Background: an optimization exercise with open tools, aiming at small area, a short achievable clock period and few clock cycles. Do not read the settings as production practice.
RTL that was checked went through simulation tests only; none was proved equivalent to the original.
Some runs may be left out. An edit can pass the tests and still lose a function that they never use.
No functional check of the RTL was part of runs 1 to 6 and 8 to 10.

## flow/design.v in outline (module list and top-level ports)
// module systolic_array: 125 lines
// module mac_lane0: 516 lines
// module mac_lane1: 516 lines
// module mac_lane2: 516 lines
// module mac_lane3: 516 lines
// module mac_lane4: 516 lines
module systolic_array #(
    parameter DATAWIDTH = 16,
    parameter N_SIZE = 5
) (
    input  wire                     clk,
    input  wire                     rst_n,
    input  wire                     valid_in,
    input  wire signed [N_SIZE*DATAWIDTH-1:0] matrix_a_in,
    input  wire signed [N_SIZE*DATAWIDTH-1:0] matrix_b_in,
    output reg  valid_out,
    output wire signed [N_SIZE*2*DATAWIDTH-1:0] matrix_c_out
);
  // ...
==> flow/flow/run.sh <==
#!/bin/bash
set -euo pipefail
MARGIN=5.9
bash standard.sh synth > log_synth.txt 2>&1
bash standard.sh SETUP_SLACK_MARGIN=$MARGIN finish > log_layout.txt 2>&1
test -f out/final.def
==> flow/standard.sh <==
#!/bin/bash
# synth_recipe.tcl (not shown) runs the flow's synth.tcl, then flattens the netlist and writes it again
# the make line also repeats each setting of config.mk as NAME=value (left out here)
make -C /OpenROAD-flow-scripts/flow DESIGN_CONFIG=/design/flow/config.mk WORK_HOME=/design/flow/orfs CLKGATE_MAP_FILE= SYNTH_SCRIPT=/design/flow/synth_recipe.tcl "${@:-finish}"
==> flow/config.mk <==
export PLATFORM = sky130hd
export DESIGN_NAME = systolic_array
export DESIGN_NICKNAME = systolic_array
export VERILOG_FILES = /design/flow/design.v
export SDC_FILE = /design/flow/constraint.sdc
export NUM_CORES = 8
export LEC_CHECK = 0
export CAP_MARGIN = 40
export CORE_MARGIN = 2
export CORE_UTILIZATION = 45
export SLEW_MARGIN = 40
==> flow/constraint.sdc <==
create_clock -name core_clock -period 9.0 [get_ports {clk}]
set_input_delay 1.8000 -clock core_clock [delete_from_list [all_inputs] [get_ports {clk}]]
set_output_delay 1.8000 -clock core_clock [all_outputs]
set_load 0.01 [all_outputs]
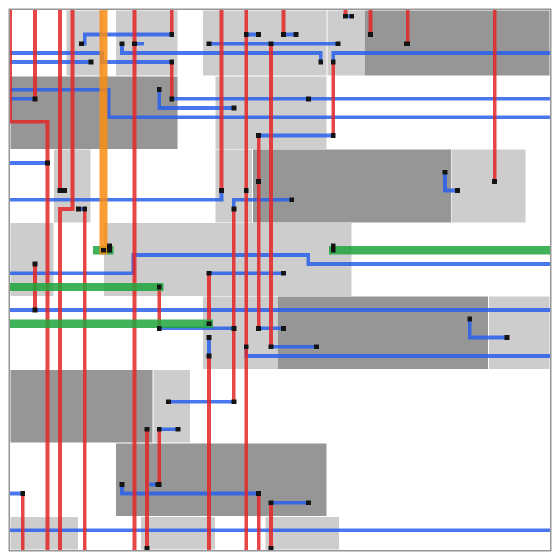
(run_1/zoom.png)
Region (181, 181) to (201, 201) µm. Cells in gray, sequential cells in the stronger gray; small squares are vias.
layer	color
met1	blue
met2	red
met3	green
met4	orange
most frequent	inv_1 (4), dfxtp_2 (4)
sequential cells in the window	6
cells with their middle in the window	18

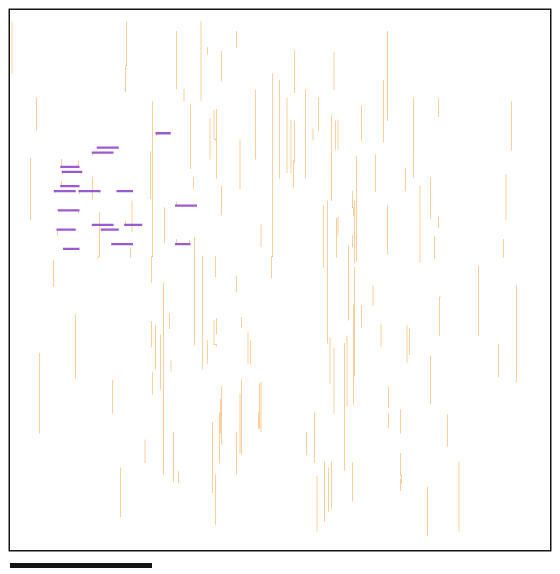
(run_1/metal_stack.png)
Bar = 100 µm. Two of the layers only.
layer	color	wire length
met5	purple	220 µm
met4	orange	4550 µm

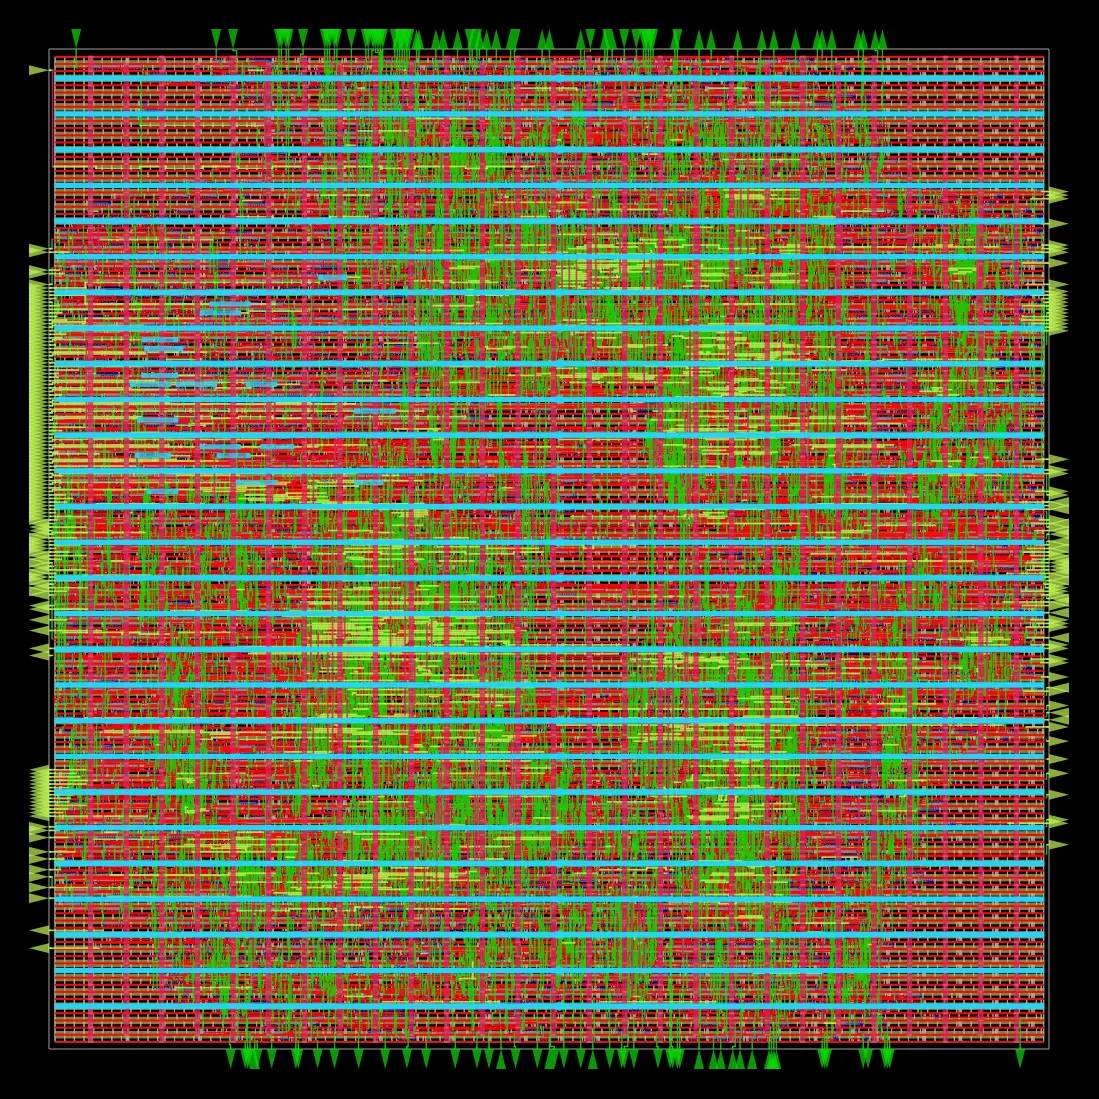
(run_1/final_all.png)
die height: 381 µm
row count: 138
Final Cell Area: 77000 µm²

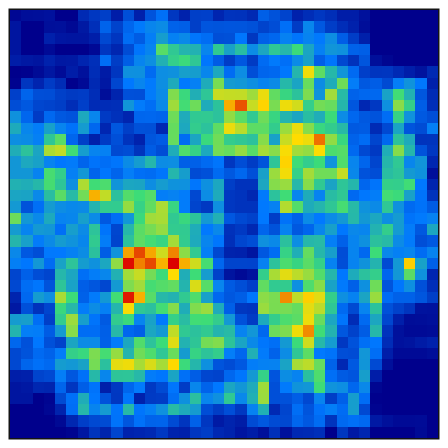
(run_1/wire_density.png)
The die is cut into 38 by 38 equal tiles; dark blue is low, red is high, scaled to the fullest tile. Values are wire area over tile area, all layers added.
nearly empty tiles	6.8%
tiles over half the peak	15%
mean over tiles	0.19
fullest tile	0.67

==> results.yml, run 1 <==
timing:
  slew-limit-headroom: 0.390
  fin_worst_skew_ps: 51.3
  post-route-period-util: 0.398
  layout_min_cycle_time_ps: 3580
  fmax_mhz: 279
  setup_tns_ps: 0
  fin_hold_ws_ps: 299
  tightest_slew_ps: 914
  finalWorstSetupSlack_ps: 5420
  setup_violations: 0
  finalHoldViolations: 0
  final_max_slew_viol_count: 0
  grt_setup_unrepaired: "true"
finish:
  fill_cells: 12200
  nMultiInputCombCells: 3386
  final_cells: 7881
  buf_share: 0.0638
  multi_input_area_um2: 35100
  layout-drive-gt1-share: 0.207
  n_antenna_cell: 3
  nClkBuffers: 186
  largestClassByArea: "multi-input combinational cells"
  n_all_inverters: 449
  regArea_um2: 27700
  multi_input_area_share: 0.455
  seq_share: 0.360
  final-clk-cell-share: 0.0678
  seq_cell_count: 1366
  signal_buffers: 522
  num-nets-final: 6879
  synthToLayoutAreaGrowth_pct: 20.3
  final_common_cell: "dfxtp_1"
  final_util: 0.544
  largest_reg_flops: 400
  layout_common_cells: "dfxtp_1 (1143), xnor2_1 (665), fa_1 (553)"
setup_path:
  cp-end-kind: "register"
  cp_cell_sequence: "fa_1 -> inv_1 -> fa_1 -> inv_2 -> ha_4 -> nand2_2 -> o2111a_2 -> o31a_1 -> nor2_4 -> a311o_1 -> a31oi_4 -> o21ai_2 -> a21boi_2 -> xor2_1"
  critical-path-top-delay-family: "compound AO/OA/AOI/OAI gates"
  arrival_ps: 4290
  cp_data_required_time_ps: 9710
  crit_top_cell: "fa_1"
  cp_num_buf_inv: 2
  slowest_delay_ps: 530
  reg2regPathDepth: 14
  worst-r2r-setup-slack_ps: 5420
  start_kind: "register"
  crit_fanout: 4
  cp_slowest_cell: "fa_1"
  cp.depth: 14
  critical_path_class: "register to register"
clock_network:
  root_buffer: "clkbuf_16"
  clock_latency_ps: 800
  h-tree-depth: 4
  numCtsBuffers: 146
  cts.clk_slew.worst_paths_ps: 60
  cts_buffer_depth: 3
  cts.sinks: 1366
  cts_hold_buf: 0
  cts_tree: "yes"
route:
  drt-initial-drc-count: 3223
  wl_per_cell_um: 21.4
  drc: 0
  ant_nets: 0
  via_per_inst: 5.32
  firstDrtPassIters: 5
  routed-wl-met3_um: 14600
  wl_met2_um: 74200
  vias: 41900
  wl_met1_um: 75100
  wl_um: 169000
  top_layer: "met5"
die:
  die-area_um2: 145000
  coreArea_um2: 141000
  start_util: 0.452
  ioPinCount: 324
  taps: 1890
  fp.dieW_um: 381
synthesis:
  synth_top_family_by_area: "adder cells"
  async_flop_share: 0.00366
  ys.flop_type: "dfxtp_1"
  synth_area_leader_cell: "dfxtp_1"
  yosysUniqueCellTypes: 75
  yosys.area_share.xor_xnor: 0.113
  seq_area_frac_synth: 0.428
  synthMuxAreaShare: 0.0263
  netlist.area_leader.share: 0.426
  syn_inst: 5590
  synth_common_cells: "dfxtp_1 (1361), xnor2_1 (672), fa_1 (560)"
  synth-seq-cells: 1366
  syn-cell-area_um2: 64000
  yosys-top-cells-area: "dfxtp_1 (43%), fa_1 (18%), xnor2_1 (9.2%)"
  synth.avg_cell_area_um2: 11.4
  yosysWarnings: 18
  synth_compound_area_frac: 0.112
  synthSimpleGateAreaFrac: 0.0403
  synth.net_count: 6598
  synth-adder-area-share: 0.231
  synth-edff-count: 0
  synth_most_common_cell: "dfxtp_1"
grt:
  grt_max_degree: 64
  grt_pass1_vias: 43800
  use_met3: 0.0639
  busiest_layer: "met2"
  grtUsageMet2: 0.352
  track_usage: 0.231
  grtUsageMet1: 0.319
  antenna_found_initial: 21
  grt_pass1_wl_um: 260000
  gr-total-overflow: 0
place:
  place_inst: 7487
  gp_congestion: 0.864
  dp_slack_ps: 4830
  port_buffers: 323
  dpl_cell_area_um2: 69100
  dp_hpwl_um: 110000
status:
  status: "timing/DRC/antenna clean"
job:
  drv_cap: 0
min_path:
  min_path_cells: 0
  min_path_type: "register to register"
==> run 1: worst reg2reg max path, stage by stage (launching register included) <==
cell      delay (ps)
dfxtp_2          320
fa_1             530
inv_1             50
fa_1             490
inv_2             50
ha_4             280
nand2_2           60
o2111a_2         280
o31a_1           280
nor2_4           190
a311o_1          290
a31oi_4          120
o21ai_2          200
a21boi_2         200
xor2_1           180
==> run 1: kinds of logic after synthesis <==
family          after synthesis
xor+xnor                    827
mux                         152
compound gates             1061
buf+inv                     838
flops                      1366
simple gates                501
fa+ha+maj                   845
==> run 1: what timing repair did <==
item | in CTS | in global routing
setup buffers | 74 | 51
cloned | 1 | 0
pin swaps | 120 | 130
endpoints found under the setup margin | 251 | 187
gates resized for setup | 1102 | 171
==> run 2: changes to the inputs <==
--- a/flow/config.mk
+++ b/flow/config.mk
@@ -9,3 +9,4 @@
 export CORE_MARGIN = 2
 export CORE_UTILIZATION = 45
 export SLEW_MARGIN = 40
+export TNS_END_PERCENT = 10
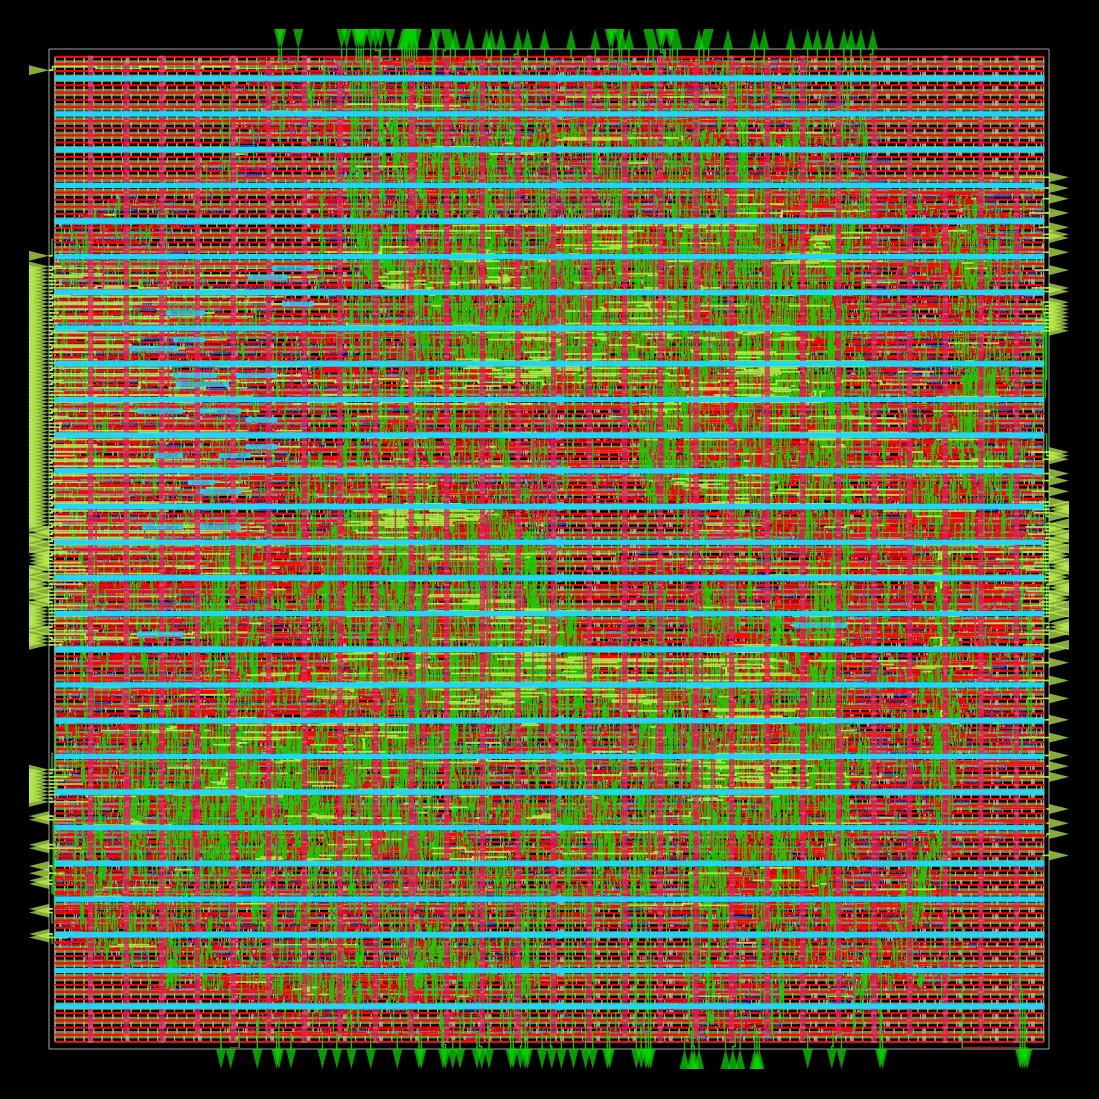
(run_2/final_all.png)
Die W: 381 µm
routed wire length: 165000 µm
fin util: 0.533

==> results.yml, run 2 <==
finish:
  fill_cells: 12200
  final_area_um2: 75400
  num-nets-final: 6805
  largest_reg_flops: 400
  n_all_inverters: 449
  multi_input_area_share: 0.458
  signal_buffers: 451
  final-clk-cell-share: 0.0670
  seq_share: 0.365
  layout_common_cells: "dfxtp_1 (1288), xnor2_1 (671), fa_1 (552)"
  multi_input_area_um2: 34500
  synthToLayoutAreaGrowth_pct: 17.9
  n_antenna_cell: 10
  largestClassByArea: "multi-input combinational cells"
  final_common_cell: "dfxtp_1"
  nMultiInputCombCells: 3386
  seq_cell_count: 1366
  layout-drive-gt1-share: 0.134
  buf_share: 0.0564
  nClkBuffers: 196
  regArea_um2: 27500
synthesis:
  synth_common_cells: "dfxtp_1 (1361), xnor2_1 (672), fa_1 (560)"
  synthMuxAreaShare: 0.0263
  yosysWarnings: 18
  synth.avg_cell_area_um2: 11.4
  yosys.area_share.xor_xnor: 0.113
  synthSimpleGateAreaFrac: 0.0403
  async_flop_share: 0.00366
  synth-adder-area-share: 0.231
  synth-seq-cells: 1366
  synth_top_family_by_area: "adder cells"
  seq_area_frac_synth: 0.428
  yosys-top-cells-area: "dfxtp_1 (43%), fa_1 (18%), xnor2_1 (9.2%)"
  netlist.area_leader.share: 0.426
  synth.net_count: 6598
  synth_compound_area_frac: 0.112
  synth-edff-count: 0
  syn-cell-area_um2: 64000
  yosysUniqueCellTypes: 75
  ys.flop_type: "dfxtp_1"
  synth_area_leader_cell: "dfxtp_1"
  synth_most_common_cell: "dfxtp_1"
route:
  wl_met1_um: 72100
  ant_nets: 0
  routed-wl-met3_um: 14400
  vias: 41700
  via_per_inst: 5.33
  drt-initial-drc-count: 2926
  top_layer: "met5"
  wl_per_cell_um: 21.1
  firstDrtPassIters: 6
  wl_met2_um: 73700
grt:
  use_met3: 0.0616
  gr-total-overflow: 0
  grt_max_degree: 60
  grtUsageMet2: 0.348
  grt_pass1_wl_um: 255000
  busiest_layer: "met2"
  antenna_found_initial: 30
  grtUsageMet1: 0.305
  grt_pass1_vias: 43400
  track_usage: 0.226
clock_network:
  cts.clk_slew.worst_paths_ps: 60
  cts_hold_buf: 0
  cts.sinks: 1366
  clock_latency_ps: 790
  h-tree-depth: 4
  numCtsBuffers: 143
  cts_tree: "yes"
  cts_buffer_depth: 3
  root_buffer: "clkbuf_16"
job:
  drv_cap: 0
timing:
  setup_violations: 0
  grt_setup_unrepaired: "true"
  slew-limit-headroom: 0.390
  final_max_slew_viol_count: 0
  tightest_slew_ps: 916
  setup_tns_ps: 0
  layout_min_cycle_time_ps: 3570
  post-route-period-util: 0.396
  finalHoldViolations: 0
  fin_worst_skew_ps: 41.3
  fmax_mhz: 280
place:
  port_buffers: 323
  dpl_cell_area_um2: 68800
  dp_hpwl_um: 110000
  gp_congestion: 0.846
setup_path:
  cp-end-kind: "register"
  arrival_ps: 4210
  crit_fanout: 3
  start_kind: "register"
  critical_path_class: "register to register"
  worst-r2r-setup-slack_ps: 5430
  cp_cell_sequence: "fa_1 -> inv_2 -> fa_1 -> inv_2 -> ha_4 -> o21ai_4 -> nor2_4 -> o31ai_4 -> a21oi_2 -> or4b_4 -> a31oi_4 -> o21ai_2 -> a21oi_2 -> o21ai_1 -> xnor2_1"
  critical-path-top-delay-family: "adder cells"
  slowest_delay_ps: 580
  cp_slowest_cell: "or4b_4"
  reg2regPathDepth: 15
  cp.depth: 15
  cp_data_required_time_ps: 9640
min_path:
  min_path_type: "register to register"
  min_path_cells: 0
die:
  rows: 138
  start_util: 0.452
  taps: 1890
  die-area_um2: 145000
  coreArea_um2: 141000
  ioPinCount: 324
status:
  status: "timing/DRC/antenna clean"
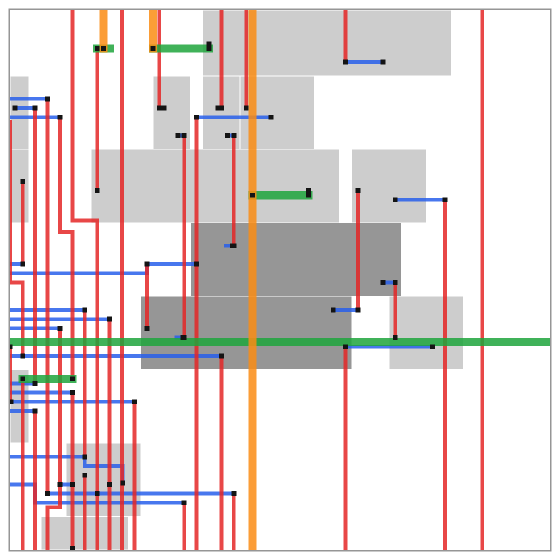
(run_2/zoom.png)
Region (181, 181) to (201, 201) µm. Cells in gray, sequential cells in the stronger gray; small squares are vias.
layer	color
met4	orange
met2	red
met3	green
met1	blue
most frequent	buf_4 (3)
cells with their middle in the window	10
sequential cells in the window	2

-- run 2: kinds of logic (layout without fill, tap and decap cells) --
logic type,count (synthesis),after routing
flops,1366,1366
compound gates,1061,1061
fa+ha+maj,845,845
buf+inv,838,1163
xor+xnor,827,827
simple gates,501,501
mux,152,152
other cells,0,10
-- run 2: metrics by stage --
stage          cells  setup WS (ps)  hold slack (ps)
3_5_place_dp    7488           4860              312
4_1_cts         7784           5360              311
6_report        7815           5430              308
2_1_floorplan   5590           5600              310
5_1_grt         7805           5310              311
3_3_place_gp    7488           4750              310
-- run 2: timing repair --
item,CTS,global route
endpoints found under the hold margin,0,0
pin swaps,88,53
cloned,0,0
gates resized for setup,172,127
buffers inserted,33,21
endpoints found under the setup margin,266,292
==> run 3: changes to the inputs <==
--- a/flow/config.mk
+++ b/flow/config.mk
@@ -8,5 +8,7 @@
 export CAP_MARGIN = 40
 export CORE_MARGIN = 2
 export CORE_UTILIZATION = 45
+export CTS_CLUSTER_DIAMETER = 150
+export CTS_CLUSTER_SIZE = 28
 export SLEW_MARGIN = 40
 export TNS_END_PERCENT = 10
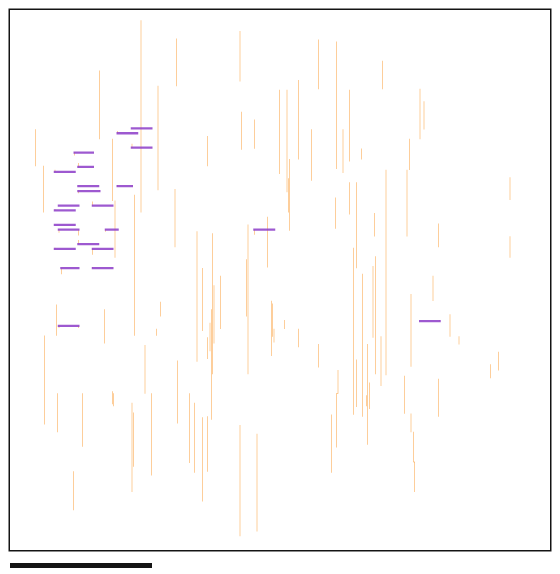
(run_3/metal_stack.png)
Bar = 100 µm. Two of the layers only.
layer	color	wire length
met5	purple	303 µm
met4	orange	4040 µm

==> results.yml, run 3 <==
status:
  status: "timing/DRC/antenna clean"
setup_path:
  worst-r2r-setup-slack_ps: 5440
  critical-path-top-delay-family: "adder cells"
  slowest_delay_ps: 560
  reg2regPathDepth: 12
  critical_path_class: "register to register"
  cp_num_buf_inv: 1
  cp.depth: 12
  cp-end-kind: "register"
  cp_data_required_time_ps: 9610
  cp_cell_sequence: "fa_1 -> fa_1 -> ha_4 -> inv_1 -> or3_1 -> o211ai_1 -> and3_4 -> nor3_4 -> a21oi_2 -> a211o_1 -> a21oi_2 -> xnor2_1"
  cp_slowest_cell: "fa_1"
  crit_fanout: 5
  start_kind: "register"
  arrival_ps: 4170
timing:
  tightest_slew_ps: 891
  setup_violations: 0
  grt_setup_unrepaired: "true"
  fmax_mhz: 281
  final_max_slew_viol_count: 0
  fin_hold_ws_ps: 304
  finalHoldViolations: 0
  setup_tns_ps: 0
  fin_worst_skew_ps: 54.3
  layout_min_cycle_time_ps: 3560
  slew-limit-headroom: 0.406
  finalWorstSetupSlack_ps: 5440
  post-route-period-util: 0.396
finish:
  layout-drive-gt1-share: 0.108
  final_area_um2: 71900
  synthToLayoutAreaGrowth_pct: 12.4
  largest_reg_flops: 400
  final_util: 0.508
  num-nets-final: 6718
  layout_common_cells: "dfxtp_1 (1288), xnor2_1 (671), fa_1 (553)"
  final_common_cell: "dfxtp_1"
route:
  via_per_inst: 5.37
  wl_met1_um: 72700
  routed-wl-met3_um: 13000
  ant_nets: 0
  vias: 40800
  drc: 0
  wl_um: 162000
  firstDrtPassIters: 6
  drt-initial-drc-count: 2949
  wl_per_cell_um: 21.3
  top_layer: "met5"
  wl_met2_um: 72300
clock_network:
  cts_buffer_depth: 3
  root_buffer: "clkbuf_16"
  numCtsBuffers: 55
  clock_latency_ps: 740
  cts.sinks: 1366
  h-tree-depth: 2
  cts_hold_buf: 0
  cts.clk_slew.worst_paths_ps: 120
  cts_tree: "yes"
grt:
  gr-total-overflow: 0
  grt_pass1_vias: 42200
  grtUsageMet1: 0.308
  grt_max_degree: 60
  grtUsageMet2: 0.345
  grt_pass1_wl_um: 251000
  use_met3: 0.0489
  antenna_found_initial: 31
  track_usage: 0.221
  busiest_layer: "met2"
die:
  dieHeight_um: 381
  start_util: 0.452
  fp.dieW_um: 381
  coreArea_um2: 141000
  die-area_um2: 145000
  ioPinCount: 324
  rows: 138
synthesis:
  netlist.area_leader.share: 0.426
  syn-cell-area_um2: 64000
  synth-edff-count: 0
  synth_most_common_cell: "dfxtp_1"
  seq_area_frac_synth: 0.428
  async_flop_share: 0.00366
  yosysUniqueCellTypes: 75
  yosysWarnings: 18
  synth.net_count: 6598
  synth-seq-cells: 1366
  synth.avg_cell_area_um2: 11.4
  synth_area_leader_cell: "dfxtp_1"
  syn_inst: 5590
  ys.flop_type: "dfxtp_1"
  yosys-top-cells-area: "dfxtp_1 (43%), fa_1 (18%), xnor2_1 (9.2%)"
  synth_common_cells: "dfxtp_1 (1361), xnor2_1 (672), fa_1 (560)"
min_path:
  min_path_type: "register to register"
  min_path_cells: 0
place:
  port_buffers: 323
  dp_hpwl_um: 110000
  gp_congestion: 0.846
  dp_slack_ps: 4860
  dpl_cell_area_um2: 68800
job:
  drv_cap: 0
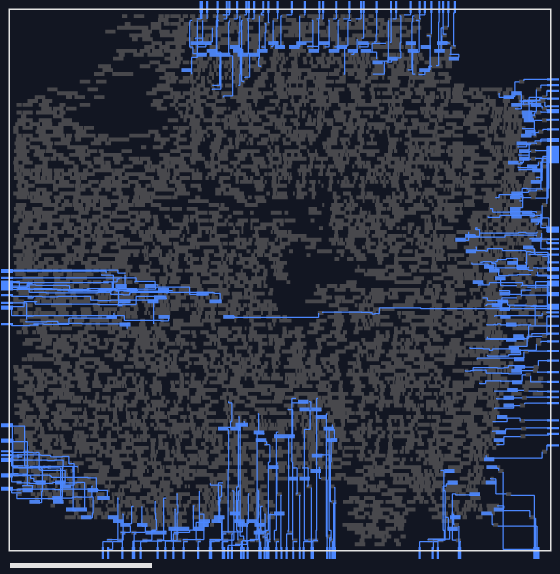
(run_3/port_nets.png)
Bar = 100 µm.
port	color	bits	direction	end cells	buffers	wire
matrix_c_out	blue	160	output	160	160	9630 µm

-- run 3: cell counts after synthesis --
No cell type changed its count.
-- run 3: final cells by class --
cell class,instances,area (µm²)
Fill cell,12500,69500
Multi-Input combinational cell,3386,34600
Sequential cell,1366,27500
Timing Repair Buffer,452,4240
Tap cell,1890,2360
Inverter,449,1690
Clock buffer,57,1380
Clock inverter,5,126
Antenna cell,5,12.5
-- run 3: kinds of logic (layout without fill, tap and decap cells) --
group / after synthesis / after routing / synth area share
simple gates: 501 / 501 / 0.0403
fa+ha+maj: 845 / 845 / 0.231
buf+inv: 838 / 963 / 0.0492
flops: 1366 / 1366 / 0.428
xor+xnor: 827 / 827 / 0.113
compound gates: 1061 / 1061 / 0.112
other cells: 0 / 5 / 0
mux: 152 / 152 / 0.0263
-- run 3: metrics by stage --
| stage | std cells |
|---|---|
| floorplan | 5590 |
| global placement | 7488 |
| detailed placement | 7488 |
| CTS | 7593 |
| global route | 7605 |
| finish | 7610 |
-- run 3: repair_timing --
action                     CTS  global route
gates resized for setup    183            97
pin swaps                   98            49
hold endpoints to repair     0             0
setup endpoints to repair  267           292
setup buffers               43            12
==> run 4: changes to the inputs <==
==> flow/flow/run.sh (replaced) <==
#!/bin/bash
set -euo pipefail
MARGIN=5.9
R=orfs/results/sky130hd/systolic_array/base
bash standard.sh synth > log_synth.txt 2>&1
python3 flow/polarity.py $R/1_2_yosys.v > log_polarity.txt 2>&1
bash standard.sh SETUP_SLACK_MARGIN=$MARGIN \
  "BUFFER_PORTS_ARGS=-buffer_cell sky130_fd_sc_hd__buf_4" finish > log_layout.txt 2>&1
test -f out/final.def
==> flow/flow/polarity.py (new file) <==
#!/usr/bin/env python3
"""Remove inverters around full adders in a Yosys sky130hd netlist.

A full adder is self-dual: complementing its three inputs complements both
outputs.  XOR/XNOR gates take either input polarity (swapping XOR for XNOR).
This pass gives every full adder and XOR gate a phase (output stored true or
complemented) so that as few inverters as possible are needed, removes the
netlist's inverters and re-inserts one where a pin still needs the other
polarity of a net.  Registers and every other cell are left as they are.

usage: polarity.py NETLIST.v  (rewritten in place)
"""
import re
import sys
from collections import defaultdict

path = sys.argv[1]
text = open(path).read()

m = re.search(r"^module\s+(\S+)\s*\(", text, re.M)
body_start = text.index(";", m.end()) + 1
end = text.rindex("endmodule")
header, body, tail = text[:body_start], text[body_start:end], text[end:]

# split body into statements
stmts = [s.strip() for s in body.split(";") if s.strip()]
decls, cells, others = [], [], []
cell_re = re.compile(r"^(\S+)\s+(\S+)\s*\((.*)\)$", re.S)
pin_re = re.compile(r"\.(\w+)\(\s*(.*?)\s*\)\s*(?:,|$)", re.S)
for s in stmts:
    if s.startswith(("wire", "input", "output", "reg")):
        decls.append(s)
        continue
    if s.startswith("assign"):
        others.append(s)
        continue
    mm = cell_re.match(s)
    if not mm or not mm.group(1).startswith("sky130_fd_sc_hd__"):
        others.append(s)
        continue
    typ, name, conns = mm.groups()
    pins = {}
    for p, n in pin_re.findall(conns):
        pins[p] = n.strip()
    cells.append({"type": typ, "name": name, "pins": pins})

OUTP = {"X", "Y", "Q", "Q_N", "SUM", "COUT", "HI", "LO"}
def base(t):
    return re.sub(r"^sky130_fd_sc_hd__", "", t)

def kind(c):
    b = base(c["type"])
    if re.match(r"inv_\d+$", b):
        return "inv"
    if re.match(r"fa_\d+$", b):
        return "fa"
    if re.match(r"xn?or2_\d+$", b):
        return "xor"
    return "other"

driver = {}
loads = defaultdict(list)
for i, c in enumerate(cells):
    for p, n in c["pins"].items():
        if p in OUTP:
            driver[n] = (i, p)
        else:
            loads[n].append((i, p))
ports_out = set()
for d in decls:
    if d.startswith("output"):
        mm = re.match(r"output\s+(?:\[(\d+):(\d+)\]\s+)?(\S+)", d)
        hi, lo, nm = mm.groups()
        if hi is None:
            ports_out.add(nm)
        else:
            for k in range(int(lo), int(hi) + 1):
                ports_out.add(f"{nm}[{k}]")

def root(n):
    """Follow inverters back: (root net, parity)."""
    k = 0
    seen = 0
    while n in driver and kind(cells[driver[n][0]]) == "inv" and seen < 64:
        n = cells[driver[n][0]]["pins"]["A"]
        k ^= 1
        seen += 1
    return n, k

# sinks: every non-inverter cell input pin, and every output port
sinks = []  # (cell index or None, pin, port name, root net, parity)
for i, c in enumerate(cells):
    if kind(c) == "inv":
        continue
    for p, n in c["pins"].items():
        if p in OUTP:
            continue
        r, k = root(n)
        sinks.append((i, p, None, r, k))
# output ports driven through inverters
port_sinks = []
for n in ports_out:
    if n in driver and kind(cells[driver[n][0]]) == "inv":
        r, k = root(n)
        port_sinks.append((n, r, k))

phase = [0] * len(cells)   # for fa and xor cells
def src_phase(r):
    if r in driver:
        i = driver[r][0]
        if kind(cells[i]) in ("fa", "xor"):
            return phase[i]
    return 0

def need(s):
    i, p, _, r, k = s
    kd = kind(cells[i])
    if kd == "xor":
        return 0
    want = k ^ (phase[i] if kd == "fa" else 0)
    return want ^ src_phase(r)

sinks_by_root = defaultdict(list)
sinks_by_cell = defaultdict(list)
for s in sinks:
    sinks_by_root[s[3]].append(s)
    sinks_by_cell[s[0]].append(s)
port_by_root = defaultdict(list)
for ps in port_sinks:
    port_by_root[ps[1]].append(ps)

def root_cost(r):
    nd = any(need(s) for s in sinks_by_root[r])
    nd = nd or any(k ^ src_phase(r) for _, _, k in port_by_root[r])
    return 1 if nd else 0

def cell_cost(i):
    roots = set(s[3] for s in sinks_by_cell[i])
    c = cells[i]
    for p, n in c["pins"].items():
        if p in OUTP:
            roots.add(n)
    return sum(root_cost(r) for r in roots)

flippable = [i for i, c in enumerate(cells) if kind(c) in ("fa", "xor")]
total0 = sum(root_cost(r) for r in set(list(sinks_by_root) + list(port_by_root)))
for it in range(20):
    changed = 0
    for i in flippable:
        before = cell_cost(i)
        phase[i] ^= 1
        after = cell_cost(i)
        if after < before:
            changed += 1
        else:
            phase[i] ^= 1
    if not changed:
        break
total1 = sum(root_cost(r) for r in set(list(sinks_by_root) + list(port_by_root)))
ninv = sum(1 for c in cells if kind(c) == "inv")

# rewrite
new_cells = []
comp = {}
newwires = []
inv_type = "sky130_fd_sc_hd__inv_1"
def complement(r):
    if r not in comp:
        w = f"_pol{len(comp)}_"
        comp[r] = w
        newwires.append(w)
        new_cells.append({"type": inv_type, "name": f"_polinv{len(comp)}_",
                          "pins": {"A": r, "Y": w}})
    return comp[r]

def physical(r, want_comp):
    return complement(r) if want_comp else r

for s in sinks:
    i, p, _, r, k = s
    c = cells[i]
    kd = kind(c)
    if kd == "xor":
        # take the root net as it is, fold the polarity into the gate type
        pol = k ^ src_phase(r)
        c["pins"][p] = r
        c.setdefault("tog", 0)
        c["tog"] ^= pol
    else:
        c["pins"][p] = physical(r, need(s) == 1)
# xor cells: output polarity = original type ^ input toggles ^ phase
for i, c in enumerate(cells):
    if kind(c) != "xor":
        continue
    b = base(c["type"])
    is_xnor = b.startswith("xnor")
    drive = b.split("_")[1]
    outp = "Y" if is_xnor else "X"
    out = c["pins"].pop(outp)
    inv_now = is_xnor ^ c.get("tog", 0) ^ phase[i]
    if inv_now:
        c["type"] = f"sky130_fd_sc_hd__xnor2_{drive}"
        c["pins"]["Y"] = out
    else:
        c["type"] = f"sky130_fd_sc_hd__xor2_{drive}"
        c["pins"]["X"] = out
# output ports fed by inverters: drive the port from an inverter of the root
# (or a buffer-free connection is not possible: keep an inverter cell)
port_cells = []
for n, r, k in port_sinks:
    want = k ^ src_phase(r)
    if want:
        port_cells.append({"type": inv_type, "name": f"_polport{len(port_cells)}_",
                           "pins": {"A": r, "Y": n}})
    else:
        port_cells.append({"type": "sky130_fd_sc_hd__buf_1", "name": f"_polport{len(port_cells)}_",
                           "pins": {"A": r, "X": n}})

kept = [c for c in cells if kind(c) != "inv"]
out_cells = kept + new_cells + port_cells

def esc(n):
    return n + " " if n.startswith("\\") else n

def fmt(c):
    pins = ",\n".join(f"    .{p}({esc(n)})" for p, n in c["pins"].items())
    return f"  {c['type']} {c['name']} (\n{pins}\n  );"

# wires: keep declarations of nets still used, add new ones
used = set()
for c in out_cells:
    used.update(c["pins"].values())
lines = [header]
for d in decls:
    mm = re.match(r"wire\s+(?:\[\d+:\d+\]\s+)?(\S+)$", d)
    if mm and not d.startswith(("input", "output")):
        nm = mm.group(1)
        if nm not in used and not any(u.startswith(nm + "[") or u == nm for u in used) and not re.search(r"\[", d):
            continue
    lines.append(f"  {d} ;")
for w in newwires:
    lines.append(f"  wire {w};")
for o in others:
    lines.append(f"  {o} ;")
for c in out_cells:
    lines.append(fmt(c))
open(path, "w").write("\n".join(lines) + "\n" + tail)
print(f"polarity: {ninv} inverters before, {len(newwires)} after "
      f"(+{sum(1 for c in port_cells if 'inv' in c['type'])} at ports); "
      f"root cost {total0} -> {total1}")
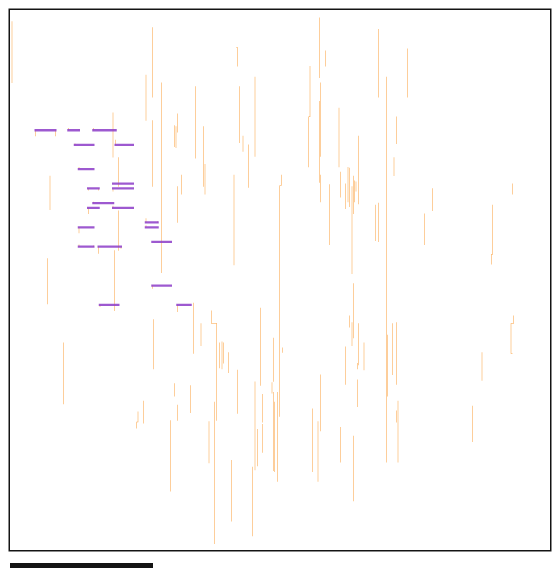
(run_4/metal_stack.png)
Bar = 100 µm. Two of the layers only.
layer	color	wire length
met4	orange	3850 µm
met5	purple	242 µm

==> results.yml, run 4 <==
clock_network:
  cts.sinks: 1366
  root_buffer: "clkbuf_16"
  cts_buffer_depth: 3
  cts.clk_slew.worst_paths_ps: 110
  cts_hold_buf: 0
  cts_tree: "yes"
  clock_latency_ps: 740
  numCtsBuffers: 55
setup_path:
  crit_fanout: 4
  cp_slowest_cell: "fa_1"
  slowest_delay_ps: 600
  cp_num_buf_inv: 0
  cp-end-kind: "register"
  cp.depth: 13
  arrival_ps: 4200
  critical-path-top-delay-family: "adder cells"
  worst-r2r-setup-slack_ps: 5440
  start_kind: "register"
  cp_cell_sequence: "fa_1 -> fa_1 -> ha_4 -> a21oi_2 -> o21ai_1 -> a31oi_1 -> o211ai_1 -> and3_4 -> nor3_2 -> a21oi_1 -> a211o_1 -> a21oi_1 -> xnor2_1"
  critical_path_class: "register to register"
  cp_data_required_time_ps: 9640
  reg2regPathDepth: 13
finish:
  fill_cells: 12400
  multi_input_area_share: 0.490
  synthToLayoutAreaGrowth_pct: 11.4
  n_all_inverters: 203
  signal_buffers: 480
  multi_input_area_um2: 34400
  seq_cell_count: 1366
  final_cells: 7377
  final-clk-cell-share: 0.0219
  layout-drive-gt1-share: 0.165
  n_antenna_cell: 3
  final_util: 0.504
  regArea_um2: 27500
  num-nets-final: 6500
  largest_reg_flops: 400
  nClkBuffers: 56
  buf_share: 0.0524
  final_common_cell: "dfxtp_1"
  nMultiInputCombCells: 3386
  seq_share: 0.391
  largestClassByArea: "multi-input combinational cells"
  final_area_um2: 70200
  layout_common_cells: "dfxtp_1 (1301), xnor2_1 (628), fa_1 (558)"
timing:
  setup_violations: 0
  fmax_mhz: 281
  final_max_slew_viol_count: 0
  finalWorstSetupSlack_ps: 5440
  post-route-period-util: 0.396
  fin_worst_skew_ps: 45.3
  finalHoldViolations: 0
  slew-limit-headroom: 0.386
  tightest_slew_ps: 919
  grt_setup_unrepaired: "true"
  layout_min_cycle_time_ps: 3560
  setup_tns_ps: 0
grt:
  grt_pass1_wl_um: 250000
  antenna_found_initial: 28
  grt_max_degree: 52
  track_usage: 0.226
  gr-total-overflow: 0
  grt_pass1_vias: 41300
place:
  place_inst: 7234
  gp_congestion: 0.845
  dpl_cell_area_um2: 67100
  port_buffers: 323
  dp_hpwl_um: 110000
  dp_slack_ps: 4750
die:
  start_util: 0.452
  ioPinCount: 324
  taps: 1876
  die-area_um2: 143000
  coreArea_um2: 139000
  rows: 137
  dieHeight_um: 378
  fp.dieW_um: 378
synthesis:
  syn-cell-area_um2: 63100
  syn_inst: 5344
  yosysWarnings: 18
  synth.net_count: 6352
  synth.avg_cell_area_um2: 11.8
min_path:
  min_path_type: "register to register"
  min_path_cells: 0
route:
  via_per_inst: 5.38
  wl_per_cell_um: 22.0
  wl_um: 162000
  vias: 39700
  ant_nets: 0
  drt-initial-drc-count: 3081
  drc: 0
  firstDrtPassIters: 6
job:
  drv_cap: 0
status:
  status: "timing/DRC/antenna clean"
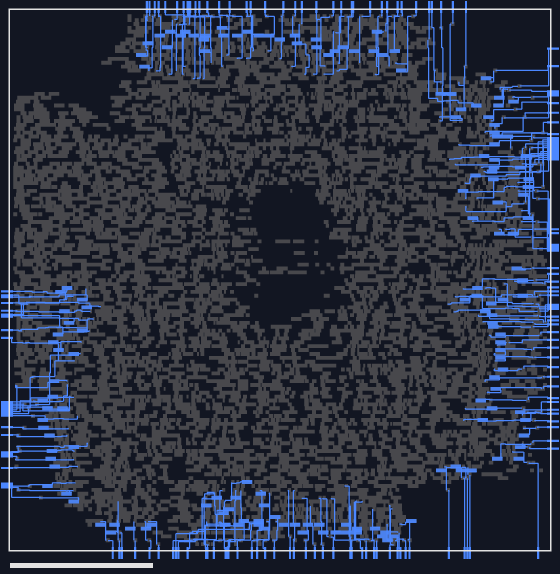
(run_4/port_nets.png)
Bar = 100 µm.
port	color	bits	direction	end cells	buffers	wire
matrix_c_out	blue	160	output	160	160	8400 µm

## run 4: repair_timing
item                       CTS  global route
gates resized for setup    116            76
gates cloned                 1             0
buffers inserted            31            45
hold endpoints to repair     0             0
pin swaps                   86            61
setup endpoints to repair  148           197
## run 4: through the flow
| stage | hold slack (ps) |
|---|---|
| 5_1_grt | 301 |
| 4_1_cts | 287 |
| 2_1_floorplan | 310 |
| 3_3_place_gp | 310 |
| 6_report | 306 |
| 3_5_place_dp | 312 |
## run 4: per-layer routing
metal  vias up  part of all wire  global-route usage
li1      18200                 -                   -
met1     19800              0.45               0.319
met2      1455              0.44               0.346
met3       278             0.084              0.0529
met4        42             0.024              0.0572
met5         -            0.0015                   0
## Run 5: large edit since run 4, in outline
flow/design.v: 2705 -> 2704 lines; modules unchanged: 3
  systolic_array: edited, 125 -> 124 lines
  mac_lane3: edited, 516 -> 516 lines
  mac_lane4: edited, 516 -> 516 lines
==> module systolic_array as of run 5 <==
module systolic_array #(
    parameter DATAWIDTH = 16,
    parameter N_SIZE = 5
) (
    input  wire                     clk,
    input  wire                     rst_n,
    input  wire                     valid_in,
    input  wire signed [N_SIZE*DATAWIDTH-1:0] matrix_a_in,
    input  wire signed [N_SIZE*DATAWIDTH-1:0] matrix_b_in,
    output reg  valid_out,
    output wire signed [N_SIZE*2*DATAWIDTH-1:0] matrix_c_out
);
    localparam DW = DATAWIDTH;
    localparam N  = N_SIZE;
    localparam CW = 2*DATAWIDTH;
    reg [4:0] cnt;
    reg       load;      
    reg       first_0;   
    reg       first_1;   
    reg       first_2;   
    reg       first_3;   
    reg       first_4;   
    wire      run = (cnt != 5'd0) | valid_in;
    wire [4:0] cnt_nx = (cnt == 5'd31) ? cnt : cnt + 5'd1;
    always @(posedge clk or negedge rst_n) begin
        if (!rst_n)
            cnt <= 5'd0;
        else if (run)
            cnt <= cnt_nx;
    end
    always @(posedge clk) begin
        load      <= ~run | (cnt_nx <= 5'd4);
        valid_out <= run & ((cnt_nx == 5'd7) | (cnt_nx == 5'd12) | (cnt_nx == 5'd17) | (cnt_nx == 5'd22) | (cnt_nx == 5'd27));
        first_0 <= run & ((cnt_nx == 5'd2) | (cnt_nx == 5'd7) | (cnt_nx == 5'd12) | (cnt_nx == 5'd17) | (cnt_nx == 5'd22));
        first_1 <= ~(run & ((cnt_nx == 5'd2) | (cnt_nx == 5'd7) | (cnt_nx == 5'd12) | (cnt_nx == 5'd17) | (cnt_nx == 5'd22)));
        first_2 <= run & ((cnt_nx == 5'd1) | (cnt_nx == 5'd2) | (cnt_nx == 5'd7) | (cnt_nx == 5'd12) | (cnt_nx == 5'd17) | (cnt_nx == 5'd22));
        first_3 <= ~(run & ((cnt_nx == 5'd1) | (cnt_nx == 5'd2) | (cnt_nx == 5'd7) | (cnt_nx == 5'd12) | (cnt_nx == 5'd17) | (cnt_nx == 5'd22)));
        first_4 <= run & ((cnt_nx == 5'd2) | (cnt_nx == 5'd7) | (cnt_nx == 5'd12) | (cnt_nx == 5'd17) | (cnt_nx == 5'd22) | (cnt_nx == 5'd27));
    end
    reg signed [DW-1:0] a_st [1:20];
    integer q;
    always @(posedge clk) begin
        for (q = 1; q < 20; q = q + 1) begin
            if (q % 5 == 0)
                a_st[q] <= load ? matrix_a_in[(q/5)*DW +: DW] : a_st[q+1];
            else
                a_st[q] <= a_st[q+1];
        end
        a_st[20] <= matrix_a_in[4*DW +: DW];
    end
    wire [DW-1:0] a0_nx = load ? matrix_a_in[0 +: DW] : a_st[1];
    wire [DW:0]   a0_ext = {a0_nx, 1'b0};
    reg  [7:0] e0_0, e1_0, e2_0;
    reg  [7:0] e0_1, e1_1, e2_1;
    reg  [7:0] e0_2, e1_2, e2_2;
    reg  [7:0] e0_3, e1_3, e2_3;
    reg  [7:0] e0_4, e1_4, e2_4;
    integer d;
    reg x2, x1, x0;
    always @(posedge clk) begin
        for (d = 0; d < 8; d = d + 1) begin
            x2 = a0_ext[2*d+2];
            x1 = a0_ext[2*d+1];
            x0 = a0_ext[2*d];
            e0_0[d] <= x2;
            e1_0[d] <= x1 ^ x0;
            e2_0[d] <= (x2 & ~x1 & ~x0) | (~x2 & x1 & x0);
            e0_1[d] <= ~x2;
            e1_1[d] <= ~(x1 ^ x0);
            e2_1[d] <= ~((x2 & ~x1 & ~x0) | (~x2 & x1 & x0));
            e0_2[d] <= x2 & ~(x1 & x0);
            e1_2[d] <= x1 ^ x0;
            e2_2[d] <= (x2 & ~x1 & ~x0) | (~x2 & x1 & x0);
            e0_3[d] <= x2 | (~x1 & ~x0);
            e1_3[d] <= x1 ^ x0;
            e2_3[d] <= (x2 & ~x1 & ~x0) | (~x2 & x1 & x0);
            e0_4[d] <= (x2 & ~(x1 & x0)) | (~x2 & ~x1 & ~x0);
            e1_4[d] <= x1 ^ x0;
            e2_4[d] <= (x2 & ~x1 & ~x0) | (~x2 & x1 & x0);
        end
    end
    genvar j;
    generate
        for (j = 0; j < N; j = j + 1) begin : col
            reg signed [DW-1:0] b_st [0:4];
            integer p;
            always @(posedge clk) begin
                b_st[0] <= load ? matrix_b_in[j*DW +: DW] : b_st[4];
                for (p = 1; p < 5; p = p + 1)
                    b_st[p] <= b_st[p-1];
            end
        end
    endgenerate
    wire [CW-1:0] acc_0;
    mac_lane0 lane0 (
        .clk(clk), .first(first_0), .e0(e0_0), .e1(e1_0), .e2(e2_0),
        .b(col[0].b_st[0]), .acc(acc_0)
    );
    assign matrix_c_out[0*CW +: CW] = acc_0;
    wire [CW-1:0] acc_1;
    mac_lane1 lane1 (
        .clk(clk), .first(first_1), .e0(e0_1), .e1(e1_1), .e2(e2_1),
        .b(col[1].b_st[0]), .acc(acc_1)
    );
    assign matrix_c_out[1*CW +: CW] = acc_1;
    wire [CW-1:0] acc_2;
    mac_lane2 lane2 (
        .clk(clk), .first(first_2), .e0(e0_2), .e1(e1_2), .e2(e2_2),
        .b(col[2].b_st[0]), .acc(acc_2)
    );
    assign matrix_c_out[2*CW +: CW] = acc_2;
    wire [CW-1:0] acc_3;
    mac_lane3 lane3 (
        .clk(clk), .first(first_3), .e0(e0_3), .e1(e1_3), .e2(e2_3),
        .b(col[3].b_st[0]), .acc(acc_3)
    );
    assign matrix_c_out[3*CW +: CW] = acc_3;
    wire [CW-1:0] acc_4;
    mac_lane4 lane4 (
        .clk(clk), .first(first_4), .e0(e0_4), .e1(e1_4), .e2(e2_4),
        .b(col[4].b_st[0]), .acc(acc_4)
    );
    assign matrix_c_out[4*CW +: CW] = acc_4;
endmodule
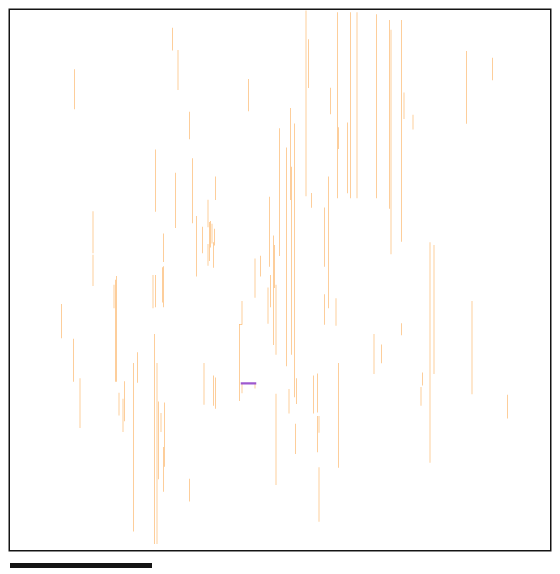
(run_5/metal_stack.png)
Bar = 100 µm. Two of the layers only.
layer	color	wire length
met4	orange	4790 µm
met5	purple	9.20 µm

==> results.yml, run 5 <==
clock_network:
  numCtsBuffers: 55
  cts_tree: "yes"
  cts_buffer_depth: 3
  clock_latency_ps: 740
  root_buffer: "clkbuf_16"
  cts.clk_slew.worst_paths_ps: 120
  h-tree-depth: 2
  cts_hold_buf: 0
  cts.sinks: 1375
place:
  dpl_cell_area_um2: 67600
  port_buffers: 323
  gp_congestion: 0.857
  dp_hpwl_um: 113000
  dp_slack_ps: 5140
  place_inst: 7271
route:
  wl_per_cell_um: 22.2
  wl_um: 164000
  wl_met2_um: 74400
  drt-initial-drc-count: 2849
  top_layer: "met5"
  ant_nets: 0
  wl_met1_um: 74600
  firstDrtPassIters: 6
  vias: 40100
  via_per_inst: 5.42
  routed-wl-met3_um: 10100
  drc: 0
finish:
  num-nets-final: 6519
  final_area_um2: 70700
  regArea_um2: 27600
  fill_cells: 12500
  layout_common_cells: "dfxtp_1 (1307), xnor2_1 (659), fa_1 (555)"
  final_common_cell: "dfxtp_1"
  final_util: 0.501
  multi_input_area_um2: 34900
  layout-drive-gt1-share: 0.162
  largest_reg_flops: 400
  final_cells: 7400
  synthToLayoutAreaGrowth_pct: 11.0
grt:
  track_usage: 0.223
  gr-total-overflow: 0
  grt_max_degree: 69
  grt_pass1_wl_um: 252000
  grt_pass1_vias: 41600
  antenna_found_initial: 5
setup_path:
  crit_fanout: 4
  cp_num_buf_inv: 0
  cp.depth: 12
  critical-path-top-delay-family: "compound AO/OA/AOI/OAI gates"
  worst-r2r-setup-slack_ps: 5510
  slowest_delay_ps: 550
  cp_cell_sequence: "fa_1 -> fa_1 -> ha_4 -> o211ai_1 -> o211ai_1 -> a41o_1 -> a2111o_1 -> a31oi_4 -> o31a_4 -> o21bai_1 -> a21oi_1 -> xnor2_1"
  cp_data_required_time_ps: 9610
  start_kind: "register"
  arrival_ps: 4110
  cp_slowest_cell: "fa_1"
  reg2regPathDepth: 12
  cp-end-kind: "register"
  critical_path_class: "register to register"
synthesis:
  synth.net_count: 6412
  syn-cell-area_um2: 63700
  yosysWarnings: 18
  syn_inst: 5397
  synth.avg_cell_area_um2: 11.8
die:
  fp.dieW_um: 380
  dieHeight_um: 380
  die-area_um2: 145000
  ioPinCount: 324
  start_util: 0.451
  rows: 138
  coreArea_um2: 141000
min_path:
  min_path_cells: 0
  min_path_type: "register to register"
timing:
  slew-limit-headroom: 0.396
  setup_violations: 0
  tightest_slew_ps: 904
  final_max_slew_viol_count: 0
  fin_hold_ws_ps: 313
  finalHoldViolations: 0
  fin_worst_skew_ps: 42.7
  setup_tns_ps: 0
  post-route-period-util: 0.388
  finalWorstSetupSlack_ps: 5510
  layout_min_cycle_time_ps: 3490
  grt_setup_unrepaired: "true"
  fmax_mhz: 286
job:
  drv_cap: 0
status:
  status: "timing/DRC/antenna clean"
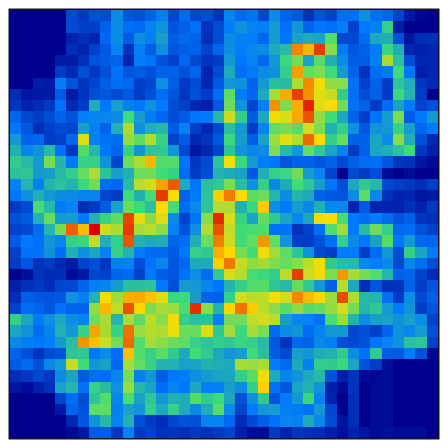
(run_5/wire_density.png)
The die is cut into 38 by 38 equal tiles; dark blue is low, red is high, scaled to the fullest tile. Values are wire area over tile area, all layers added.
fullest tile	0.58
nearly empty tiles	6.4%
emptiest ninth of the die	upper left
tiles over half the peak	19%
densest ninth of the die	center

-- run 5: timing repair --
item	in CTS	in global routing
cloned	0	1
endpoints found under the setup margin	215	255
buffers inserted	47	16
pin swaps	90	65
endpoints found under the hold margin	0	0
resized for setup	140	73
-- run 5: cell type report --
type,count,area share
Antenna cell,1,0.0000354
Clock buffer,57,0.0197
Clock inverter,5,0.00138
Inverter,171,0.00908
Multi-Input combinational cell,3438,0.494
Sequential cell,1375,0.391
Tap cell,1890,0.0335
Timing Repair Buffer,463,0.0517
-- run 5: routing by layer --
metal  global-route usage  vias to the layer above
met5                    0                        -
met4               0.0682                        2
met3               0.0350                      225
met2                0.352                     1403
met1                0.315                    20200
li1                     -                    18300
==> run 6: changes to the inputs <==
--- a/flow/config.mk
+++ b/flow/config.mk
@@ -7,8 +7,9 @@
 export LEC_CHECK = 0
 export CAP_MARGIN = 40
 export CORE_MARGIN = 2
-export CORE_UTILIZATION = 45
-export CTS_CLUSTER_DIAMETER = 150
+export CORE_UTILIZATION = 60
+export CTS_CLUSTER_DIAMETER = 100
 export CTS_CLUSTER_SIZE = 28
+export PLACE_DENSITY = 0.7
 export SLEW_MARGIN = 40
 export TNS_END_PERCENT = 10
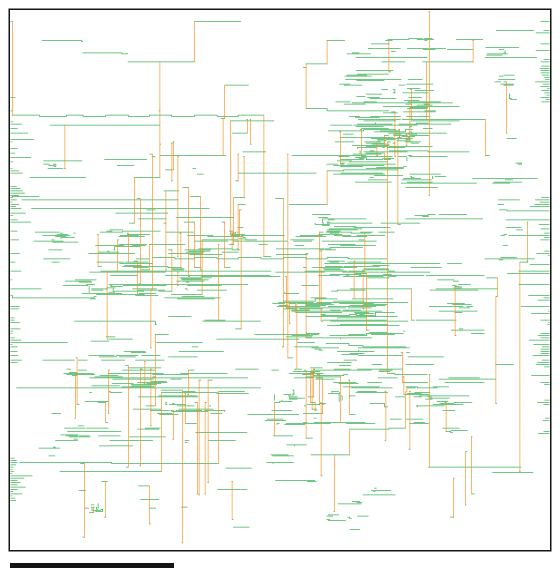
(run_6/metal_stack.png)
Bar = 100 µm. Two of the layers only.
layer	color	wire length
met3	green	12500 µm
met4	orange	4280 µm

==> results.yml, run 6 <==
setup_path:
  critical-path-top-delay-family: "compound AO/OA/AOI/OAI gates"
  crit_fanout: 4
  worst-r2r-setup-slack_ps: 5420
  cp.depth: 12
  reg2regPathDepth: 12
  start_kind: "register"
  cp_slowest_cell: "fa_1"
  cp_cell_sequence: "fa_1 -> fa_1 -> ha_4 -> o21a_1 -> o21a_2 -> a41o_1 -> a2111o_1 -> a31oi_4 -> o31a_4 -> o21bai_4 -> a21oi_2 -> xnor2_1"
  critical_path_class: "register to register"
  cp_num_buf_inv: 0
  cp_data_required_time_ps: 9630
  cp-end-kind: "register"
  crit_top_cell: "fa_1"
  slowest_delay_ps: 550
  arrival_ps: 4210
min_path:
  min_path_type: "register to register"
  min_path_cells: 0
grt:
  antenna_found_initial: 4
  grtUsageMet1: 0.391
  grt_pass1_vias: 41500
  grt_max_degree: 69
  grt_pass1_wl_um: 239000
  busiest_layer: "met2"
  gr-total-overflow: 0
  track_usage: 0.282
  grtUsageMet2: 0.451
  use_met3: 0.0531
die:
  rows: 119
  coreArea_um2: 105000
  dieHeight_um: 330
  start_util: 0.605
  ioPinCount: 324
  die-area_um2: 109000
  fp.dieW_um: 330
finish:
  layout_common_cells: "dfxtp_1 (1309), xnor2_1 (659), fa_1 (557)"
  final_util: 0.665
  largest_reg_flops: 400
  layout-drive-gt1-share: 0.160
  fill_cells: 8029
  num-nets-final: 6501
  synthToLayoutAreaGrowth_pct: 9.95
  regArea_um2: 27600
  final_common_cell: "dfxtp_1"
  multi_input_area_um2: 34900
  n_antenna_cell: 0
place:
  dp_hpwl_um: 104000
  dp_slack_ps: 5090
  gp_congestion: 0.887
  port_buffers: 323
timing:
  post-route-period-util: 0.398
  setup_violations: 0
  final_max_slew_viol_count: 0
  layout_min_cycle_time_ps: 3580
  fin_worst_skew_ps: 39.8
  finalWorstSetupSlack_ps: 5420
  finalHoldViolations: 0
  tightest_slew_ps: 916
  fin_hold_ws_ps: 323
  slew-limit-headroom: 0.389
  fmax_mhz: 279
  setup_tns_ps: 0
  grt_setup_unrepaired: "true"
synthesis:
  synth.net_count: 6412
  syn_inst: 5397
  synth.avg_cell_area_um2: 11.8
  yosysWarnings: 18
  syn-cell-area_um2: 63700
status:
  status: "timing/DRC/antenna clean"
route:
  top_layer: "met4"
  via_per_inst: 5.86
  wl_met1_um: 65700
  ant_nets: 0
  firstDrtPassIters: 6
  routed-wl-met3_um: 12500
  wl_met2_um: 71800
  vias: 40400
  drt-initial-drc-count: 3298
  wl_um: 154000
  drc: 0
  wl_per_cell_um: 22.4
clock_network:
  clock_latency_ps: 730
  cts_hold_buf: 0
  h-tree-depth: 2
  cts_buffer_depth: 3
  cts.sinks: 1375
  numCtsBuffers: 57
  cts.clk_slew.worst_paths_ps: 110
  root_buffer: "clkbuf_16"
  cts_tree: "yes"
job:
  drv_cap: 0
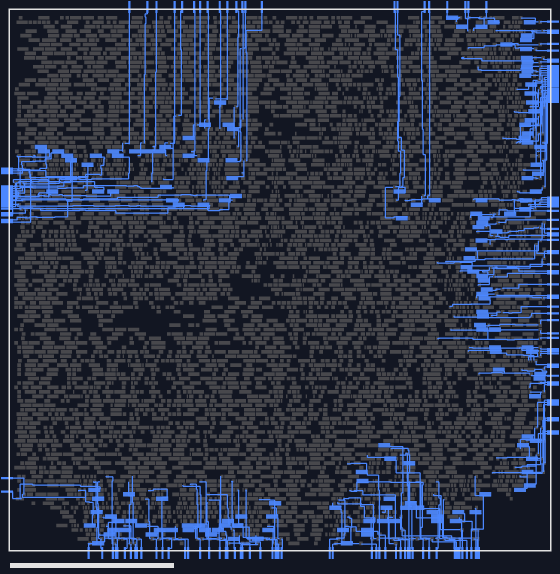
(run_6/port_nets.png)
Bar = 100 µm.
port	color	bits	direction	end cells	buffers	wire
matrix_c_out	blue	160	output	160	160	9060 µm

-- run 6: final cells by class --
type / count / share of cell area
Multi-Input combinational cell: 3438 / 0.498
Sequential cell: 1375 / 0.395
Timing Repair Buffer: 443 / 0.0490
Tap cell: 1391 / 0.0249
Clock buffer: 63 / 0.0210
Inverter: 171 / 0.00917
Clock inverter: 11 / 0.00298
-- run 6: worst register-to-register path, delay by kind of cell, from the launching register on --
| family | cells | cell delay (ps) |
|---|---|---|
| DFF | 1 | 330 |
| AOI/OAI and AO/OA | 8 | 1800 |
| adders and majority gates | 3 | 1250 |
| xor gates and xnor gates | 1 | 130 |
-- run 6: timing repair --
action / in CTS / in global routing
buffers inserted: 32 / 19
pin swaps: 85 / 77
resized for setup: 115 / 86
endpoints found under the setup margin: 174 / 196
-- run 6: stage by stage --
step           cell area [µm²]  std cells
2_1_floorplan            63700       5397
6_report                 70000       6892
3_3_place_gp             66900       6764
3_5_place_dp             66900       6766
4_1_cts                  69400       6872
5_1_grt                  70000       6892
==> run 7: changes to the inputs <==
--- a/flow/design.v
+++ b/flow/design.v
@@ -15,11 +15,11 @@
     localparam CW = 2*DATAWIDTH;
     reg [4:0] cnt;
     reg       load;      
-    reg       first_0;   
-    reg       first_1;   
-    reg       first_2;   
-    reg       first_3;   
-    reg       first_4;   
+    reg [3:0] first_0;   
+    reg [3:0] first_1;   
+    reg [3:0] first_2;   
+    reg [3:0] first_3;   
+    reg [3:0] first_4;   
     wire      run = (cnt != 5'd0) | valid_in;
     wire [4:0] cnt_nx = (cnt == 5'd31) ? cnt : cnt + 5'd1;
     always @(posedge clk or negedge rst_n) begin
@@ -31,11 +31,26 @@
     always @(posedge clk) begin
         load      <= ~run | (cnt_nx <= 5'd4);
         valid_out <= run & ((cnt_nx == 5'd7) | (cnt_nx == 5'd12) | (cnt_nx == 5'd17) | (cnt_nx == 5'd22) | (cnt_nx == 5'd27));
-        first_0 <= run & ((cnt_nx == 5'd2) | (cnt_nx == 5'd7) | (cnt_nx == 5'd12) | (cnt_nx == 5'd17) | (cnt_nx == 5'd22));
-        first_1 <= ~(run & ((cnt_nx == 5'd2) | (cnt_nx == 5'd7) | (cnt_nx == 5'd12) | (cnt_nx == 5'd17) | (cnt_nx == 5'd22)));
-        first_2 <= run & ((cnt_nx == 5'd1) | (cnt_nx == 5'd2) | (cnt_nx == 5'd7) | (cnt_nx == 5'd12) | (cnt_nx == 5'd17) | (cnt_nx == 5'd22));
-        first_3 <= ~(run & ((cnt_nx == 5'd1) | (cnt_nx == 5'd2) | (cnt_nx == 5'd7) | (cnt_nx == 5'd12) | (cnt_nx == 5'd17) | (cnt_nx == 5'd22)));
-        first_4 <= run & ((cnt_nx == 5'd2) | (cnt_nx == 5'd7) | (cnt_nx == 5'd12) | (cnt_nx == 5'd17) | (cnt_nx == 5'd22) | (cnt_nx == 5'd27));
+        first_0[0] <= run & ((cnt_nx == 5'd2) | (cnt_nx == 5'd7) | (cnt_nx == 5'd12) | (cnt_nx == 5'd17) | (cnt_nx == 5'd22));
+        first_0[1] <= ~(run & ((cnt_nx == 5'd2) | (cnt_nx == 5'd7) | (cnt_nx == 5'd12) | (cnt_nx == 5'd17) | (cnt_nx == 5'd22)));
+        first_0[2] <= run & ((cnt_nx == 5'd1) | (cnt_nx == 5'd2) | (cnt_nx == 5'd7) | (cnt_nx == 5'd12) | (cnt_nx == 5'd17) | (cnt_nx == 5'd22));
+        first_0[3] <= ~(run & ((cnt_nx == 5'd1) | (cnt_nx == 5'd2) | (cnt_nx == 5'd7) | (cnt_nx == 5'd12) | (cnt_nx == 5'd17) | (cnt_nx == 5'd22)));
+        first_1[0] <= run & ((cnt_nx == 5'd2) | (cnt_nx == 5'd7) | (cnt_nx == 5'd12) | (cnt_nx == 5'd17) | (cnt_nx == 5'd22) | (cnt_nx == 5'd27));
+        first_1[1] <= ~(run & ((cnt_nx == 5'd2) | (cnt_nx == 5'd7) | (cnt_nx == 5'd12) | (cnt_nx == 5'd17) | (cnt_nx == 5'd22) | (cnt_nx == 5'd27)));
+        first_1[2] <= run & ((cnt_nx == 5'd1) | (cnt_nx == 5'd2) | (cnt_nx == 5'd7) | (cnt_nx == 5'd12) | (cnt_nx == 5'd17) | (cnt_nx == 5'd22) | (cnt_nx == 5'd27));
+        first_1[3] <= ~(run & ((cnt_nx == 5'd1) | (cnt_nx == 5'd2) | (cnt_nx == 5'd7) | (cnt_nx == 5'd12) | (cnt_nx == 5'd17) | (cnt_nx == 5'd22) | (cnt_nx == 5'd27)));
+        first_2[0] <= run & ((cnt_nx == 5'd2) | (cnt_nx == 5'd7) | (cnt_nx == 5'd12) | (cnt_nx == 5'd17) | (cnt_nx == 5'd22) | (cnt_nx == 5'd28));
+        first_2[1] <= ~(run & ((cnt_nx == 5'd2) | (cnt_nx == 5'd7) | (cnt_nx == 5'd12) | (cnt_nx == 5'd17) | (cnt_nx == 5'd22) | (cnt_nx == 5'd28)));
+        first_2[2] <= run & ((cnt_nx == 5'd1) | (cnt_nx == 5'd2) | (cnt_nx == 5'd7) | (cnt_nx == 5'd12) | (cnt_nx == 5'd17) | (cnt_nx == 5'd22) | (cnt_nx == 5'd28));
+        first_2[3] <= ~(run & ((cnt_nx == 5'd1) | (cnt_nx == 5'd2) | (cnt_nx == 5'd7) | (cnt_nx == 5'd12) | (cnt_nx == 5'd17) | (cnt_nx == 5'd22) | (cnt_nx == 5'd28)));
+        first_3[0] <= run & ((cnt_nx == 5'd2) | (cnt_nx == 5'd7) | (cnt_nx == 5'd12) | (cnt_nx == 5'd17) | (cnt_nx == 5'd22) | (cnt_nx == 5'd27) | (cnt_nx == 5'd28));
+        first_3[1] <= ~(run & ((cnt_nx == 5'd2) | (cnt_nx == 5'd7) | (cnt_nx == 5'd12) | (cnt_nx == 5'd17) | (cnt_nx == 5'd22) | (cnt_nx == 5'd27) | (cnt_nx == 5'd28)));
+        first_3[2] <= run & ((cnt_nx == 5'd1) | (cnt_nx == 5'd2) | (cnt_nx == 5'd7) | (cnt_nx == 5'd12) | (cnt_nx == 5'd17) | (cnt_nx == 5'd22) | (cnt_nx == 5'd27) | (cnt_nx == 5'd28));
+        first_3[3] <= ~(run & ((cnt_nx == 5'd1) | (cnt_nx == 5'd2) | (cnt_nx == 5'd7) | (cnt_nx == 5'd12) | (cnt_nx == 5'd17) | (cnt_nx == 5'd22) | (cnt_nx == 5'd27) | (cnt_nx == 5'd28)));
+        first_4[0] <= run & ((cnt_nx == 5'd2) | (cnt_nx == 5'd7) | (cnt_nx == 5'd12) | (cnt_nx == 5'd17) | (cnt_nx == 5'd22) | (cnt_nx == 5'd29));
+        first_4[1] <= ~(run & ((cnt_nx == 5'd2) | (cnt_nx == 5'd7) | (cnt_nx == 5'd12) | (cnt_nx == 5'd17) | (cnt_nx == 5'd22) | (cnt_nx == 5'd29)));
+        first_4[2] <= run & ((cnt_nx == 5'd1) | (cnt_nx == 5'd2) | (cnt_nx == 5'd7) | (cnt_nx == 5'd12) | (cnt_nx == 5'd17) | (cnt_nx == 5'd22) | (cnt_nx == 5'd29));
+        first_4[3] <= ~(run & ((cnt_nx == 5'd1) | (cnt_nx == 5'd2) | (cnt_nx == 5'd7) | (cnt_nx == 5'd12) | (cnt_nx == 5'd17) | (cnt_nx == 5'd22) | (cnt_nx == 5'd29)));
     end
     reg signed [DW-1:0] a_st [1:20];
     integer q;
@@ -124,7 +139,7 @@
 endmodule
 module mac_lane0 (
     input  wire        clk,
-    input  wire        first,
+    input  wire [3:0]  first,
     input  wire [7:0]  e0,
     input  wire [7:0]  e1,
     input  wire [7:0]  e2,
@@ -519,7 +534,7 @@
         s1[81] <= pp7_15;
         s1[82] <= pp7_16;
     end
-    wire [31:0] acc_in = first ? 32'h55570000 : acc;
+    wire [31:0] acc_in = {(!first[3] ? 8'h55 : acc[31:24]), (first[2] ? 8'h57 : acc[23:16]), (!first[1] ? 8'h0 : acc[15:8]), (first[0] ? 8'h0 : acc[7:0])};
     wire u1 = s1[4] ^ s1[5];
     wire u2 = s1[4] & s1[5];
     wire u3 = s1[7] ^ s1[8] ^ s1[9];
@@ -636,11 +651,12 @@
     wire u114 = s1[82] & acc_in[30];
     wire [31:0] x = {u114, u112, u110, u108, u106, u104, u102, u100, u98, u96, u94, u92, u90, u88, u86, u84, u82, u80, u78, u76, u74, u72, u70, u68, u66, u64, u62, u60, u58, u56, u54, u53};
     wire [31:0] y = {acc_in[31], u113, u111, u109, u107, u105, u103, u101, u99, u97, u95, u93, u91, u89, u87, u85, u83, u81, u79, u77, u75, u73, u71, u69, u67, u65, u63, u61, u59, u57, u55, acc_in[0]};
-    always @(posedge clk) acc <= x + y;
+    wire [31:0] sum = x + y;
+    always @(posedge clk) acc <= sum;
 endmodule
 module mac_lane1 (
     input  wire        clk,
-    input  wire        first,
+    input  wire [3:0]  first,
     input  wire [7:0]  e0,
     input  wire [7:0]  e1,
     input  wire [7:0]  e2,
@@ -1035,7 +1051,7 @@
         s1[81] <= pp7_15;
         s1[82] <= pp7_16;
     end
-    wire [31:0] acc_in = !first ? 32'h55570000 : acc;
+    wire [31:0] acc_in = {(!first[3] ? 8'h55 : acc[31:24]), (first[2] ? 8'h57 : acc[23:16]), (!first[1] ? 8'h0 : acc[15:8]), (first[0] ? 8'h0 : acc[7:0])};
     wire u1 = s1[4] ^ s1[5];
     wire u2 = s1[4] & s1[5];
     wire u3 = s1[7] ^ s1[8] ^ s1[9];
@@ -1152,11 +1168,12 @@
     wire u114 = s1[82] & acc_in[30];
     wire [31:0] x = {u114, u112, u110, u108, u106, u104, u102, u100, u98, u96, u94, u92, u90, u88, u86, u84, u82, u80, u78, u76, u74, u72, u70, u68, u66, u64, u62, u60, u58, u56, u54, u53};
     wire [31:0] y = {acc_in[31], u113, u111, u109, u107, u105, u103, u101, u99, u97, u95, u93, u91, u89, u87, u85, u83, u81, u79, u77, u75, u73, u71, u69, u67, u65, u63, u61, u59, u57, u55, acc_in[0]};
-    always @(posedge clk) acc <= x + y;
+    wire [31:0] sum = x + y;
+    always @(posedge clk) acc <= sum;
 endmodule
 module mac_lane2 (
     input  wire        clk,
-    input  wire        first,
+    input  wire [3:0]  first,
     input  wire [7:0]  e0,
     input  wire [7:0]  e1,
     input  wire [7:0]  e2,
@@ -1551,7 +1568,7 @@
         s1[81] <= pp7_15;
         s1[82] <= pp7_16;
     end
-    wire [31:0] acc_in = first ? 32'h55570000 : acc;
+    wire [31:0] acc_in = {(!first[3] ? 8'h55 : acc[31:24]), (first[2] ? 8'h57 : acc[23:16]), (!first[1] ? 8'h0 : acc[15:8]), (first[0] ? 8'h0 : acc[7:0])};
     wire u1 = s1[4] ^ s1[5];
     wire u2 = s1[4] & s1[5];
     wire u3 = s1[7] ^ s1[8] ^ s1[9];
@@ -1668,11 +1685,12 @@
     wire u114 = s1[82] & acc_in[30];
     wire [31:0] x = {u114, u112, u110, u108, u106, u104, u102, u100, u98, u96, u94, u92, u90, u88, u86, u84, u82, u80, u78, u76, u74, u72, u70, u68, u66, u64, u62, u60, u58, u56, u54, u53};
     wire [31:0] y = {acc_in[31], u113, u111, u109, u107, u105, u103, u101, u99, u97, u95, u93, u91, u89, u87, u85, u83, u81, u79, u77, u75, u73, u71, u69, u67, u65, u63, u61, u59, u57, u55, acc_in[0]};
-    always @(posedge clk) acc <= x + y;
+    wire [31:0] sum = x + y;
+    always @(posedge clk) acc <= sum;
 endmodule
 module mac_lane3 (
     input  wire        clk,
-    input  wire        first,
+    input  wire [3:0]  first,
     input  wire [7:0]  e0,
     input  wire [7:0]  e1,
     input  wire [7:0]  e2,
@@ -2067,7 +2085,7 @@
         s1[81] <= pp7_15;
         s1[82] <= pp7_16;
     end
-    wire [31:0] acc_in = !first ? 32'h55570000 : acc;
+    wire [31:0] acc_in = {(!first[3] ? 8'h55 : acc[31:24]), (first[2] ? 8'h57 : acc[23:16]), (!first[1] ? 8'h0 : acc[15:8]), (first[0] ? 8'h0 : acc[7:0])};
     wire u1 = s1[4] ^ s1[5];
     wire u2 = s1[4] & s1[5];
     wire u3 = s1[7] ^ s1[8] ^ s1[9];
@@ -2184,11 +2202,12 @@
     wire u114 = s1[82] & acc_in[30];
     wire [31:0] x = {u114, u112, u110, u108, u106, u104, u102, u100, u98, u96, u94, u92, u90, u88, u86, u84, u82, u80, u78, u76, u74, u72, u70, u68, u66, u64, u62, u60, u58, u56, u54, u53};
     wire [31:0] y = {acc_in[31], u113, u111, u109, u107, u105, u103, u101, u99, u97, u95, u93, u91, u89, u87, u85, u83, u81, u79, u77, u75, u73, u71, u69, u67, u65, u63, u61, u59, u57, u55, acc_in[0]};
-    always @(posedge clk) acc <= x + y;
+    wire [31:0] sum = x + y;
+    always @(posedge clk) acc <= sum;
 endmodule
 module mac_lane4 (
     input  wire        clk,
-    input  wire        first,
+    input  wire [3:0]  first,
     input  wire [7:0]  e0,
     input  wire [7:0]  e1,
     input  wire [7:0]  e2,
@@ -2583,7 +2602,7 @@
         s1[81] <= pp7_15;
         s1[82] <= pp7_16;
     end
-    wire [31:0] acc_in = first ? 32'h55570000 : acc;
+    wire [31:0] acc_in = {(!first[3] ? 8'h55 : acc[31:24]), (first[2] ? 8'h57 : acc[23:16]), (!first[1] ? 8'h0 : acc[15:8]), (first[0] ? 8'h0 : acc[7:0])};
     wire u1 = s1[4] ^ s1[5];
     wire u2 = s1[4] & s1[5];
     wire u3 = s1[7] ^ s1[8] ^ s1[9];
@@ -2700,5 +2719,6 @@
     wire u114 = s1[82] & acc_in[30];
     wire [31:0] x = {u114, u112, u110, u108, u106, u104, u102, u100, u98, u96, u94, u92, u90, u88, u86, u84, u82, u80, u78, u76, u74, u72, u70, u68, u66, u64, u62, u60, u58, u56, u54, u53};
     wire [31:0] y = {acc_in[31], u113, u111, u109, u107, u105, u103, u101, u99, u97, u95, u93, u91, u89, u87, u85, u83, u81, u79, u77, u75, u73, u71, u69, u67, u65, u63, u61, u59, u57, u55, acc_in[0]};
-    always @(posedge clk) acc <= x + y;
+    wire [31:0] sum = x + y;
+    always @(posedge clk) acc <= sum;
 endmodule
--- a/flow/flow/polarity.py
+++ b/flow/flow/polarity.py
@@ -8,6 +8,9 @@
 netlist's inverters and re-inserts one where a pin still needs the other
 polarity of a net.  Registers and every other cell are left as they are.
 
+It also gives the high-fanout operand registers (B operands, Booth digit
+registers) a stronger drive: same cell type, larger size.
+
 usage: polarity.py NETLIST.v  (rewritten in place)
 """
 import re
@@ -16,6 +19,7 @@
 
 path = sys.argv[1]
 text = open(path).read()
+text = re.sub(r"\(\*.*?\*\)", "", text, flags=re.S)
 
 m = re.search(r"^module\s+(\S+)\s*\(", text, re.M)
 body_start = text.index(";", m.end()) + 1
@@ -217,6 +221,17 @@
                            "pins": {"A": r, "X": n}})
 
 kept = [c for c in cells if kind(c) != "inv"]
+UPSIZE = [(re.compile(r"^\\col\[\d\]\.b_st\[0\]\[\d+\]\$_DFF_P_$"), "sky130_fd_sc_hd__dfxtp_4"),
+          (re.compile(r"^\\e[012]_\d\[\d\]\$_DFF_P_$"), "sky130_fd_sc_hd__dfxtp_2")]
+nup = 0
+for c in kept:
+    if c["type"] != "sky130_fd_sc_hd__dfxtp_1":
+        continue
+    for rx, cell in UPSIZE:
+        if rx.match(c["name"]):
+            c["type"] = cell
+            nup += 1
+            break
 out_cells = kept + new_cells + port_cells
 
 def esc(n):
@@ -247,4 +262,4 @@
 open(path, "w").write("\n".join(lines) + "\n" + tail)
 print(f"polarity: {ninv} inverters before, {len(newwires)} after "
       f"(+{sum(1 for c in port_cells if 'inv' in c['type'])} at ports); "
-      f"root cost {total0} -> {total1}")
+      f"root cost {total0} -> {total1}; {nup} registers upsized")
--- a/flow/config.mk
+++ b/flow/config.mk
@@ -7,9 +7,8 @@
 export LEC_CHECK = 0
 export CAP_MARGIN = 40
 export CORE_MARGIN = 2
-export CORE_UTILIZATION = 60
-export CTS_CLUSTER_DIAMETER = 100
+export CORE_UTILIZATION = 45
+export CTS_CLUSTER_DIAMETER = 150
 export CTS_CLUSTER_SIZE = 28
-export PLACE_DENSITY = 0.7
 export SLEW_MARGIN = 40
 export TNS_END_PERCENT = 10
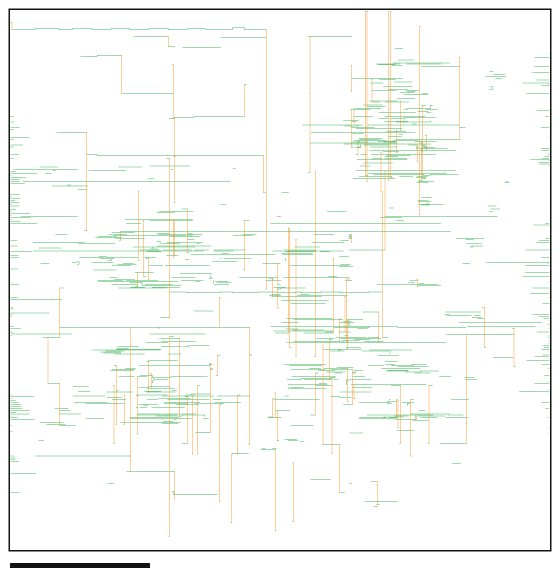
(run_7/metal_stack.png)
Bar = 100 µm. Two of the layers only.
layer	color	wire length
met4	orange	4360 µm
met3	green	10700 µm

==> results.yml, run 7 <==
clock_network:
  cts.sinks: 1390
  cts_tree: "yes"
  clock_latency_ps: 750
  root_buffer: "clkbuf_16"
  h-tree-depth: 2
  cts_buffer_depth: 3
  numCtsBuffers: 55
  cts.clk_slew.worst_paths_ps: 120
timing:
  setup_tns_ps: 0
  final_max_slew_viol_count: 0
  tightest_slew_ps: 895
  layout_min_cycle_time_ps: 3460
  fmax_mhz: 289
  fin_hold_ws_ps: 293
  grt_setup_unrepaired: "true"
  post-route-period-util: 0.384
  slew-limit-headroom: 0.403
  fin_worst_skew_ps: 70.9
  finalHoldViolations: 0
setup_path:
  start_kind: "register"
  cp_num_buf_inv: 1
  cp_slowest_cell: "fa_1"
  crit_top_cell: "fa_1"
  critical-path-top-delay-family: "compound AO/OA/AOI/OAI gates"
  cp_cell_sequence: "fa_1 -> fa_1 -> ha_4 -> a2111o_1 -> a211oi_4 -> buf_6 -> o41ai_4 -> o31a_1 -> a221oi_4 -> o31ai_2 -> xor2_1"
  cp.depth: 11
  reg2regPathDepth: 11
  worst-r2r-setup-slack_ps: 5540
  arrival_ps: 4040
  critical_path_class: "register to register"
min_path:
  min_path_type: "register to register"
  min_path_cells: 0
route:
  ant_nets: 0
  drc: 0
  wl_per_cell_um: 21.9
  wl_um: 166000
  firstDrtPassIters: 6
  drt-initial-drc-count: 3157
  vias: 40800
grt:
  antenna_found_initial: 4
  use_met3: 0.0364
  track_usage: 0.222
  grtUsageMet1: 0.307
  grt_pass1_vias: 42400
  busiest_layer: "met2"
  gr-total-overflow: 0
  grt_max_degree: 69
synthesis:
  syn-cell-area_um2: 65300
  syn_inst: 5614
  yosysWarnings: 18
  synth.net_count: 6629
  synth.avg_cell_area_um2: 11.6
finish:
  final_cells: 7595
  nMultiInputCombCells: 3529
  signal_buffers: 411
  multi_input_area_share: 0.494
  layout-drive-gt1-share: 0.170
  regArea_um2: 28300
  n_all_inverters: 272
  num-nets-final: 6674
  final-clk-cell-share: 0.0218
  layout_common_cells: "dfxtp_1 (1213), xnor2_1 (657), fa_1 (559)"
  largestClassByArea: "multi-input combinational cells"
  fill_cells: 12800
  n_antenna_cell: 3
  final_common_cell: "dfxtp_1"
  seq_share: 0.392
  seq_cell_count: 1390
  multi_input_area_um2: 35600
  largest_reg_flops: 400
  nClkBuffers: 83
  final_area_um2: 72100
die:
  dieHeight_um: 385
  ioPinCount: 324
  fp.dieW_um: 385
  taps: 1903
  start_util: 0.454
  die-area_um2: 148000
  coreArea_um2: 144000
  rows: 139
place:
  place_inst: 7446
  dp_hpwl_um: 115000
  port_buffers: 323
  gp_congestion: 0.861
  dpl_cell_area_um2: 69000
status:
  status: "timing/DRC/antenna clean"
job:
  drv_cap: 0
Testbench counts for the RTL of run 7, summed over its fixed seeds: cycles 67,200.
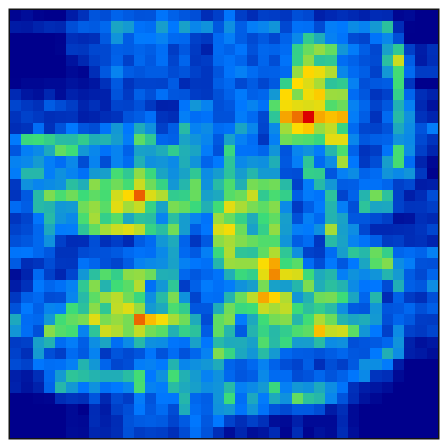
(run_7/wire_density.png)
The die is cut into 38 by 38 equal tiles; dark blue is low, red is high, scaled to the fullest tile. Values are wire area over tile area, all layers added.
tiles over half the peak	14%
densest ninth of the die	center
nearly empty tiles	7.0%
fullest tile	0.66

[run 7: changes by cell type in the layout (fill, tap and decap cells not counted), sizes merged, moves of 13 or more]
cell / delta
inv: +99
nand2: +68
and2: -36
buf: -34
nor2: +27
or2: -24
clkbuf: +22
nand3: +16
dfxtp: +15
nor3: +15
nor2b: -13
[run 7: through the flow]
step	worst slack, ps	utilization
global placement	4260	0.479
CTS	5490	0.496
detailed placement	5360	0.480
finish	5540	0.502
global route	5420	0.502
floorplan	5760	-
[run 7: routing by layer]
layer  up-vias  share of wire
li1      18900              -
met1     20300           0.44
met2      1402           0.47
met3       224          0.064
met4         0          0.026
met5         -              0
[run 7: timing repair]
item / CTS / global route
setup endpoints to repair: 206 / 257
hold buffers: 0 / 0
setup buffers: 31 / 28
resized for setup: 104 / 124
pin swaps: 77 / 62
cloned: 0 / 0
--- run 8: outline of the changes from run 7 ---
flow/design.v: 2724 -> 2414 lines; modules unchanged: 0
  systolic_array: edited, 139 -> 124 lines
  mac_lane0: edited, 517 -> 458 lines
  mac_lane1: edited, 517 -> 458 lines
  mac_lane2: edited, 517 -> 458 lines
  mac_lane3: edited, 517 -> 458 lines
  mac_lane4: edited, 517 -> 458 lines
==> module systolic_array as of run 8 <==
module systolic_array #(
    parameter DATAWIDTH = 16,
    parameter N_SIZE = 5
) (
    input  wire                     clk,
    input  wire                     rst_n,
    input  wire                     valid_in,
    input  wire signed [N_SIZE*DATAWIDTH-1:0] matrix_a_in,
    input  wire signed [N_SIZE*DATAWIDTH-1:0] matrix_b_in,
    output reg  valid_out,
    output wire signed [N_SIZE*2*DATAWIDTH-1:0] matrix_c_out
);
    localparam DW = DATAWIDTH;
    localparam N  = N_SIZE;
    localparam CW = 2*DATAWIDTH;
    reg [4:0] cnt;
    reg       load;      
    reg       first_0;   
    reg       first_1;   
    reg       first_2;   
    reg       first_3;   
    reg       first_4;   
    wire      run = (cnt != 5'd0) | valid_in;
    wire [4:0] cnt_nx = (cnt == 5'd31) ? cnt : cnt + 5'd1;
    always @(posedge clk or negedge rst_n) begin
        if (!rst_n)
            cnt <= 5'd0;
        else if (run)
            cnt <= cnt_nx;
    end
    always @(posedge clk) begin
        load      <= ~run | (cnt_nx <= 5'd4);
        valid_out <= run & ((cnt_nx == 5'd8) | (cnt_nx == 5'd13) | (cnt_nx == 5'd18) | (cnt_nx == 5'd23) | (cnt_nx == 5'd28));
        first_0 <= run & ((cnt_nx == 5'd3) | (cnt_nx == 5'd8) | (cnt_nx == 5'd13) | (cnt_nx == 5'd18) | (cnt_nx == 5'd23));
        first_1 <= ~(run & ((cnt_nx == 5'd3) | (cnt_nx == 5'd8) | (cnt_nx == 5'd13) | (cnt_nx == 5'd18) | (cnt_nx == 5'd23)));
        first_2 <= run & ((cnt_nx == 5'd2) | (cnt_nx == 5'd3) | (cnt_nx == 5'd8) | (cnt_nx == 5'd13) | (cnt_nx == 5'd18) | (cnt_nx == 5'd23));
        first_3 <= ~(run & ((cnt_nx == 5'd2) | (cnt_nx == 5'd3) | (cnt_nx == 5'd8) | (cnt_nx == 5'd13) | (cnt_nx == 5'd18) | (cnt_nx == 5'd23)));
        first_4 <= run & ((cnt_nx == 5'd3) | (cnt_nx == 5'd8) | (cnt_nx == 5'd13) | (cnt_nx == 5'd18) | (cnt_nx == 5'd23) | (cnt_nx == 5'd28));
    end
    reg signed [DW-1:0] a_st [1:20];
    integer q;
    always @(posedge clk) begin
        for (q = 1; q < 20; q = q + 1) begin
            if (q % 5 == 0)
                a_st[q] <= load ? matrix_a_in[(q/5)*DW +: DW] : a_st[q+1];
            else
                a_st[q] <= a_st[q+1];
        end
        a_st[20] <= matrix_a_in[4*DW +: DW];
    end
    wire [DW-1:0] a0_nx = load ? matrix_a_in[0 +: DW] : a_st[1];
    wire [DW:0]   a0_ext = {a0_nx, 1'b0};
    reg  [7:0] e0_0, e1_0, e2_0;
    reg  [7:0] e0_1, e1_1, e2_1;
    reg  [7:0] e0_2, e1_2, e2_2;
    reg  [7:0] e0_3, e1_3, e2_3;
    reg  [7:0] e0_4, e1_4, e2_4;
    integer d;
    reg x2, x1, x0;
    always @(posedge clk) begin
        for (d = 0; d < 8; d = d + 1) begin
            x2 = a0_ext[2*d+2];
            x1 = a0_ext[2*d+1];
            x0 = a0_ext[2*d];
            e0_0[d] <= x2;
            e1_0[d] <= x1 ^ x0;
            e2_0[d] <= (x2 & ~x1 & ~x0) | (~x2 & x1 & x0);
            e0_1[d] <= ~x2;
            e1_1[d] <= ~(x1 ^ x0);
            e2_1[d] <= ~((x2 & ~x1 & ~x0) | (~x2 & x1 & x0));
            e0_2[d] <= x2 & ~(x1 & x0);
            e1_2[d] <= x1 ^ x0;
            e2_2[d] <= (x2 & ~x1 & ~x0) | (~x2 & x1 & x0);
            e0_3[d] <= x2 | (~x1 & ~x0);
            e1_3[d] <= x1 ^ x0;
            e2_3[d] <= (x2 & ~x1 & ~x0) | (~x2 & x1 & x0);
            e0_4[d] <= (x2 & ~(x1 & x0)) | (~x2 & ~x1 & ~x0);
            e1_4[d] <= x1 ^ x0;
            e2_4[d] <= (x2 & ~x1 & ~x0) | (~x2 & x1 & x0);
        end
    end
    genvar j;
    generate
        for (j = 0; j < N; j = j + 1) begin : col
            reg signed [DW-1:0] b_st [0:4];
            integer p;
            always @(posedge clk) begin
                b_st[0] <= load ? matrix_b_in[j*DW +: DW] : b_st[4];
                for (p = 1; p < 5; p = p + 1)
                    b_st[p] <= b_st[p-1];
            end
        end
    endgenerate
    wire [CW-1:0] acc_0;
    mac_lane0 lane0 (
        .clk(clk), .first(first_0), .e0(e0_0), .e1(e1_0), .e2(e2_0),
        .b(col[0].b_st[0]), .acc(acc_0)
    );
    assign matrix_c_out[0*CW +: CW] = acc_0;
    wire [CW-1:0] acc_1;
    mac_lane1 lane1 (
        .clk(clk), .first(first_1), .e0(e0_1), .e1(e1_1), .e2(e2_1),
        .b(col[1].b_st[0]), .acc(acc_1)
    );
    assign matrix_c_out[1*CW +: CW] = acc_1;
    wire [CW-1:0] acc_2;
    mac_lane2 lane2 (
        .clk(clk), .first(first_2), .e0(e0_2), .e1(e1_2), .e2(e2_2),
        .b(col[2].b_st[0]), .acc(acc_2)
    );
    assign matrix_c_out[2*CW +: CW] = acc_2;
    wire [CW-1:0] acc_3;
    mac_lane3 lane3 (
        .clk(clk), .first(first_3), .e0(e0_3), .e1(e1_3), .e2(e2_3),
        .b(col[3].b_st[0]), .acc(acc_3)
    );
    assign matrix_c_out[3*CW +: CW] = acc_3;
    wire [CW-1:0] acc_4;
    mac_lane4 lane4 (
        .clk(clk), .first(first_4), .e0(e0_4), .e1(e1_4), .e2(e2_4),
        .b(col[4].b_st[0]), .acc(acc_4)
    );
    assign matrix_c_out[4*CW +: CW] = acc_4;
endmodule
--- a/flow/flow/polarity.py
+++ b/flow/flow/polarity.py
@@ -9,7 +9,4 @@
 polarity of a net.  Registers and every other cell are left as they are.
 
-It also gives the high-fanout operand registers (B operands, Booth digit
-registers) a stronger drive: same cell type, larger size.
-
 usage: polarity.py NETLIST.v  (rewritten in place)
 """
@@ -20,5 +17,4 @@
 path = sys.argv[1]
 text = open(path).read()
-text = re.sub(r"\(\*.*?\*\)", "", text, flags=re.S)
 
 m = re.search(r"^module\s+(\S+)\s*\(", text, re.M)
@@ -222,15 +218,4 @@
 
 kept = [c for c in cells if kind(c) != "inv"]
-UPSIZE = [(re.compile(r"^\\col\[\d\]\.b_st\[0\]\[\d+\]\$_DFF_P_$"), "sky130_fd_sc_hd__dfxtp_4"),
-          (re.compile(r"^\\e[012]_\d\[\d\]\$_DFF_P_$"), "sky130_fd_sc_hd__dfxtp_2")]
-nup = 0
-for c in kept:
-    if c["type"] != "sky130_fd_sc_hd__dfxtp_1":
-        continue
-    for rx, cell in UPSIZE:
-        if rx.match(c["name"]):
-            c["type"] = cell
-            nup += 1
-            break
 out_cells = kept + new_cells + port_cells
 
@@ -263,3 +248,3 @@
 print(f"polarity: {ninv} inverters before, {len(newwires)} after "
       f"(+{sum(1 for c in port_cells if 'inv' in c['type'])} at ports); "
-      f"root cost {total0} -> {total1}; {nup} registers upsized")
+      f"root cost {total0} -> {total1}")
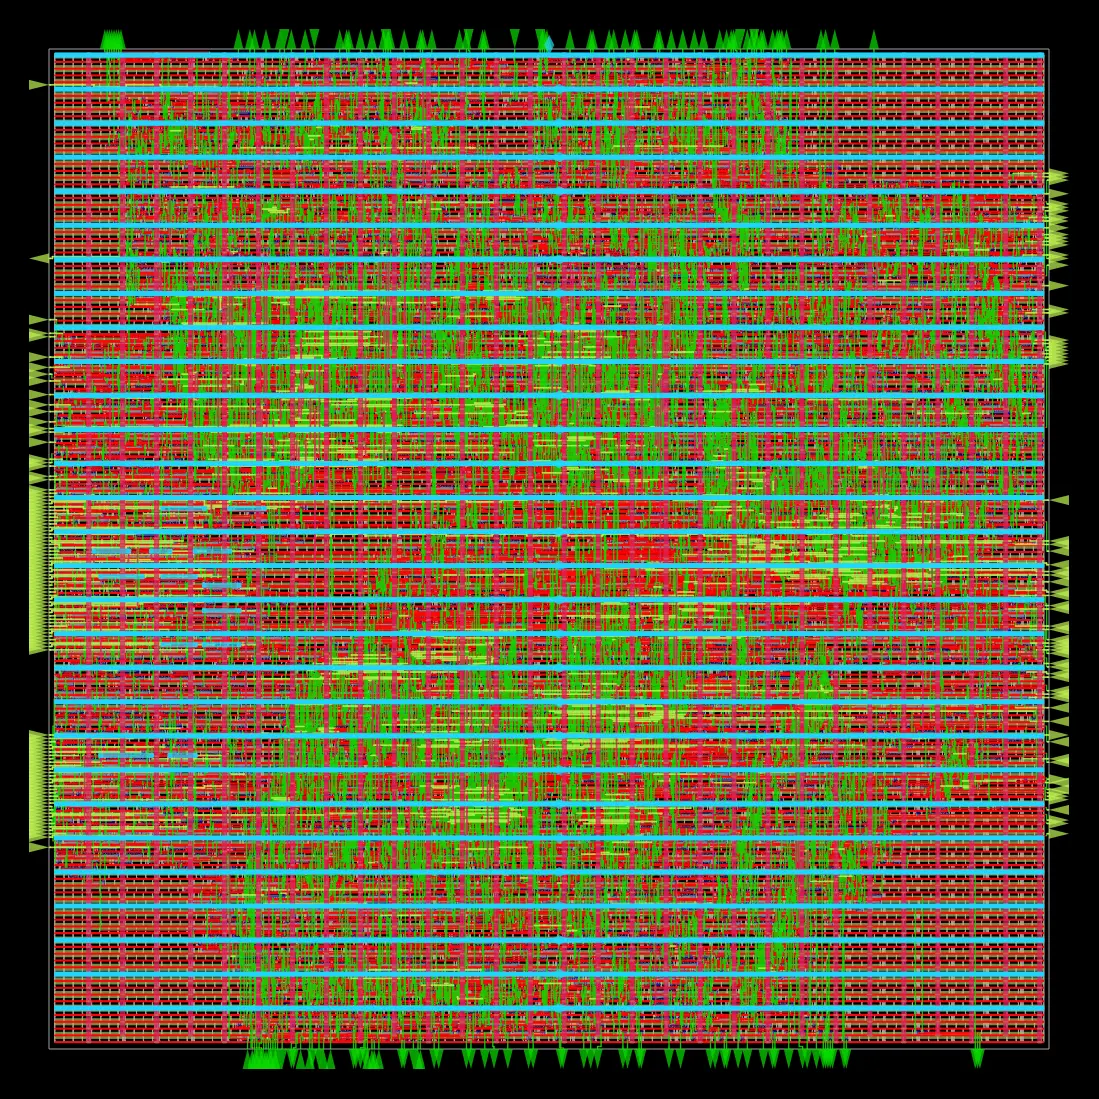
(run_8/final_all.png)
Die W: 400 µm
routed wire length: 177000 µm

==> results.yml, run 8 <==
setup_path:
  cp_data_required_time_ps: 9620
  cp_cell_sequence: "fa_1 -> ha_4 -> a21o_1 -> a21oi_2 -> and2_1 -> o41a_1 -> o31ai_4 -> a221o_1 -> and4_4 -> o31ai_4 -> nor2b_4 -> xnor2_1"
  cp.depth: 12
  cp_slowest_cell: "fa_1"
  critical_path_class: "register to register"
  start_kind: "register"
  crit_fanout: 3
  worst-r2r-setup-slack_ps: 5750
  slowest_delay_ps: 520
  cp-end-kind: "register"
  cp_num_buf_inv: 0
  crit_top_cell: "o31ai_4"
  reg2regPathDepth: 12
  arrival_ps: 3860
  critical-path-top-delay-family: "compound AO/OA/AOI/OAI gates"
grt:
  track_usage: 0.217
  busiest_layer: "met2"
  grt_max_degree: 53
  grtUsageMet2: 0.368
  use_met3: 0.0437
  grt_pass1_wl_um: 272000
  grt_pass1_vias: 48000
  gr-total-overflow: 0
  antenna_found_initial: 18
  grtUsageMet1: 0.280
finish:
  layout_common_cells: "dfxtp_1 (1449), xnor2_1 (768), a22oi_1 (482)"
  layout-drive-gt1-share: 0.158
  final_common_cell: "dfxtp_1"
  fill_cells: 13800
  final_cells: 8480
  final_area_um2: 78500
  final_util: 0.504
  synthToLayoutAreaGrowth_pct: 11.5
  num-nets-final: 7417
  largest_reg_flops: 400
clock_network:
  cts_buffer_depth: 3
  cts.clk_slew.worst_paths_ps: 120
  cts.sinks: 1535
  numCtsBuffers: 60
  cts_setup_buffers: 49
  postCtsResizedCells: 147
  clock_latency_ps: 770
  cts_hold_buf: 0
  h-tree-depth: 2
  cts_tree: "yes"
  root_buffer: "clkbuf_16"
die:
  rows: 145
  start_util: 0.452
  ioPinCount: 324
  die-area_um2: 160000
  coreArea_um2: 156000
timing:
  fin_worst_skew_ps: 90.5
  finalWorstSetupSlack_ps: 5750
  layout_min_cycle_time_ps: 3250
  fin_hold_ws_ps: 305
  grt_setup_unrepaired: "true"
  finalHoldViolations: 0
  tightest_slew_ps: 913
  setup_tns_ps: 0
  post-route-period-util: 0.361
  fmax_mhz: 308
  setup_violations: 0
  final_max_slew_viol_count: 0
  slew-limit-headroom: 0.391
place:
  place_inst: 8319
  port_buffers: 323
  gp_congestion: 0.868
  dpl_cell_area_um2: 74500
  dp_slack_ps: 5350
  dp_hpwl_um: 123000
status:
  status: "timing/DRC/antenna clean"
route:
  ant_nets: 0
  drt-initial-drc-count: 3035
  drc: 0
  firstDrtPassIters: 6
  wl_per_cell_um: 20.9
  via_per_inst: 5.46
  vias: 46300
synthesis:
  synth.avg_cell_area_um2: 11.2
  syn-cell-area_um2: 70400
  synth.net_count: 7296
  syn_inst: 6291
  yosysWarnings: 18
job:
  drv_cap: 0
min_path:
  min_path_type: "register to register"
  min_path_cells: 0
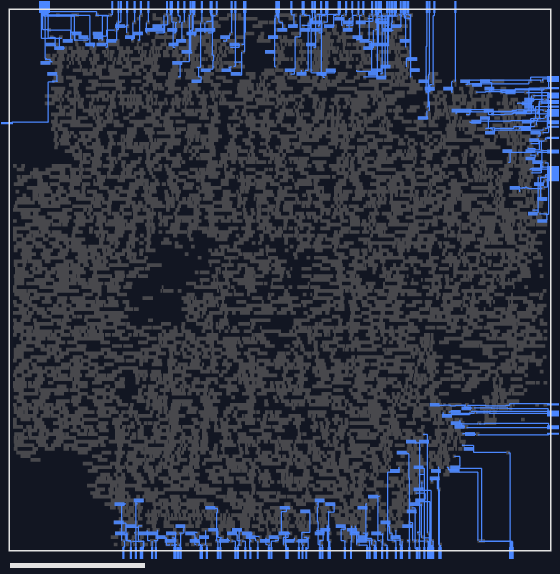
(run_8/port_nets.png)
Bar = 100 µm.
port	color	bits	direction	end cells	buffers	wire
matrix_c_out	blue	160	output	160	160	6300 µm

[run 8: area by class of cell]
class / instances / area (µm²) / area share
clock inverter: 4 / 97.6 / 0.00124
inverter: 198 / 743 / 0.00947
multi-input combinational: 4128 / 38800 / 0.494
tap: 2058 / 2570 / 0.0328
sequential: 1535 / 30900 / 0.394
clock buffer: 63 / 1510 / 0.0193
antenna: 5 / 12.5 / 0.000159
timing repair buffer: 489 / 3850 / 0.0490
[run 8: layer usage]
metal / wire length, µm / vias up
li1: - / 21700
met1: 76200 / 22900
met2: 83500 / 1352
met3: 11900 / 309
met4: 5190 / 26
met5: 179 / -
==> run 9: too many edits to list; what changed since run 8 <==
flow/design.v: 2414 -> 3054 lines; modules unchanged: 0
  systolic_array: edited, 124 -> 124 lines
  mac_lane0: edited, 458 -> 586 lines
  mac_lane1: edited, 458 -> 586 lines
  mac_lane2: edited, 458 -> 586 lines
  mac_lane3: edited, 458 -> 586 lines
  mac_lane4: edited, 458 -> 586 lines
==> module systolic_array as of run 9 <==
module systolic_array #(
    parameter DATAWIDTH = 16,
    parameter N_SIZE = 5
) (
    input  wire                     clk,
    input  wire                     rst_n,
    input  wire                     valid_in,
    input  wire signed [N_SIZE*DATAWIDTH-1:0] matrix_a_in,
    input  wire signed [N_SIZE*DATAWIDTH-1:0] matrix_b_in,
    output reg  valid_out,
    output wire signed [N_SIZE*2*DATAWIDTH-1:0] matrix_c_out
);
    localparam DW = DATAWIDTH;
    localparam N  = N_SIZE;
    localparam CW = 2*DATAWIDTH;
    reg [4:0] cnt;
    reg       load;      
    reg       first_0;   
    reg       first_1;   
    reg       first_2;   
    reg       first_3;   
    reg       first_4;   
    wire      run = (cnt != 5'd0) | valid_in;
    wire [4:0] cnt_nx = (cnt == 5'd31) ? cnt : cnt + 5'd1;
    always @(posedge clk or negedge rst_n) begin
        if (!rst_n)
            cnt <= 5'd0;
        else if (run)
            cnt <= cnt_nx;
    end
    always @(posedge clk) begin
        load      <= ~run | (cnt_nx <= 5'd4);
        valid_out <= run & ((cnt_nx == 5'd8) | (cnt_nx == 5'd13) | (cnt_nx == 5'd18) | (cnt_nx == 5'd23) | (cnt_nx == 5'd28));
        first_0 <= run & ((cnt_nx == 5'd2) | (cnt_nx == 5'd7) | (cnt_nx == 5'd12) | (cnt_nx == 5'd17) | (cnt_nx == 5'd22));
        first_1 <= ~(run & ((cnt_nx == 5'd2) | (cnt_nx == 5'd7) | (cnt_nx == 5'd12) | (cnt_nx == 5'd17) | (cnt_nx == 5'd22)));
        first_2 <= run & ((cnt_nx == 5'd1) | (cnt_nx == 5'd2) | (cnt_nx == 5'd7) | (cnt_nx == 5'd12) | (cnt_nx == 5'd17) | (cnt_nx == 5'd22));
        first_3 <= ~(run & ((cnt_nx == 5'd1) | (cnt_nx == 5'd2) | (cnt_nx == 5'd7) | (cnt_nx == 5'd12) | (cnt_nx == 5'd17) | (cnt_nx == 5'd22)));
        first_4 <= run & ((cnt_nx == 5'd2) | (cnt_nx == 5'd7) | (cnt_nx == 5'd12) | (cnt_nx == 5'd17) | (cnt_nx == 5'd22) | (cnt_nx == 5'd27));
    end
    reg signed [DW-1:0] a_st [1:20];
    integer q;
    always @(posedge clk) begin
        for (q = 1; q < 20; q = q + 1) begin
            if (q % 5 == 0)
                a_st[q] <= load ? matrix_a_in[(q/5)*DW +: DW] : a_st[q+1];
            else
                a_st[q] <= a_st[q+1];
        end
        a_st[20] <= matrix_a_in[4*DW +: DW];
    end
    wire [DW-1:0] a0_nx = load ? matrix_a_in[0 +: DW] : a_st[1];
    wire [DW:0]   a0_ext = {a0_nx, 1'b0};
    reg  [7:0] e0_0, e1_0, e2_0;
    reg  [7:0] e0_1, e1_1, e2_1;
    reg  [7:0] e0_2, e1_2, e2_2;
    reg  [7:0] e0_3, e1_3, e2_3;
    reg  [7:0] e0_4, e1_4, e2_4;
    integer d;
    reg x2, x1, x0;
    always @(posedge clk) begin
        for (d = 0; d < 8; d = d + 1) begin
            x2 = a0_ext[2*d+2];
            x1 = a0_ext[2*d+1];
            x0 = a0_ext[2*d];
            e0_0[d] <= x2;
            e1_0[d] <= x1 ^ x0;
            e2_0[d] <= (x2 & ~x1 & ~x0) | (~x2 & x1 & x0);
            e0_1[d] <= ~x2;
            e1_1[d] <= ~(x1 ^ x0);
            e2_1[d] <= ~((x2 & ~x1 & ~x0) | (~x2 & x1 & x0));
            e0_2[d] <= x2 & ~(x1 & x0);
            e1_2[d] <= x1 ^ x0;
            e2_2[d] <= (x2 & ~x1 & ~x0) | (~x2 & x1 & x0);
            e0_3[d] <= x2 | (~x1 & ~x0);
            e1_3[d] <= x1 ^ x0;
            e2_3[d] <= (x2 & ~x1 & ~x0) | (~x2 & x1 & x0);
            e0_4[d] <= (x2 & ~(x1 & x0)) | (~x2 & ~x1 & ~x0);
            e1_4[d] <= x1 ^ x0;
            e2_4[d] <= (x2 & ~x1 & ~x0) | (~x2 & x1 & x0);
        end
    end
    genvar j;
    generate
        for (j = 0; j < N; j = j + 1) begin : col
            reg signed [DW-1:0] b_st [0:4];
            integer p;
            always @(posedge clk) begin
                b_st[0] <= load ? matrix_b_in[j*DW +: DW] : b_st[4];
                for (p = 1; p < 5; p = p + 1)
                    b_st[p] <= b_st[p-1];
            end
        end
    endgenerate
    wire [CW-1:0] acc_0;
    mac_lane0 lane0 (
        .clk(clk), .first(first_0), .e0(e0_0), .e1(e1_0), .e2(e2_0),
        .b(col[0].b_st[0]), .acc(acc_0)
    );
    assign matrix_c_out[0*CW +: CW] = acc_0;
    wire [CW-1:0] acc_1;
    mac_lane1 lane1 (
        .clk(clk), .first(first_1), .e0(e0_1), .e1(e1_1), .e2(e2_1),
        .b(col[1].b_st[0]), .acc(acc_1)
    );
    assign matrix_c_out[1*CW +: CW] = acc_1;
    wire [CW-1:0] acc_2;
    mac_lane2 lane2 (
        .clk(clk), .first(first_2), .e0(e0_2), .e1(e1_2), .e2(e2_2),
        .b(col[2].b_st[0]), .acc(acc_2)
    );
    assign matrix_c_out[2*CW +: CW] = acc_2;
    wire [CW-1:0] acc_3;
    mac_lane3 lane3 (
        .clk(clk), .first(first_3), .e0(e0_3), .e1(e1_3), .e2(e2_3),
        .b(col[3].b_st[0]), .acc(acc_3)
    );
    assign matrix_c_out[3*CW +: CW] = acc_3;
    wire [CW-1:0] acc_4;
    mac_lane4 lane4 (
        .clk(clk), .first(first_4), .e0(e0_4), .e1(e1_4), .e2(e2_4),
        .b(col[4].b_st[0]), .acc(acc_4)
    );
    assign matrix_c_out[4*CW +: CW] = acc_4;
endmodule
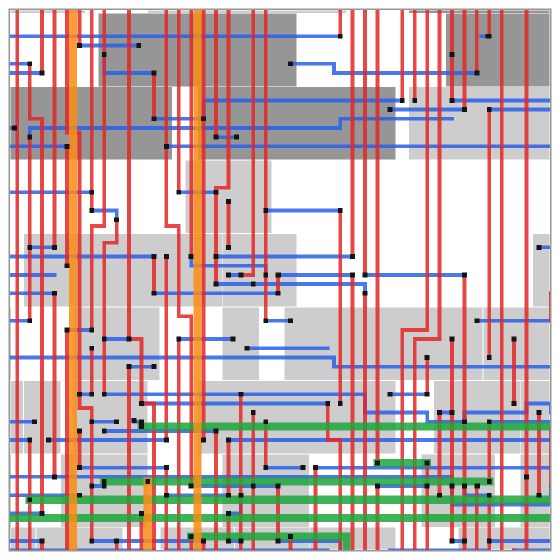
(run_9/zoom.png)
Region (195, 195) to (215, 215) µm. Cells in gray, sequential cells in the stronger gray; small squares are vias.
layer	color
met3	green
met2	red
met1	blue
met4	orange
sequential cells in the window	4
cells with their middle in the window	18
most frequent	fa_1 (4), dfxtp_1 (4)

==> results.yml, run 9 <==
finish:
  num-nets-final: 7408
  layout_common_cells: "dfxtp_1 (1623), fa_1 (708), xnor2_1 (610)"
  nMultiInputCombCells: 3704
  seq_cell_count: 1690
  largest_reg_flops: 400
  final_common_cell: "dfxtp_1"
  fill_cells: 14700
  layout-drive-gt1-share: 0.121
  n_antenna_cell: 2
  synthToLayoutAreaGrowth_pct: 8.72
  regArea_um2: 34000
  n_all_inverters: 371
  buf_share: 0.0388
  final_util: 0.491
  largestClassByArea: "multi-input combinational cells"
  seq_share: 0.420
  nClkBuffers: 73
  signal_buffers: 406
  final-clk-cell-share: 0.0238
  multi_input_area_um2: 37600
  multi_input_area_share: 0.466
clock_network:
  h-tree-depth: 3
  numCtsBuffers: 70
  root_buffer: "clkbuf_16"
  cts.clk_slew.worst_paths_ps: 120
  cts_tree: "yes"
  cts.sinks: 1690
  cts_buffer_depth: 3
  clock_latency_ps: 740
  cts_hold_buf: 0
timing:
  post-route-period-util: 0.347
  finalHoldViolations: 0
  setup_tns_ps: 0
  tightest_slew_ps: 944
  slew-limit-headroom: 0.371
  layout_min_cycle_time_ps: 3120
  setup_violations: 0
  fmax_mhz: 320
  fin_worst_skew_ps: 46.4
  grt_setup_unrepaired: "true"
  final_max_slew_viol_count: 0
die:
  fp.dieW_um: 410
  rows: 149
  start_util: 0.452
  ioPinCount: 324
  taps: 2189
  die-area_um2: 168000
  dieHeight_um: 410
  coreArea_um2: 164000
place:
  dp_hpwl_um: 124000
  port_buffers: 323
  gp_congestion: 0.843
route:
  firstDrtPassIters: 6
  wl_per_cell_um: 21.3
  drt-initial-drc-count: 3608
  via_per_inst: 5.22
  vias: 44000
  wl_met1_um: 82100
  drc: 0
  top_layer: "met4"
  ant_nets: 0
  routed-wl-met3_um: 10700
  wl_met2_um: 82900
  wl_um: 180000
setup_path:
  crit_fanout: 37
  cp_data_required_time_ps: 9620
  cp-end-kind: "register"
  reg2regPathDepth: 7
  critical_path_class: "register to register"
  worst-r2r-setup-slack_ps: 5880
  arrival_ps: 3740
  start_kind: "register"
grt:
  track_usage: 0.213
  use_met3: 0.0304
  grtUsageMet2: 0.339
  gr-total-overflow: 0
  grtUsageMet1: 0.303
  grt_max_degree: 69
  busiest_layer: "met2"
  grt_pass1_wl_um: 279000
  antenna_found_initial: 3
  grt_pass1_vias: 46200
synthesis:
  syn-cell-area_um2: 74300
  syn_inst: 6186
  yosysWarnings: 18
  synth.avg_cell_area_um2: 12.0
  synth.net_count: 7351
min_path:
  min_path_cells: 0
  min_path_type: "register to register"
status:
  status: "timing/DRC/antenna clean"
job:
  drv_cap: 0
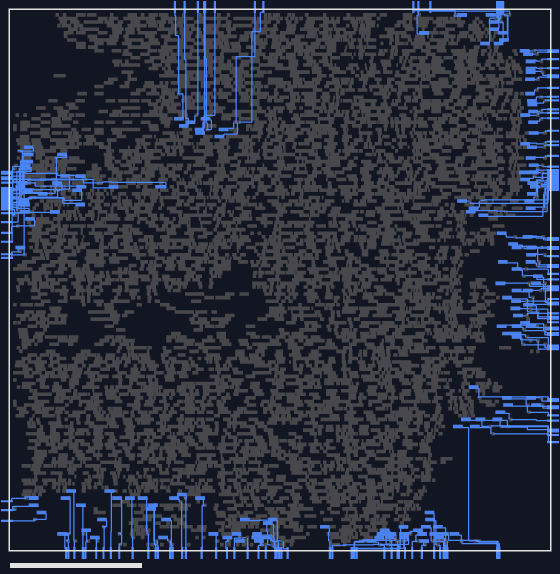
(run_9/port_nets.png)
Bar = 100 µm.
port	color	bits	direction	end cells	buffers	wire
matrix_c_out	blue	160	output	160	160	5610 µm

## run 9: cell types whose count changed in the layout (fill, tap and decap cells not counted), sizes merged, moves of 71 or more
cell,before,now
a21oi,244,133
buf,485,406
dfxtp,1530,1685
fa,425,710
ha,417,292
inv,195,377
nand2b,66,151
nor2,149,78
xnor2,768,610
## run 9: critical path: stages (launching register included)
cell	delay, ps
dfxtp_2	330
buf_4	400
buf_4	580
a22oi_1	210
xnor2_1	170
ha_1	310
fa_1	540
fa_1	420
## run 9: per-stage QoR
step | setup WS [ps] | cell area [µm²] | cells | hold WS (ps)
2_1_floorplan | 6040 | 74300 | 6186 | 310
3_3_place_gp | 5560 | 78400 | 8346 | 310
3_5_place_dp | 5570 | 78500 | 8347 | 312
4_1_cts | 5780 | 80500 | 8429 | 310
5_1_grt | 5800 | 80800 | 8442 | 318
6_report | 5880 | 80800 | 8444 | 315
## run 9: timing repair
item / in CTS / in global routing
resized for setup: 20 / 31
pin swaps: 0 / 27
buffers inserted: 0 / 13
setup endpoints to repair: 95 / 69
==> run 10: too many edits to list; what changed since run 9 <==
flow/design.v: 3054 -> 2414 lines; modules unchanged: 0
  systolic_array: edited, 124 -> 124 lines
  mac_lane0: edited, 586 -> 458 lines
  mac_lane1: edited, 586 -> 458 lines
  mac_lane2: edited, 586 -> 458 lines
  mac_lane3: edited, 586 -> 458 lines
  mac_lane4: edited, 586 -> 458 lines
==> flow/flow/run.sh (replaced) <==
#!/bin/bash
set -euo pipefail
MARGIN=5.9
bash standard.sh synth > log_synth.txt 2>&1
bash standard.sh SETUP_SLACK_MARGIN=$MARGIN finish > log_layout.txt 2>&1
test -f out/final.def
removed: flow/flow/polarity.py
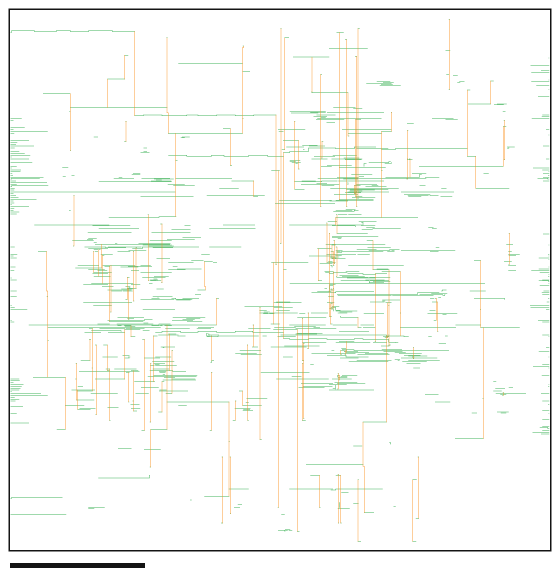
(run_10/metal_stack.png)
Bar = 100 µm. Two of the layers only.
layer	color	wire length
met3	green	10300 µm
met4	orange	5280 µm

==> results.yml, run 10 <==
grt:
  grtUsageMet1: 0.282
  grt_pass1_wl_um: 275000
  antenna_found_initial: 1
  grt_pass1_vias: 48300
  gr-total-overflow: 0
  grt_max_degree: 52
  grtUsageMet2: 0.367
  track_usage: 0.214
  use_met3: 0.0286
  busiest_layer: "met2"
setup_path:
  reg2regPathDepth: 14
  arrival_ps: 1610
  cp-end-kind: "output pin"
  cp_slowest_cell: "clkdlybuf4s50_1"
  cp.depth: 1
  cp_cell_sequence: "clkdlybuf4s50_1"
  critical_path_class: "register to output pin"
  cp_data_required_time_ps: 7200
  start_kind: "register"
  slowest_delay_ps: 540
  cp_num_buf_inv: 1
  crit_fanout: 2
  critical-path-top-delay-family: "buffers and inverters"
  worst-r2r-setup-slack_ps: 5600
clock_network:
  cts_buffer_depth: 3
  h-tree-depth: 2
  clock_latency_ps: 780
  cts_hold_buf: 0
  cts.sinks: 1526
  root_buffer: "clkbuf_16"
  numCtsBuffers: 60
  cts.clk_slew.worst_paths_ps: 120
  cts_tree: "yes"
timing:
  fin_worst_skew_ps: 57.7
  slew-limit-headroom: 0.405
  layout_min_cycle_time_ps: 3410
  finalHoldViolations: 0
  fmax_mhz: 294
  post-route-period-util: 0.378
  setup_tns_ps: 0
  finalWorstSetupSlack_ps: 5590
  fin_hold_ws_ps: 305
  final_max_slew_viol_count: 0
  setup_violations: 0
  tightest_slew_ps: 892
  grt_setup_unrepaired: "true"
finish:
  final_common_cell: "dfxtp_1"
  layout-drive-gt1-share: 0.104
  synthToLayoutAreaGrowth_pct: 12.1
  final_util: 0.507
  final_cells: 8674
  largest_reg_flops: 400
  num-nets-final: 7606
  layout_common_cells: "dfxtp_1 (1443), xnor2_1 (791), fa_1 (419)"
  final_area_um2: 79300
min_path:
  min_path_type: "register to register"
  min_path_cells: 0
synthesis:
  syn_inst: 6459
  synth_common_cells: "dfxtp_1 (1521), xnor2_1 (791), fa_1 (425)"
  synth_compound_area_frac: 0.134
  synthSimpleGateAreaFrac: 0.0571
  synthMuxAreaShare: 0.0235
  yosysUniqueCellTypes: 85
  yosys.area_share.xor_xnor: 0.119
  synth.avg_cell_area_um2: 10.9
  synth_most_common_cell: "dfxtp_1"
  synth-seq-cells: 1526
  netlist.area_leader.share: 0.431
  synth.net_count: 7457
  seq_area_frac_synth: 0.432
  synth-edff-count: 0
  synth_area_leader_cell: "dfxtp_1"
  yosys-top-cells-area: "dfxtp_1 (43%), fa_1 (12%), xnor2_1 (9.8%)"
  ys.flop_type: "dfxtp_1"
  syn-cell-area_um2: 70700
  yosysWarnings: 18
  synth-adder-area-share: 0.193
  async_flop_share: 0.00328
  synth_top_family_by_area: "adder cells"
job:
  drv_cap: 0
route:
  drc: 0
  firstDrtPassIters: 7
  vias: 47400
  ant_nets: 0
  via_per_inst: 5.47
  drt-initial-drc-count: 3205
  wl_per_cell_um: 20.5
  wl_um: 178000
status:
  status: "timing/DRC/antenna clean"
place:
  port_buffers: 323
  dp_hpwl_um: 120000
  dpl_cell_area_um2: 75700
  dp_slack_ps: 5190
  place_inst: 8513
  gp_congestion: 0.857
die:
  fp.dieW_um: 400
  start_util: 0.453
  die-area_um2: 160000
  ioPinCount: 324
  dieHeight_um: 400
  coreArea_um2: 156000
  rows: 145
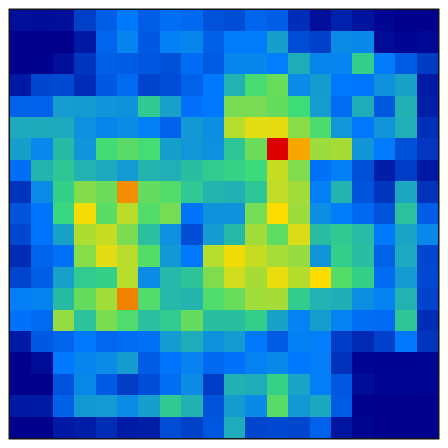
(run_10/wire_density.png)
The die is cut into 20 by 20 equal tiles; dark blue is low, red is high, scaled to the fullest tile. Values are wire area over tile area, all layers added.
emptiest ninth of the die	lower right
mean over tiles	0.18
tiles over half the peak	18%
densest ninth of the die	center
nearly empty tiles	7.5%

==> run 10: cell types whose count changed in the layout (fill, tap and decap cells not counted), moves of 70 or more <==
cell / change
xnor2_1: +181
dfxtp_1: -180
a22oi_1: -121
nand2b_1: -81
a21oi_1: +102
o22ai_1: +120
clkdlybuf4s50_1: +170
a21o_1: +70
fa_1: -289
buf_4: -233
dlygate4sd2_1: +140
ha_1: +91
==> run 10: area by class of cell <==
| type | instances | area (µm²) |
|---|---|---|
| multi-input combinational | 4170 | 38500 |
| fill | 14000 | 76900 |
| inverter | 358 | 1340 |
| timing repair buffer | 492 | 4490 |
| clock buffer | 64 | 1520 |
| antenna | 1 | 2.50 |
| clock inverter | 5 | 96.3 |
| tap | 2058 | 2570 |
| sequential | 1526 | 30700 |
==> run 10: what timing repair did <==
action,CTS,global route
setup buffers,42,46
pin swaps,49,101
gates cloned,2,1
setup endpoints to repair,289,299
gates resized for setup,346,163
==> run 10: layer usage <==
layer,vias to the layer above,part of all wire
met2,1503,0.48
met3,296,0.058
met1,23500,0.43
met4,0,0.030
met5,-,0
li1,22100,-

==> layout pictures side by side <==
Routed metal, one color a layer.
Bar = 100 µm. Two of the layers only.
(a)
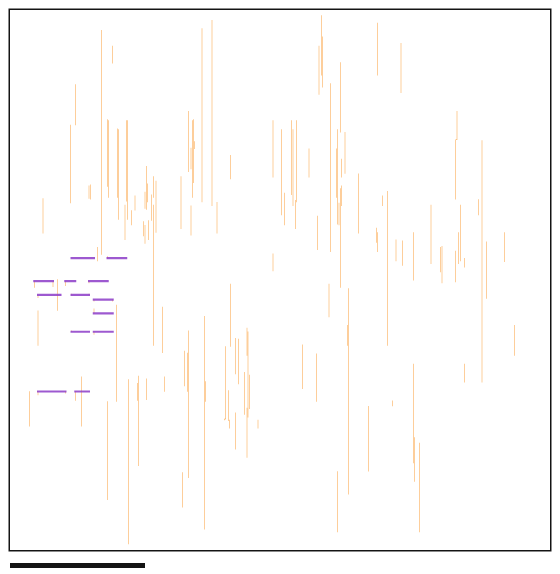
(b)
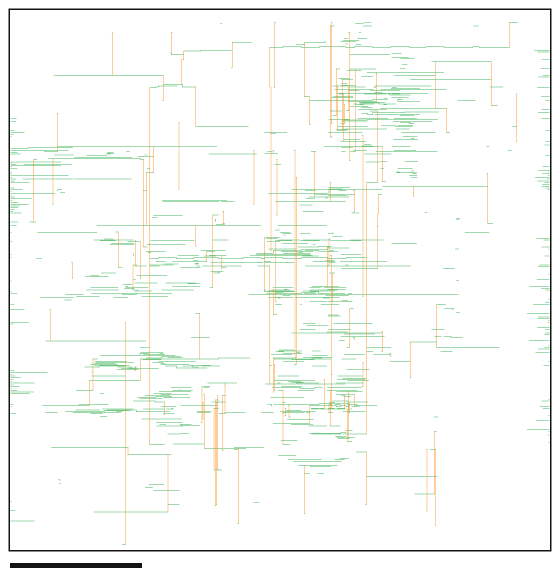
(b): run 9
(a): run 8

-- afterwards: timing with drivers on the ports --
No port has a modelled driver above. Below, the same layouts with a new extraction and two added sets of constraints. Step 1 (the two cells are an assumption about what drives the block):
set clk [get_ports {clk}]
set_driving_cell -lib_cell sky130_fd_sc_hd__clkbuf_16 $clk
set_driving_cell -lib_cell sky130_fd_sc_hd__buf_2 [delete_from_list [all_inputs] $clk]
Step 2 times the ports against the registers' clock, not the clock port: input delays grow and output delays shrink by t, the midpoint of the rising clock arrivals with the driver on. a / b / c = no drivers / after step 1 / after step 2; a / b = the first two.
| run | t (ns) | setup WS [ns] | hold WS [ns] | worst setup path after step 2 | clock arrival spread, ns |
|---|---|---|---|---|---|
| run 1 | 0.857 | 5.422 / 5.422 / 5.163 | 0.299 / 0.299 / 0.299 | input to register | 0.053 / 0.053 |
| run 2 | 0.841 | 5.434 / 5.367 / 4.823 | 0.308 / 0.308 / 0.308 | input to register | 0.041 / 0.042 |
| run 3 | 0.792 | 5.438 / 5.395 / 4.865 | 0.304 / 0.304 / 0.304 | input to register | 0.057 / 0.056 |
| run 4 | 0.790 | 5.439 / 5.439 / 4.729 | 0.306 / 0.306 / 0.306 | input to register | 0.046 / 0.047 |
| run 5 | 0.789 | 5.507 / 5.507 / 5.425 | 0.313 / 0.313 / 0.313 | input to register | 0.047 / 0.047 |
| run 6 | 0.781 | 5.420 / 5.420 / 5.420 | 0.323 / 0.323 / 0.323 | register to register | 0.044 / 0.044 |
| run 7 | 0.790 | 5.545 / 5.545 / 5.545 | 0.293 / 0.293 / 0.293 | register to register | 0.077 / 0.077 |
| run 8 | 0.809 | 5.753 / 5.753 / 5.658 | 0.305 / 0.305 / 0.305 | input to register | 0.095 / 0.095 |
| run 9 | 0.807 | 5.877 / 5.803 / 5.667 | 0.315 / 0.315 / 0.315 | input to register | 0.048 / 0.049 |
| run 10 | 0.821 | 5.595 / 5.516 / 5.404 | 0.305 / 0.305 / 0.305 | input to register | 0.069 / 0.069 |
After both steps every run listed still meets setup and hold. The setup slack of run 4, which loses most, moves by 0.000 ns with the drivers and by -0.710 ns with both steps.
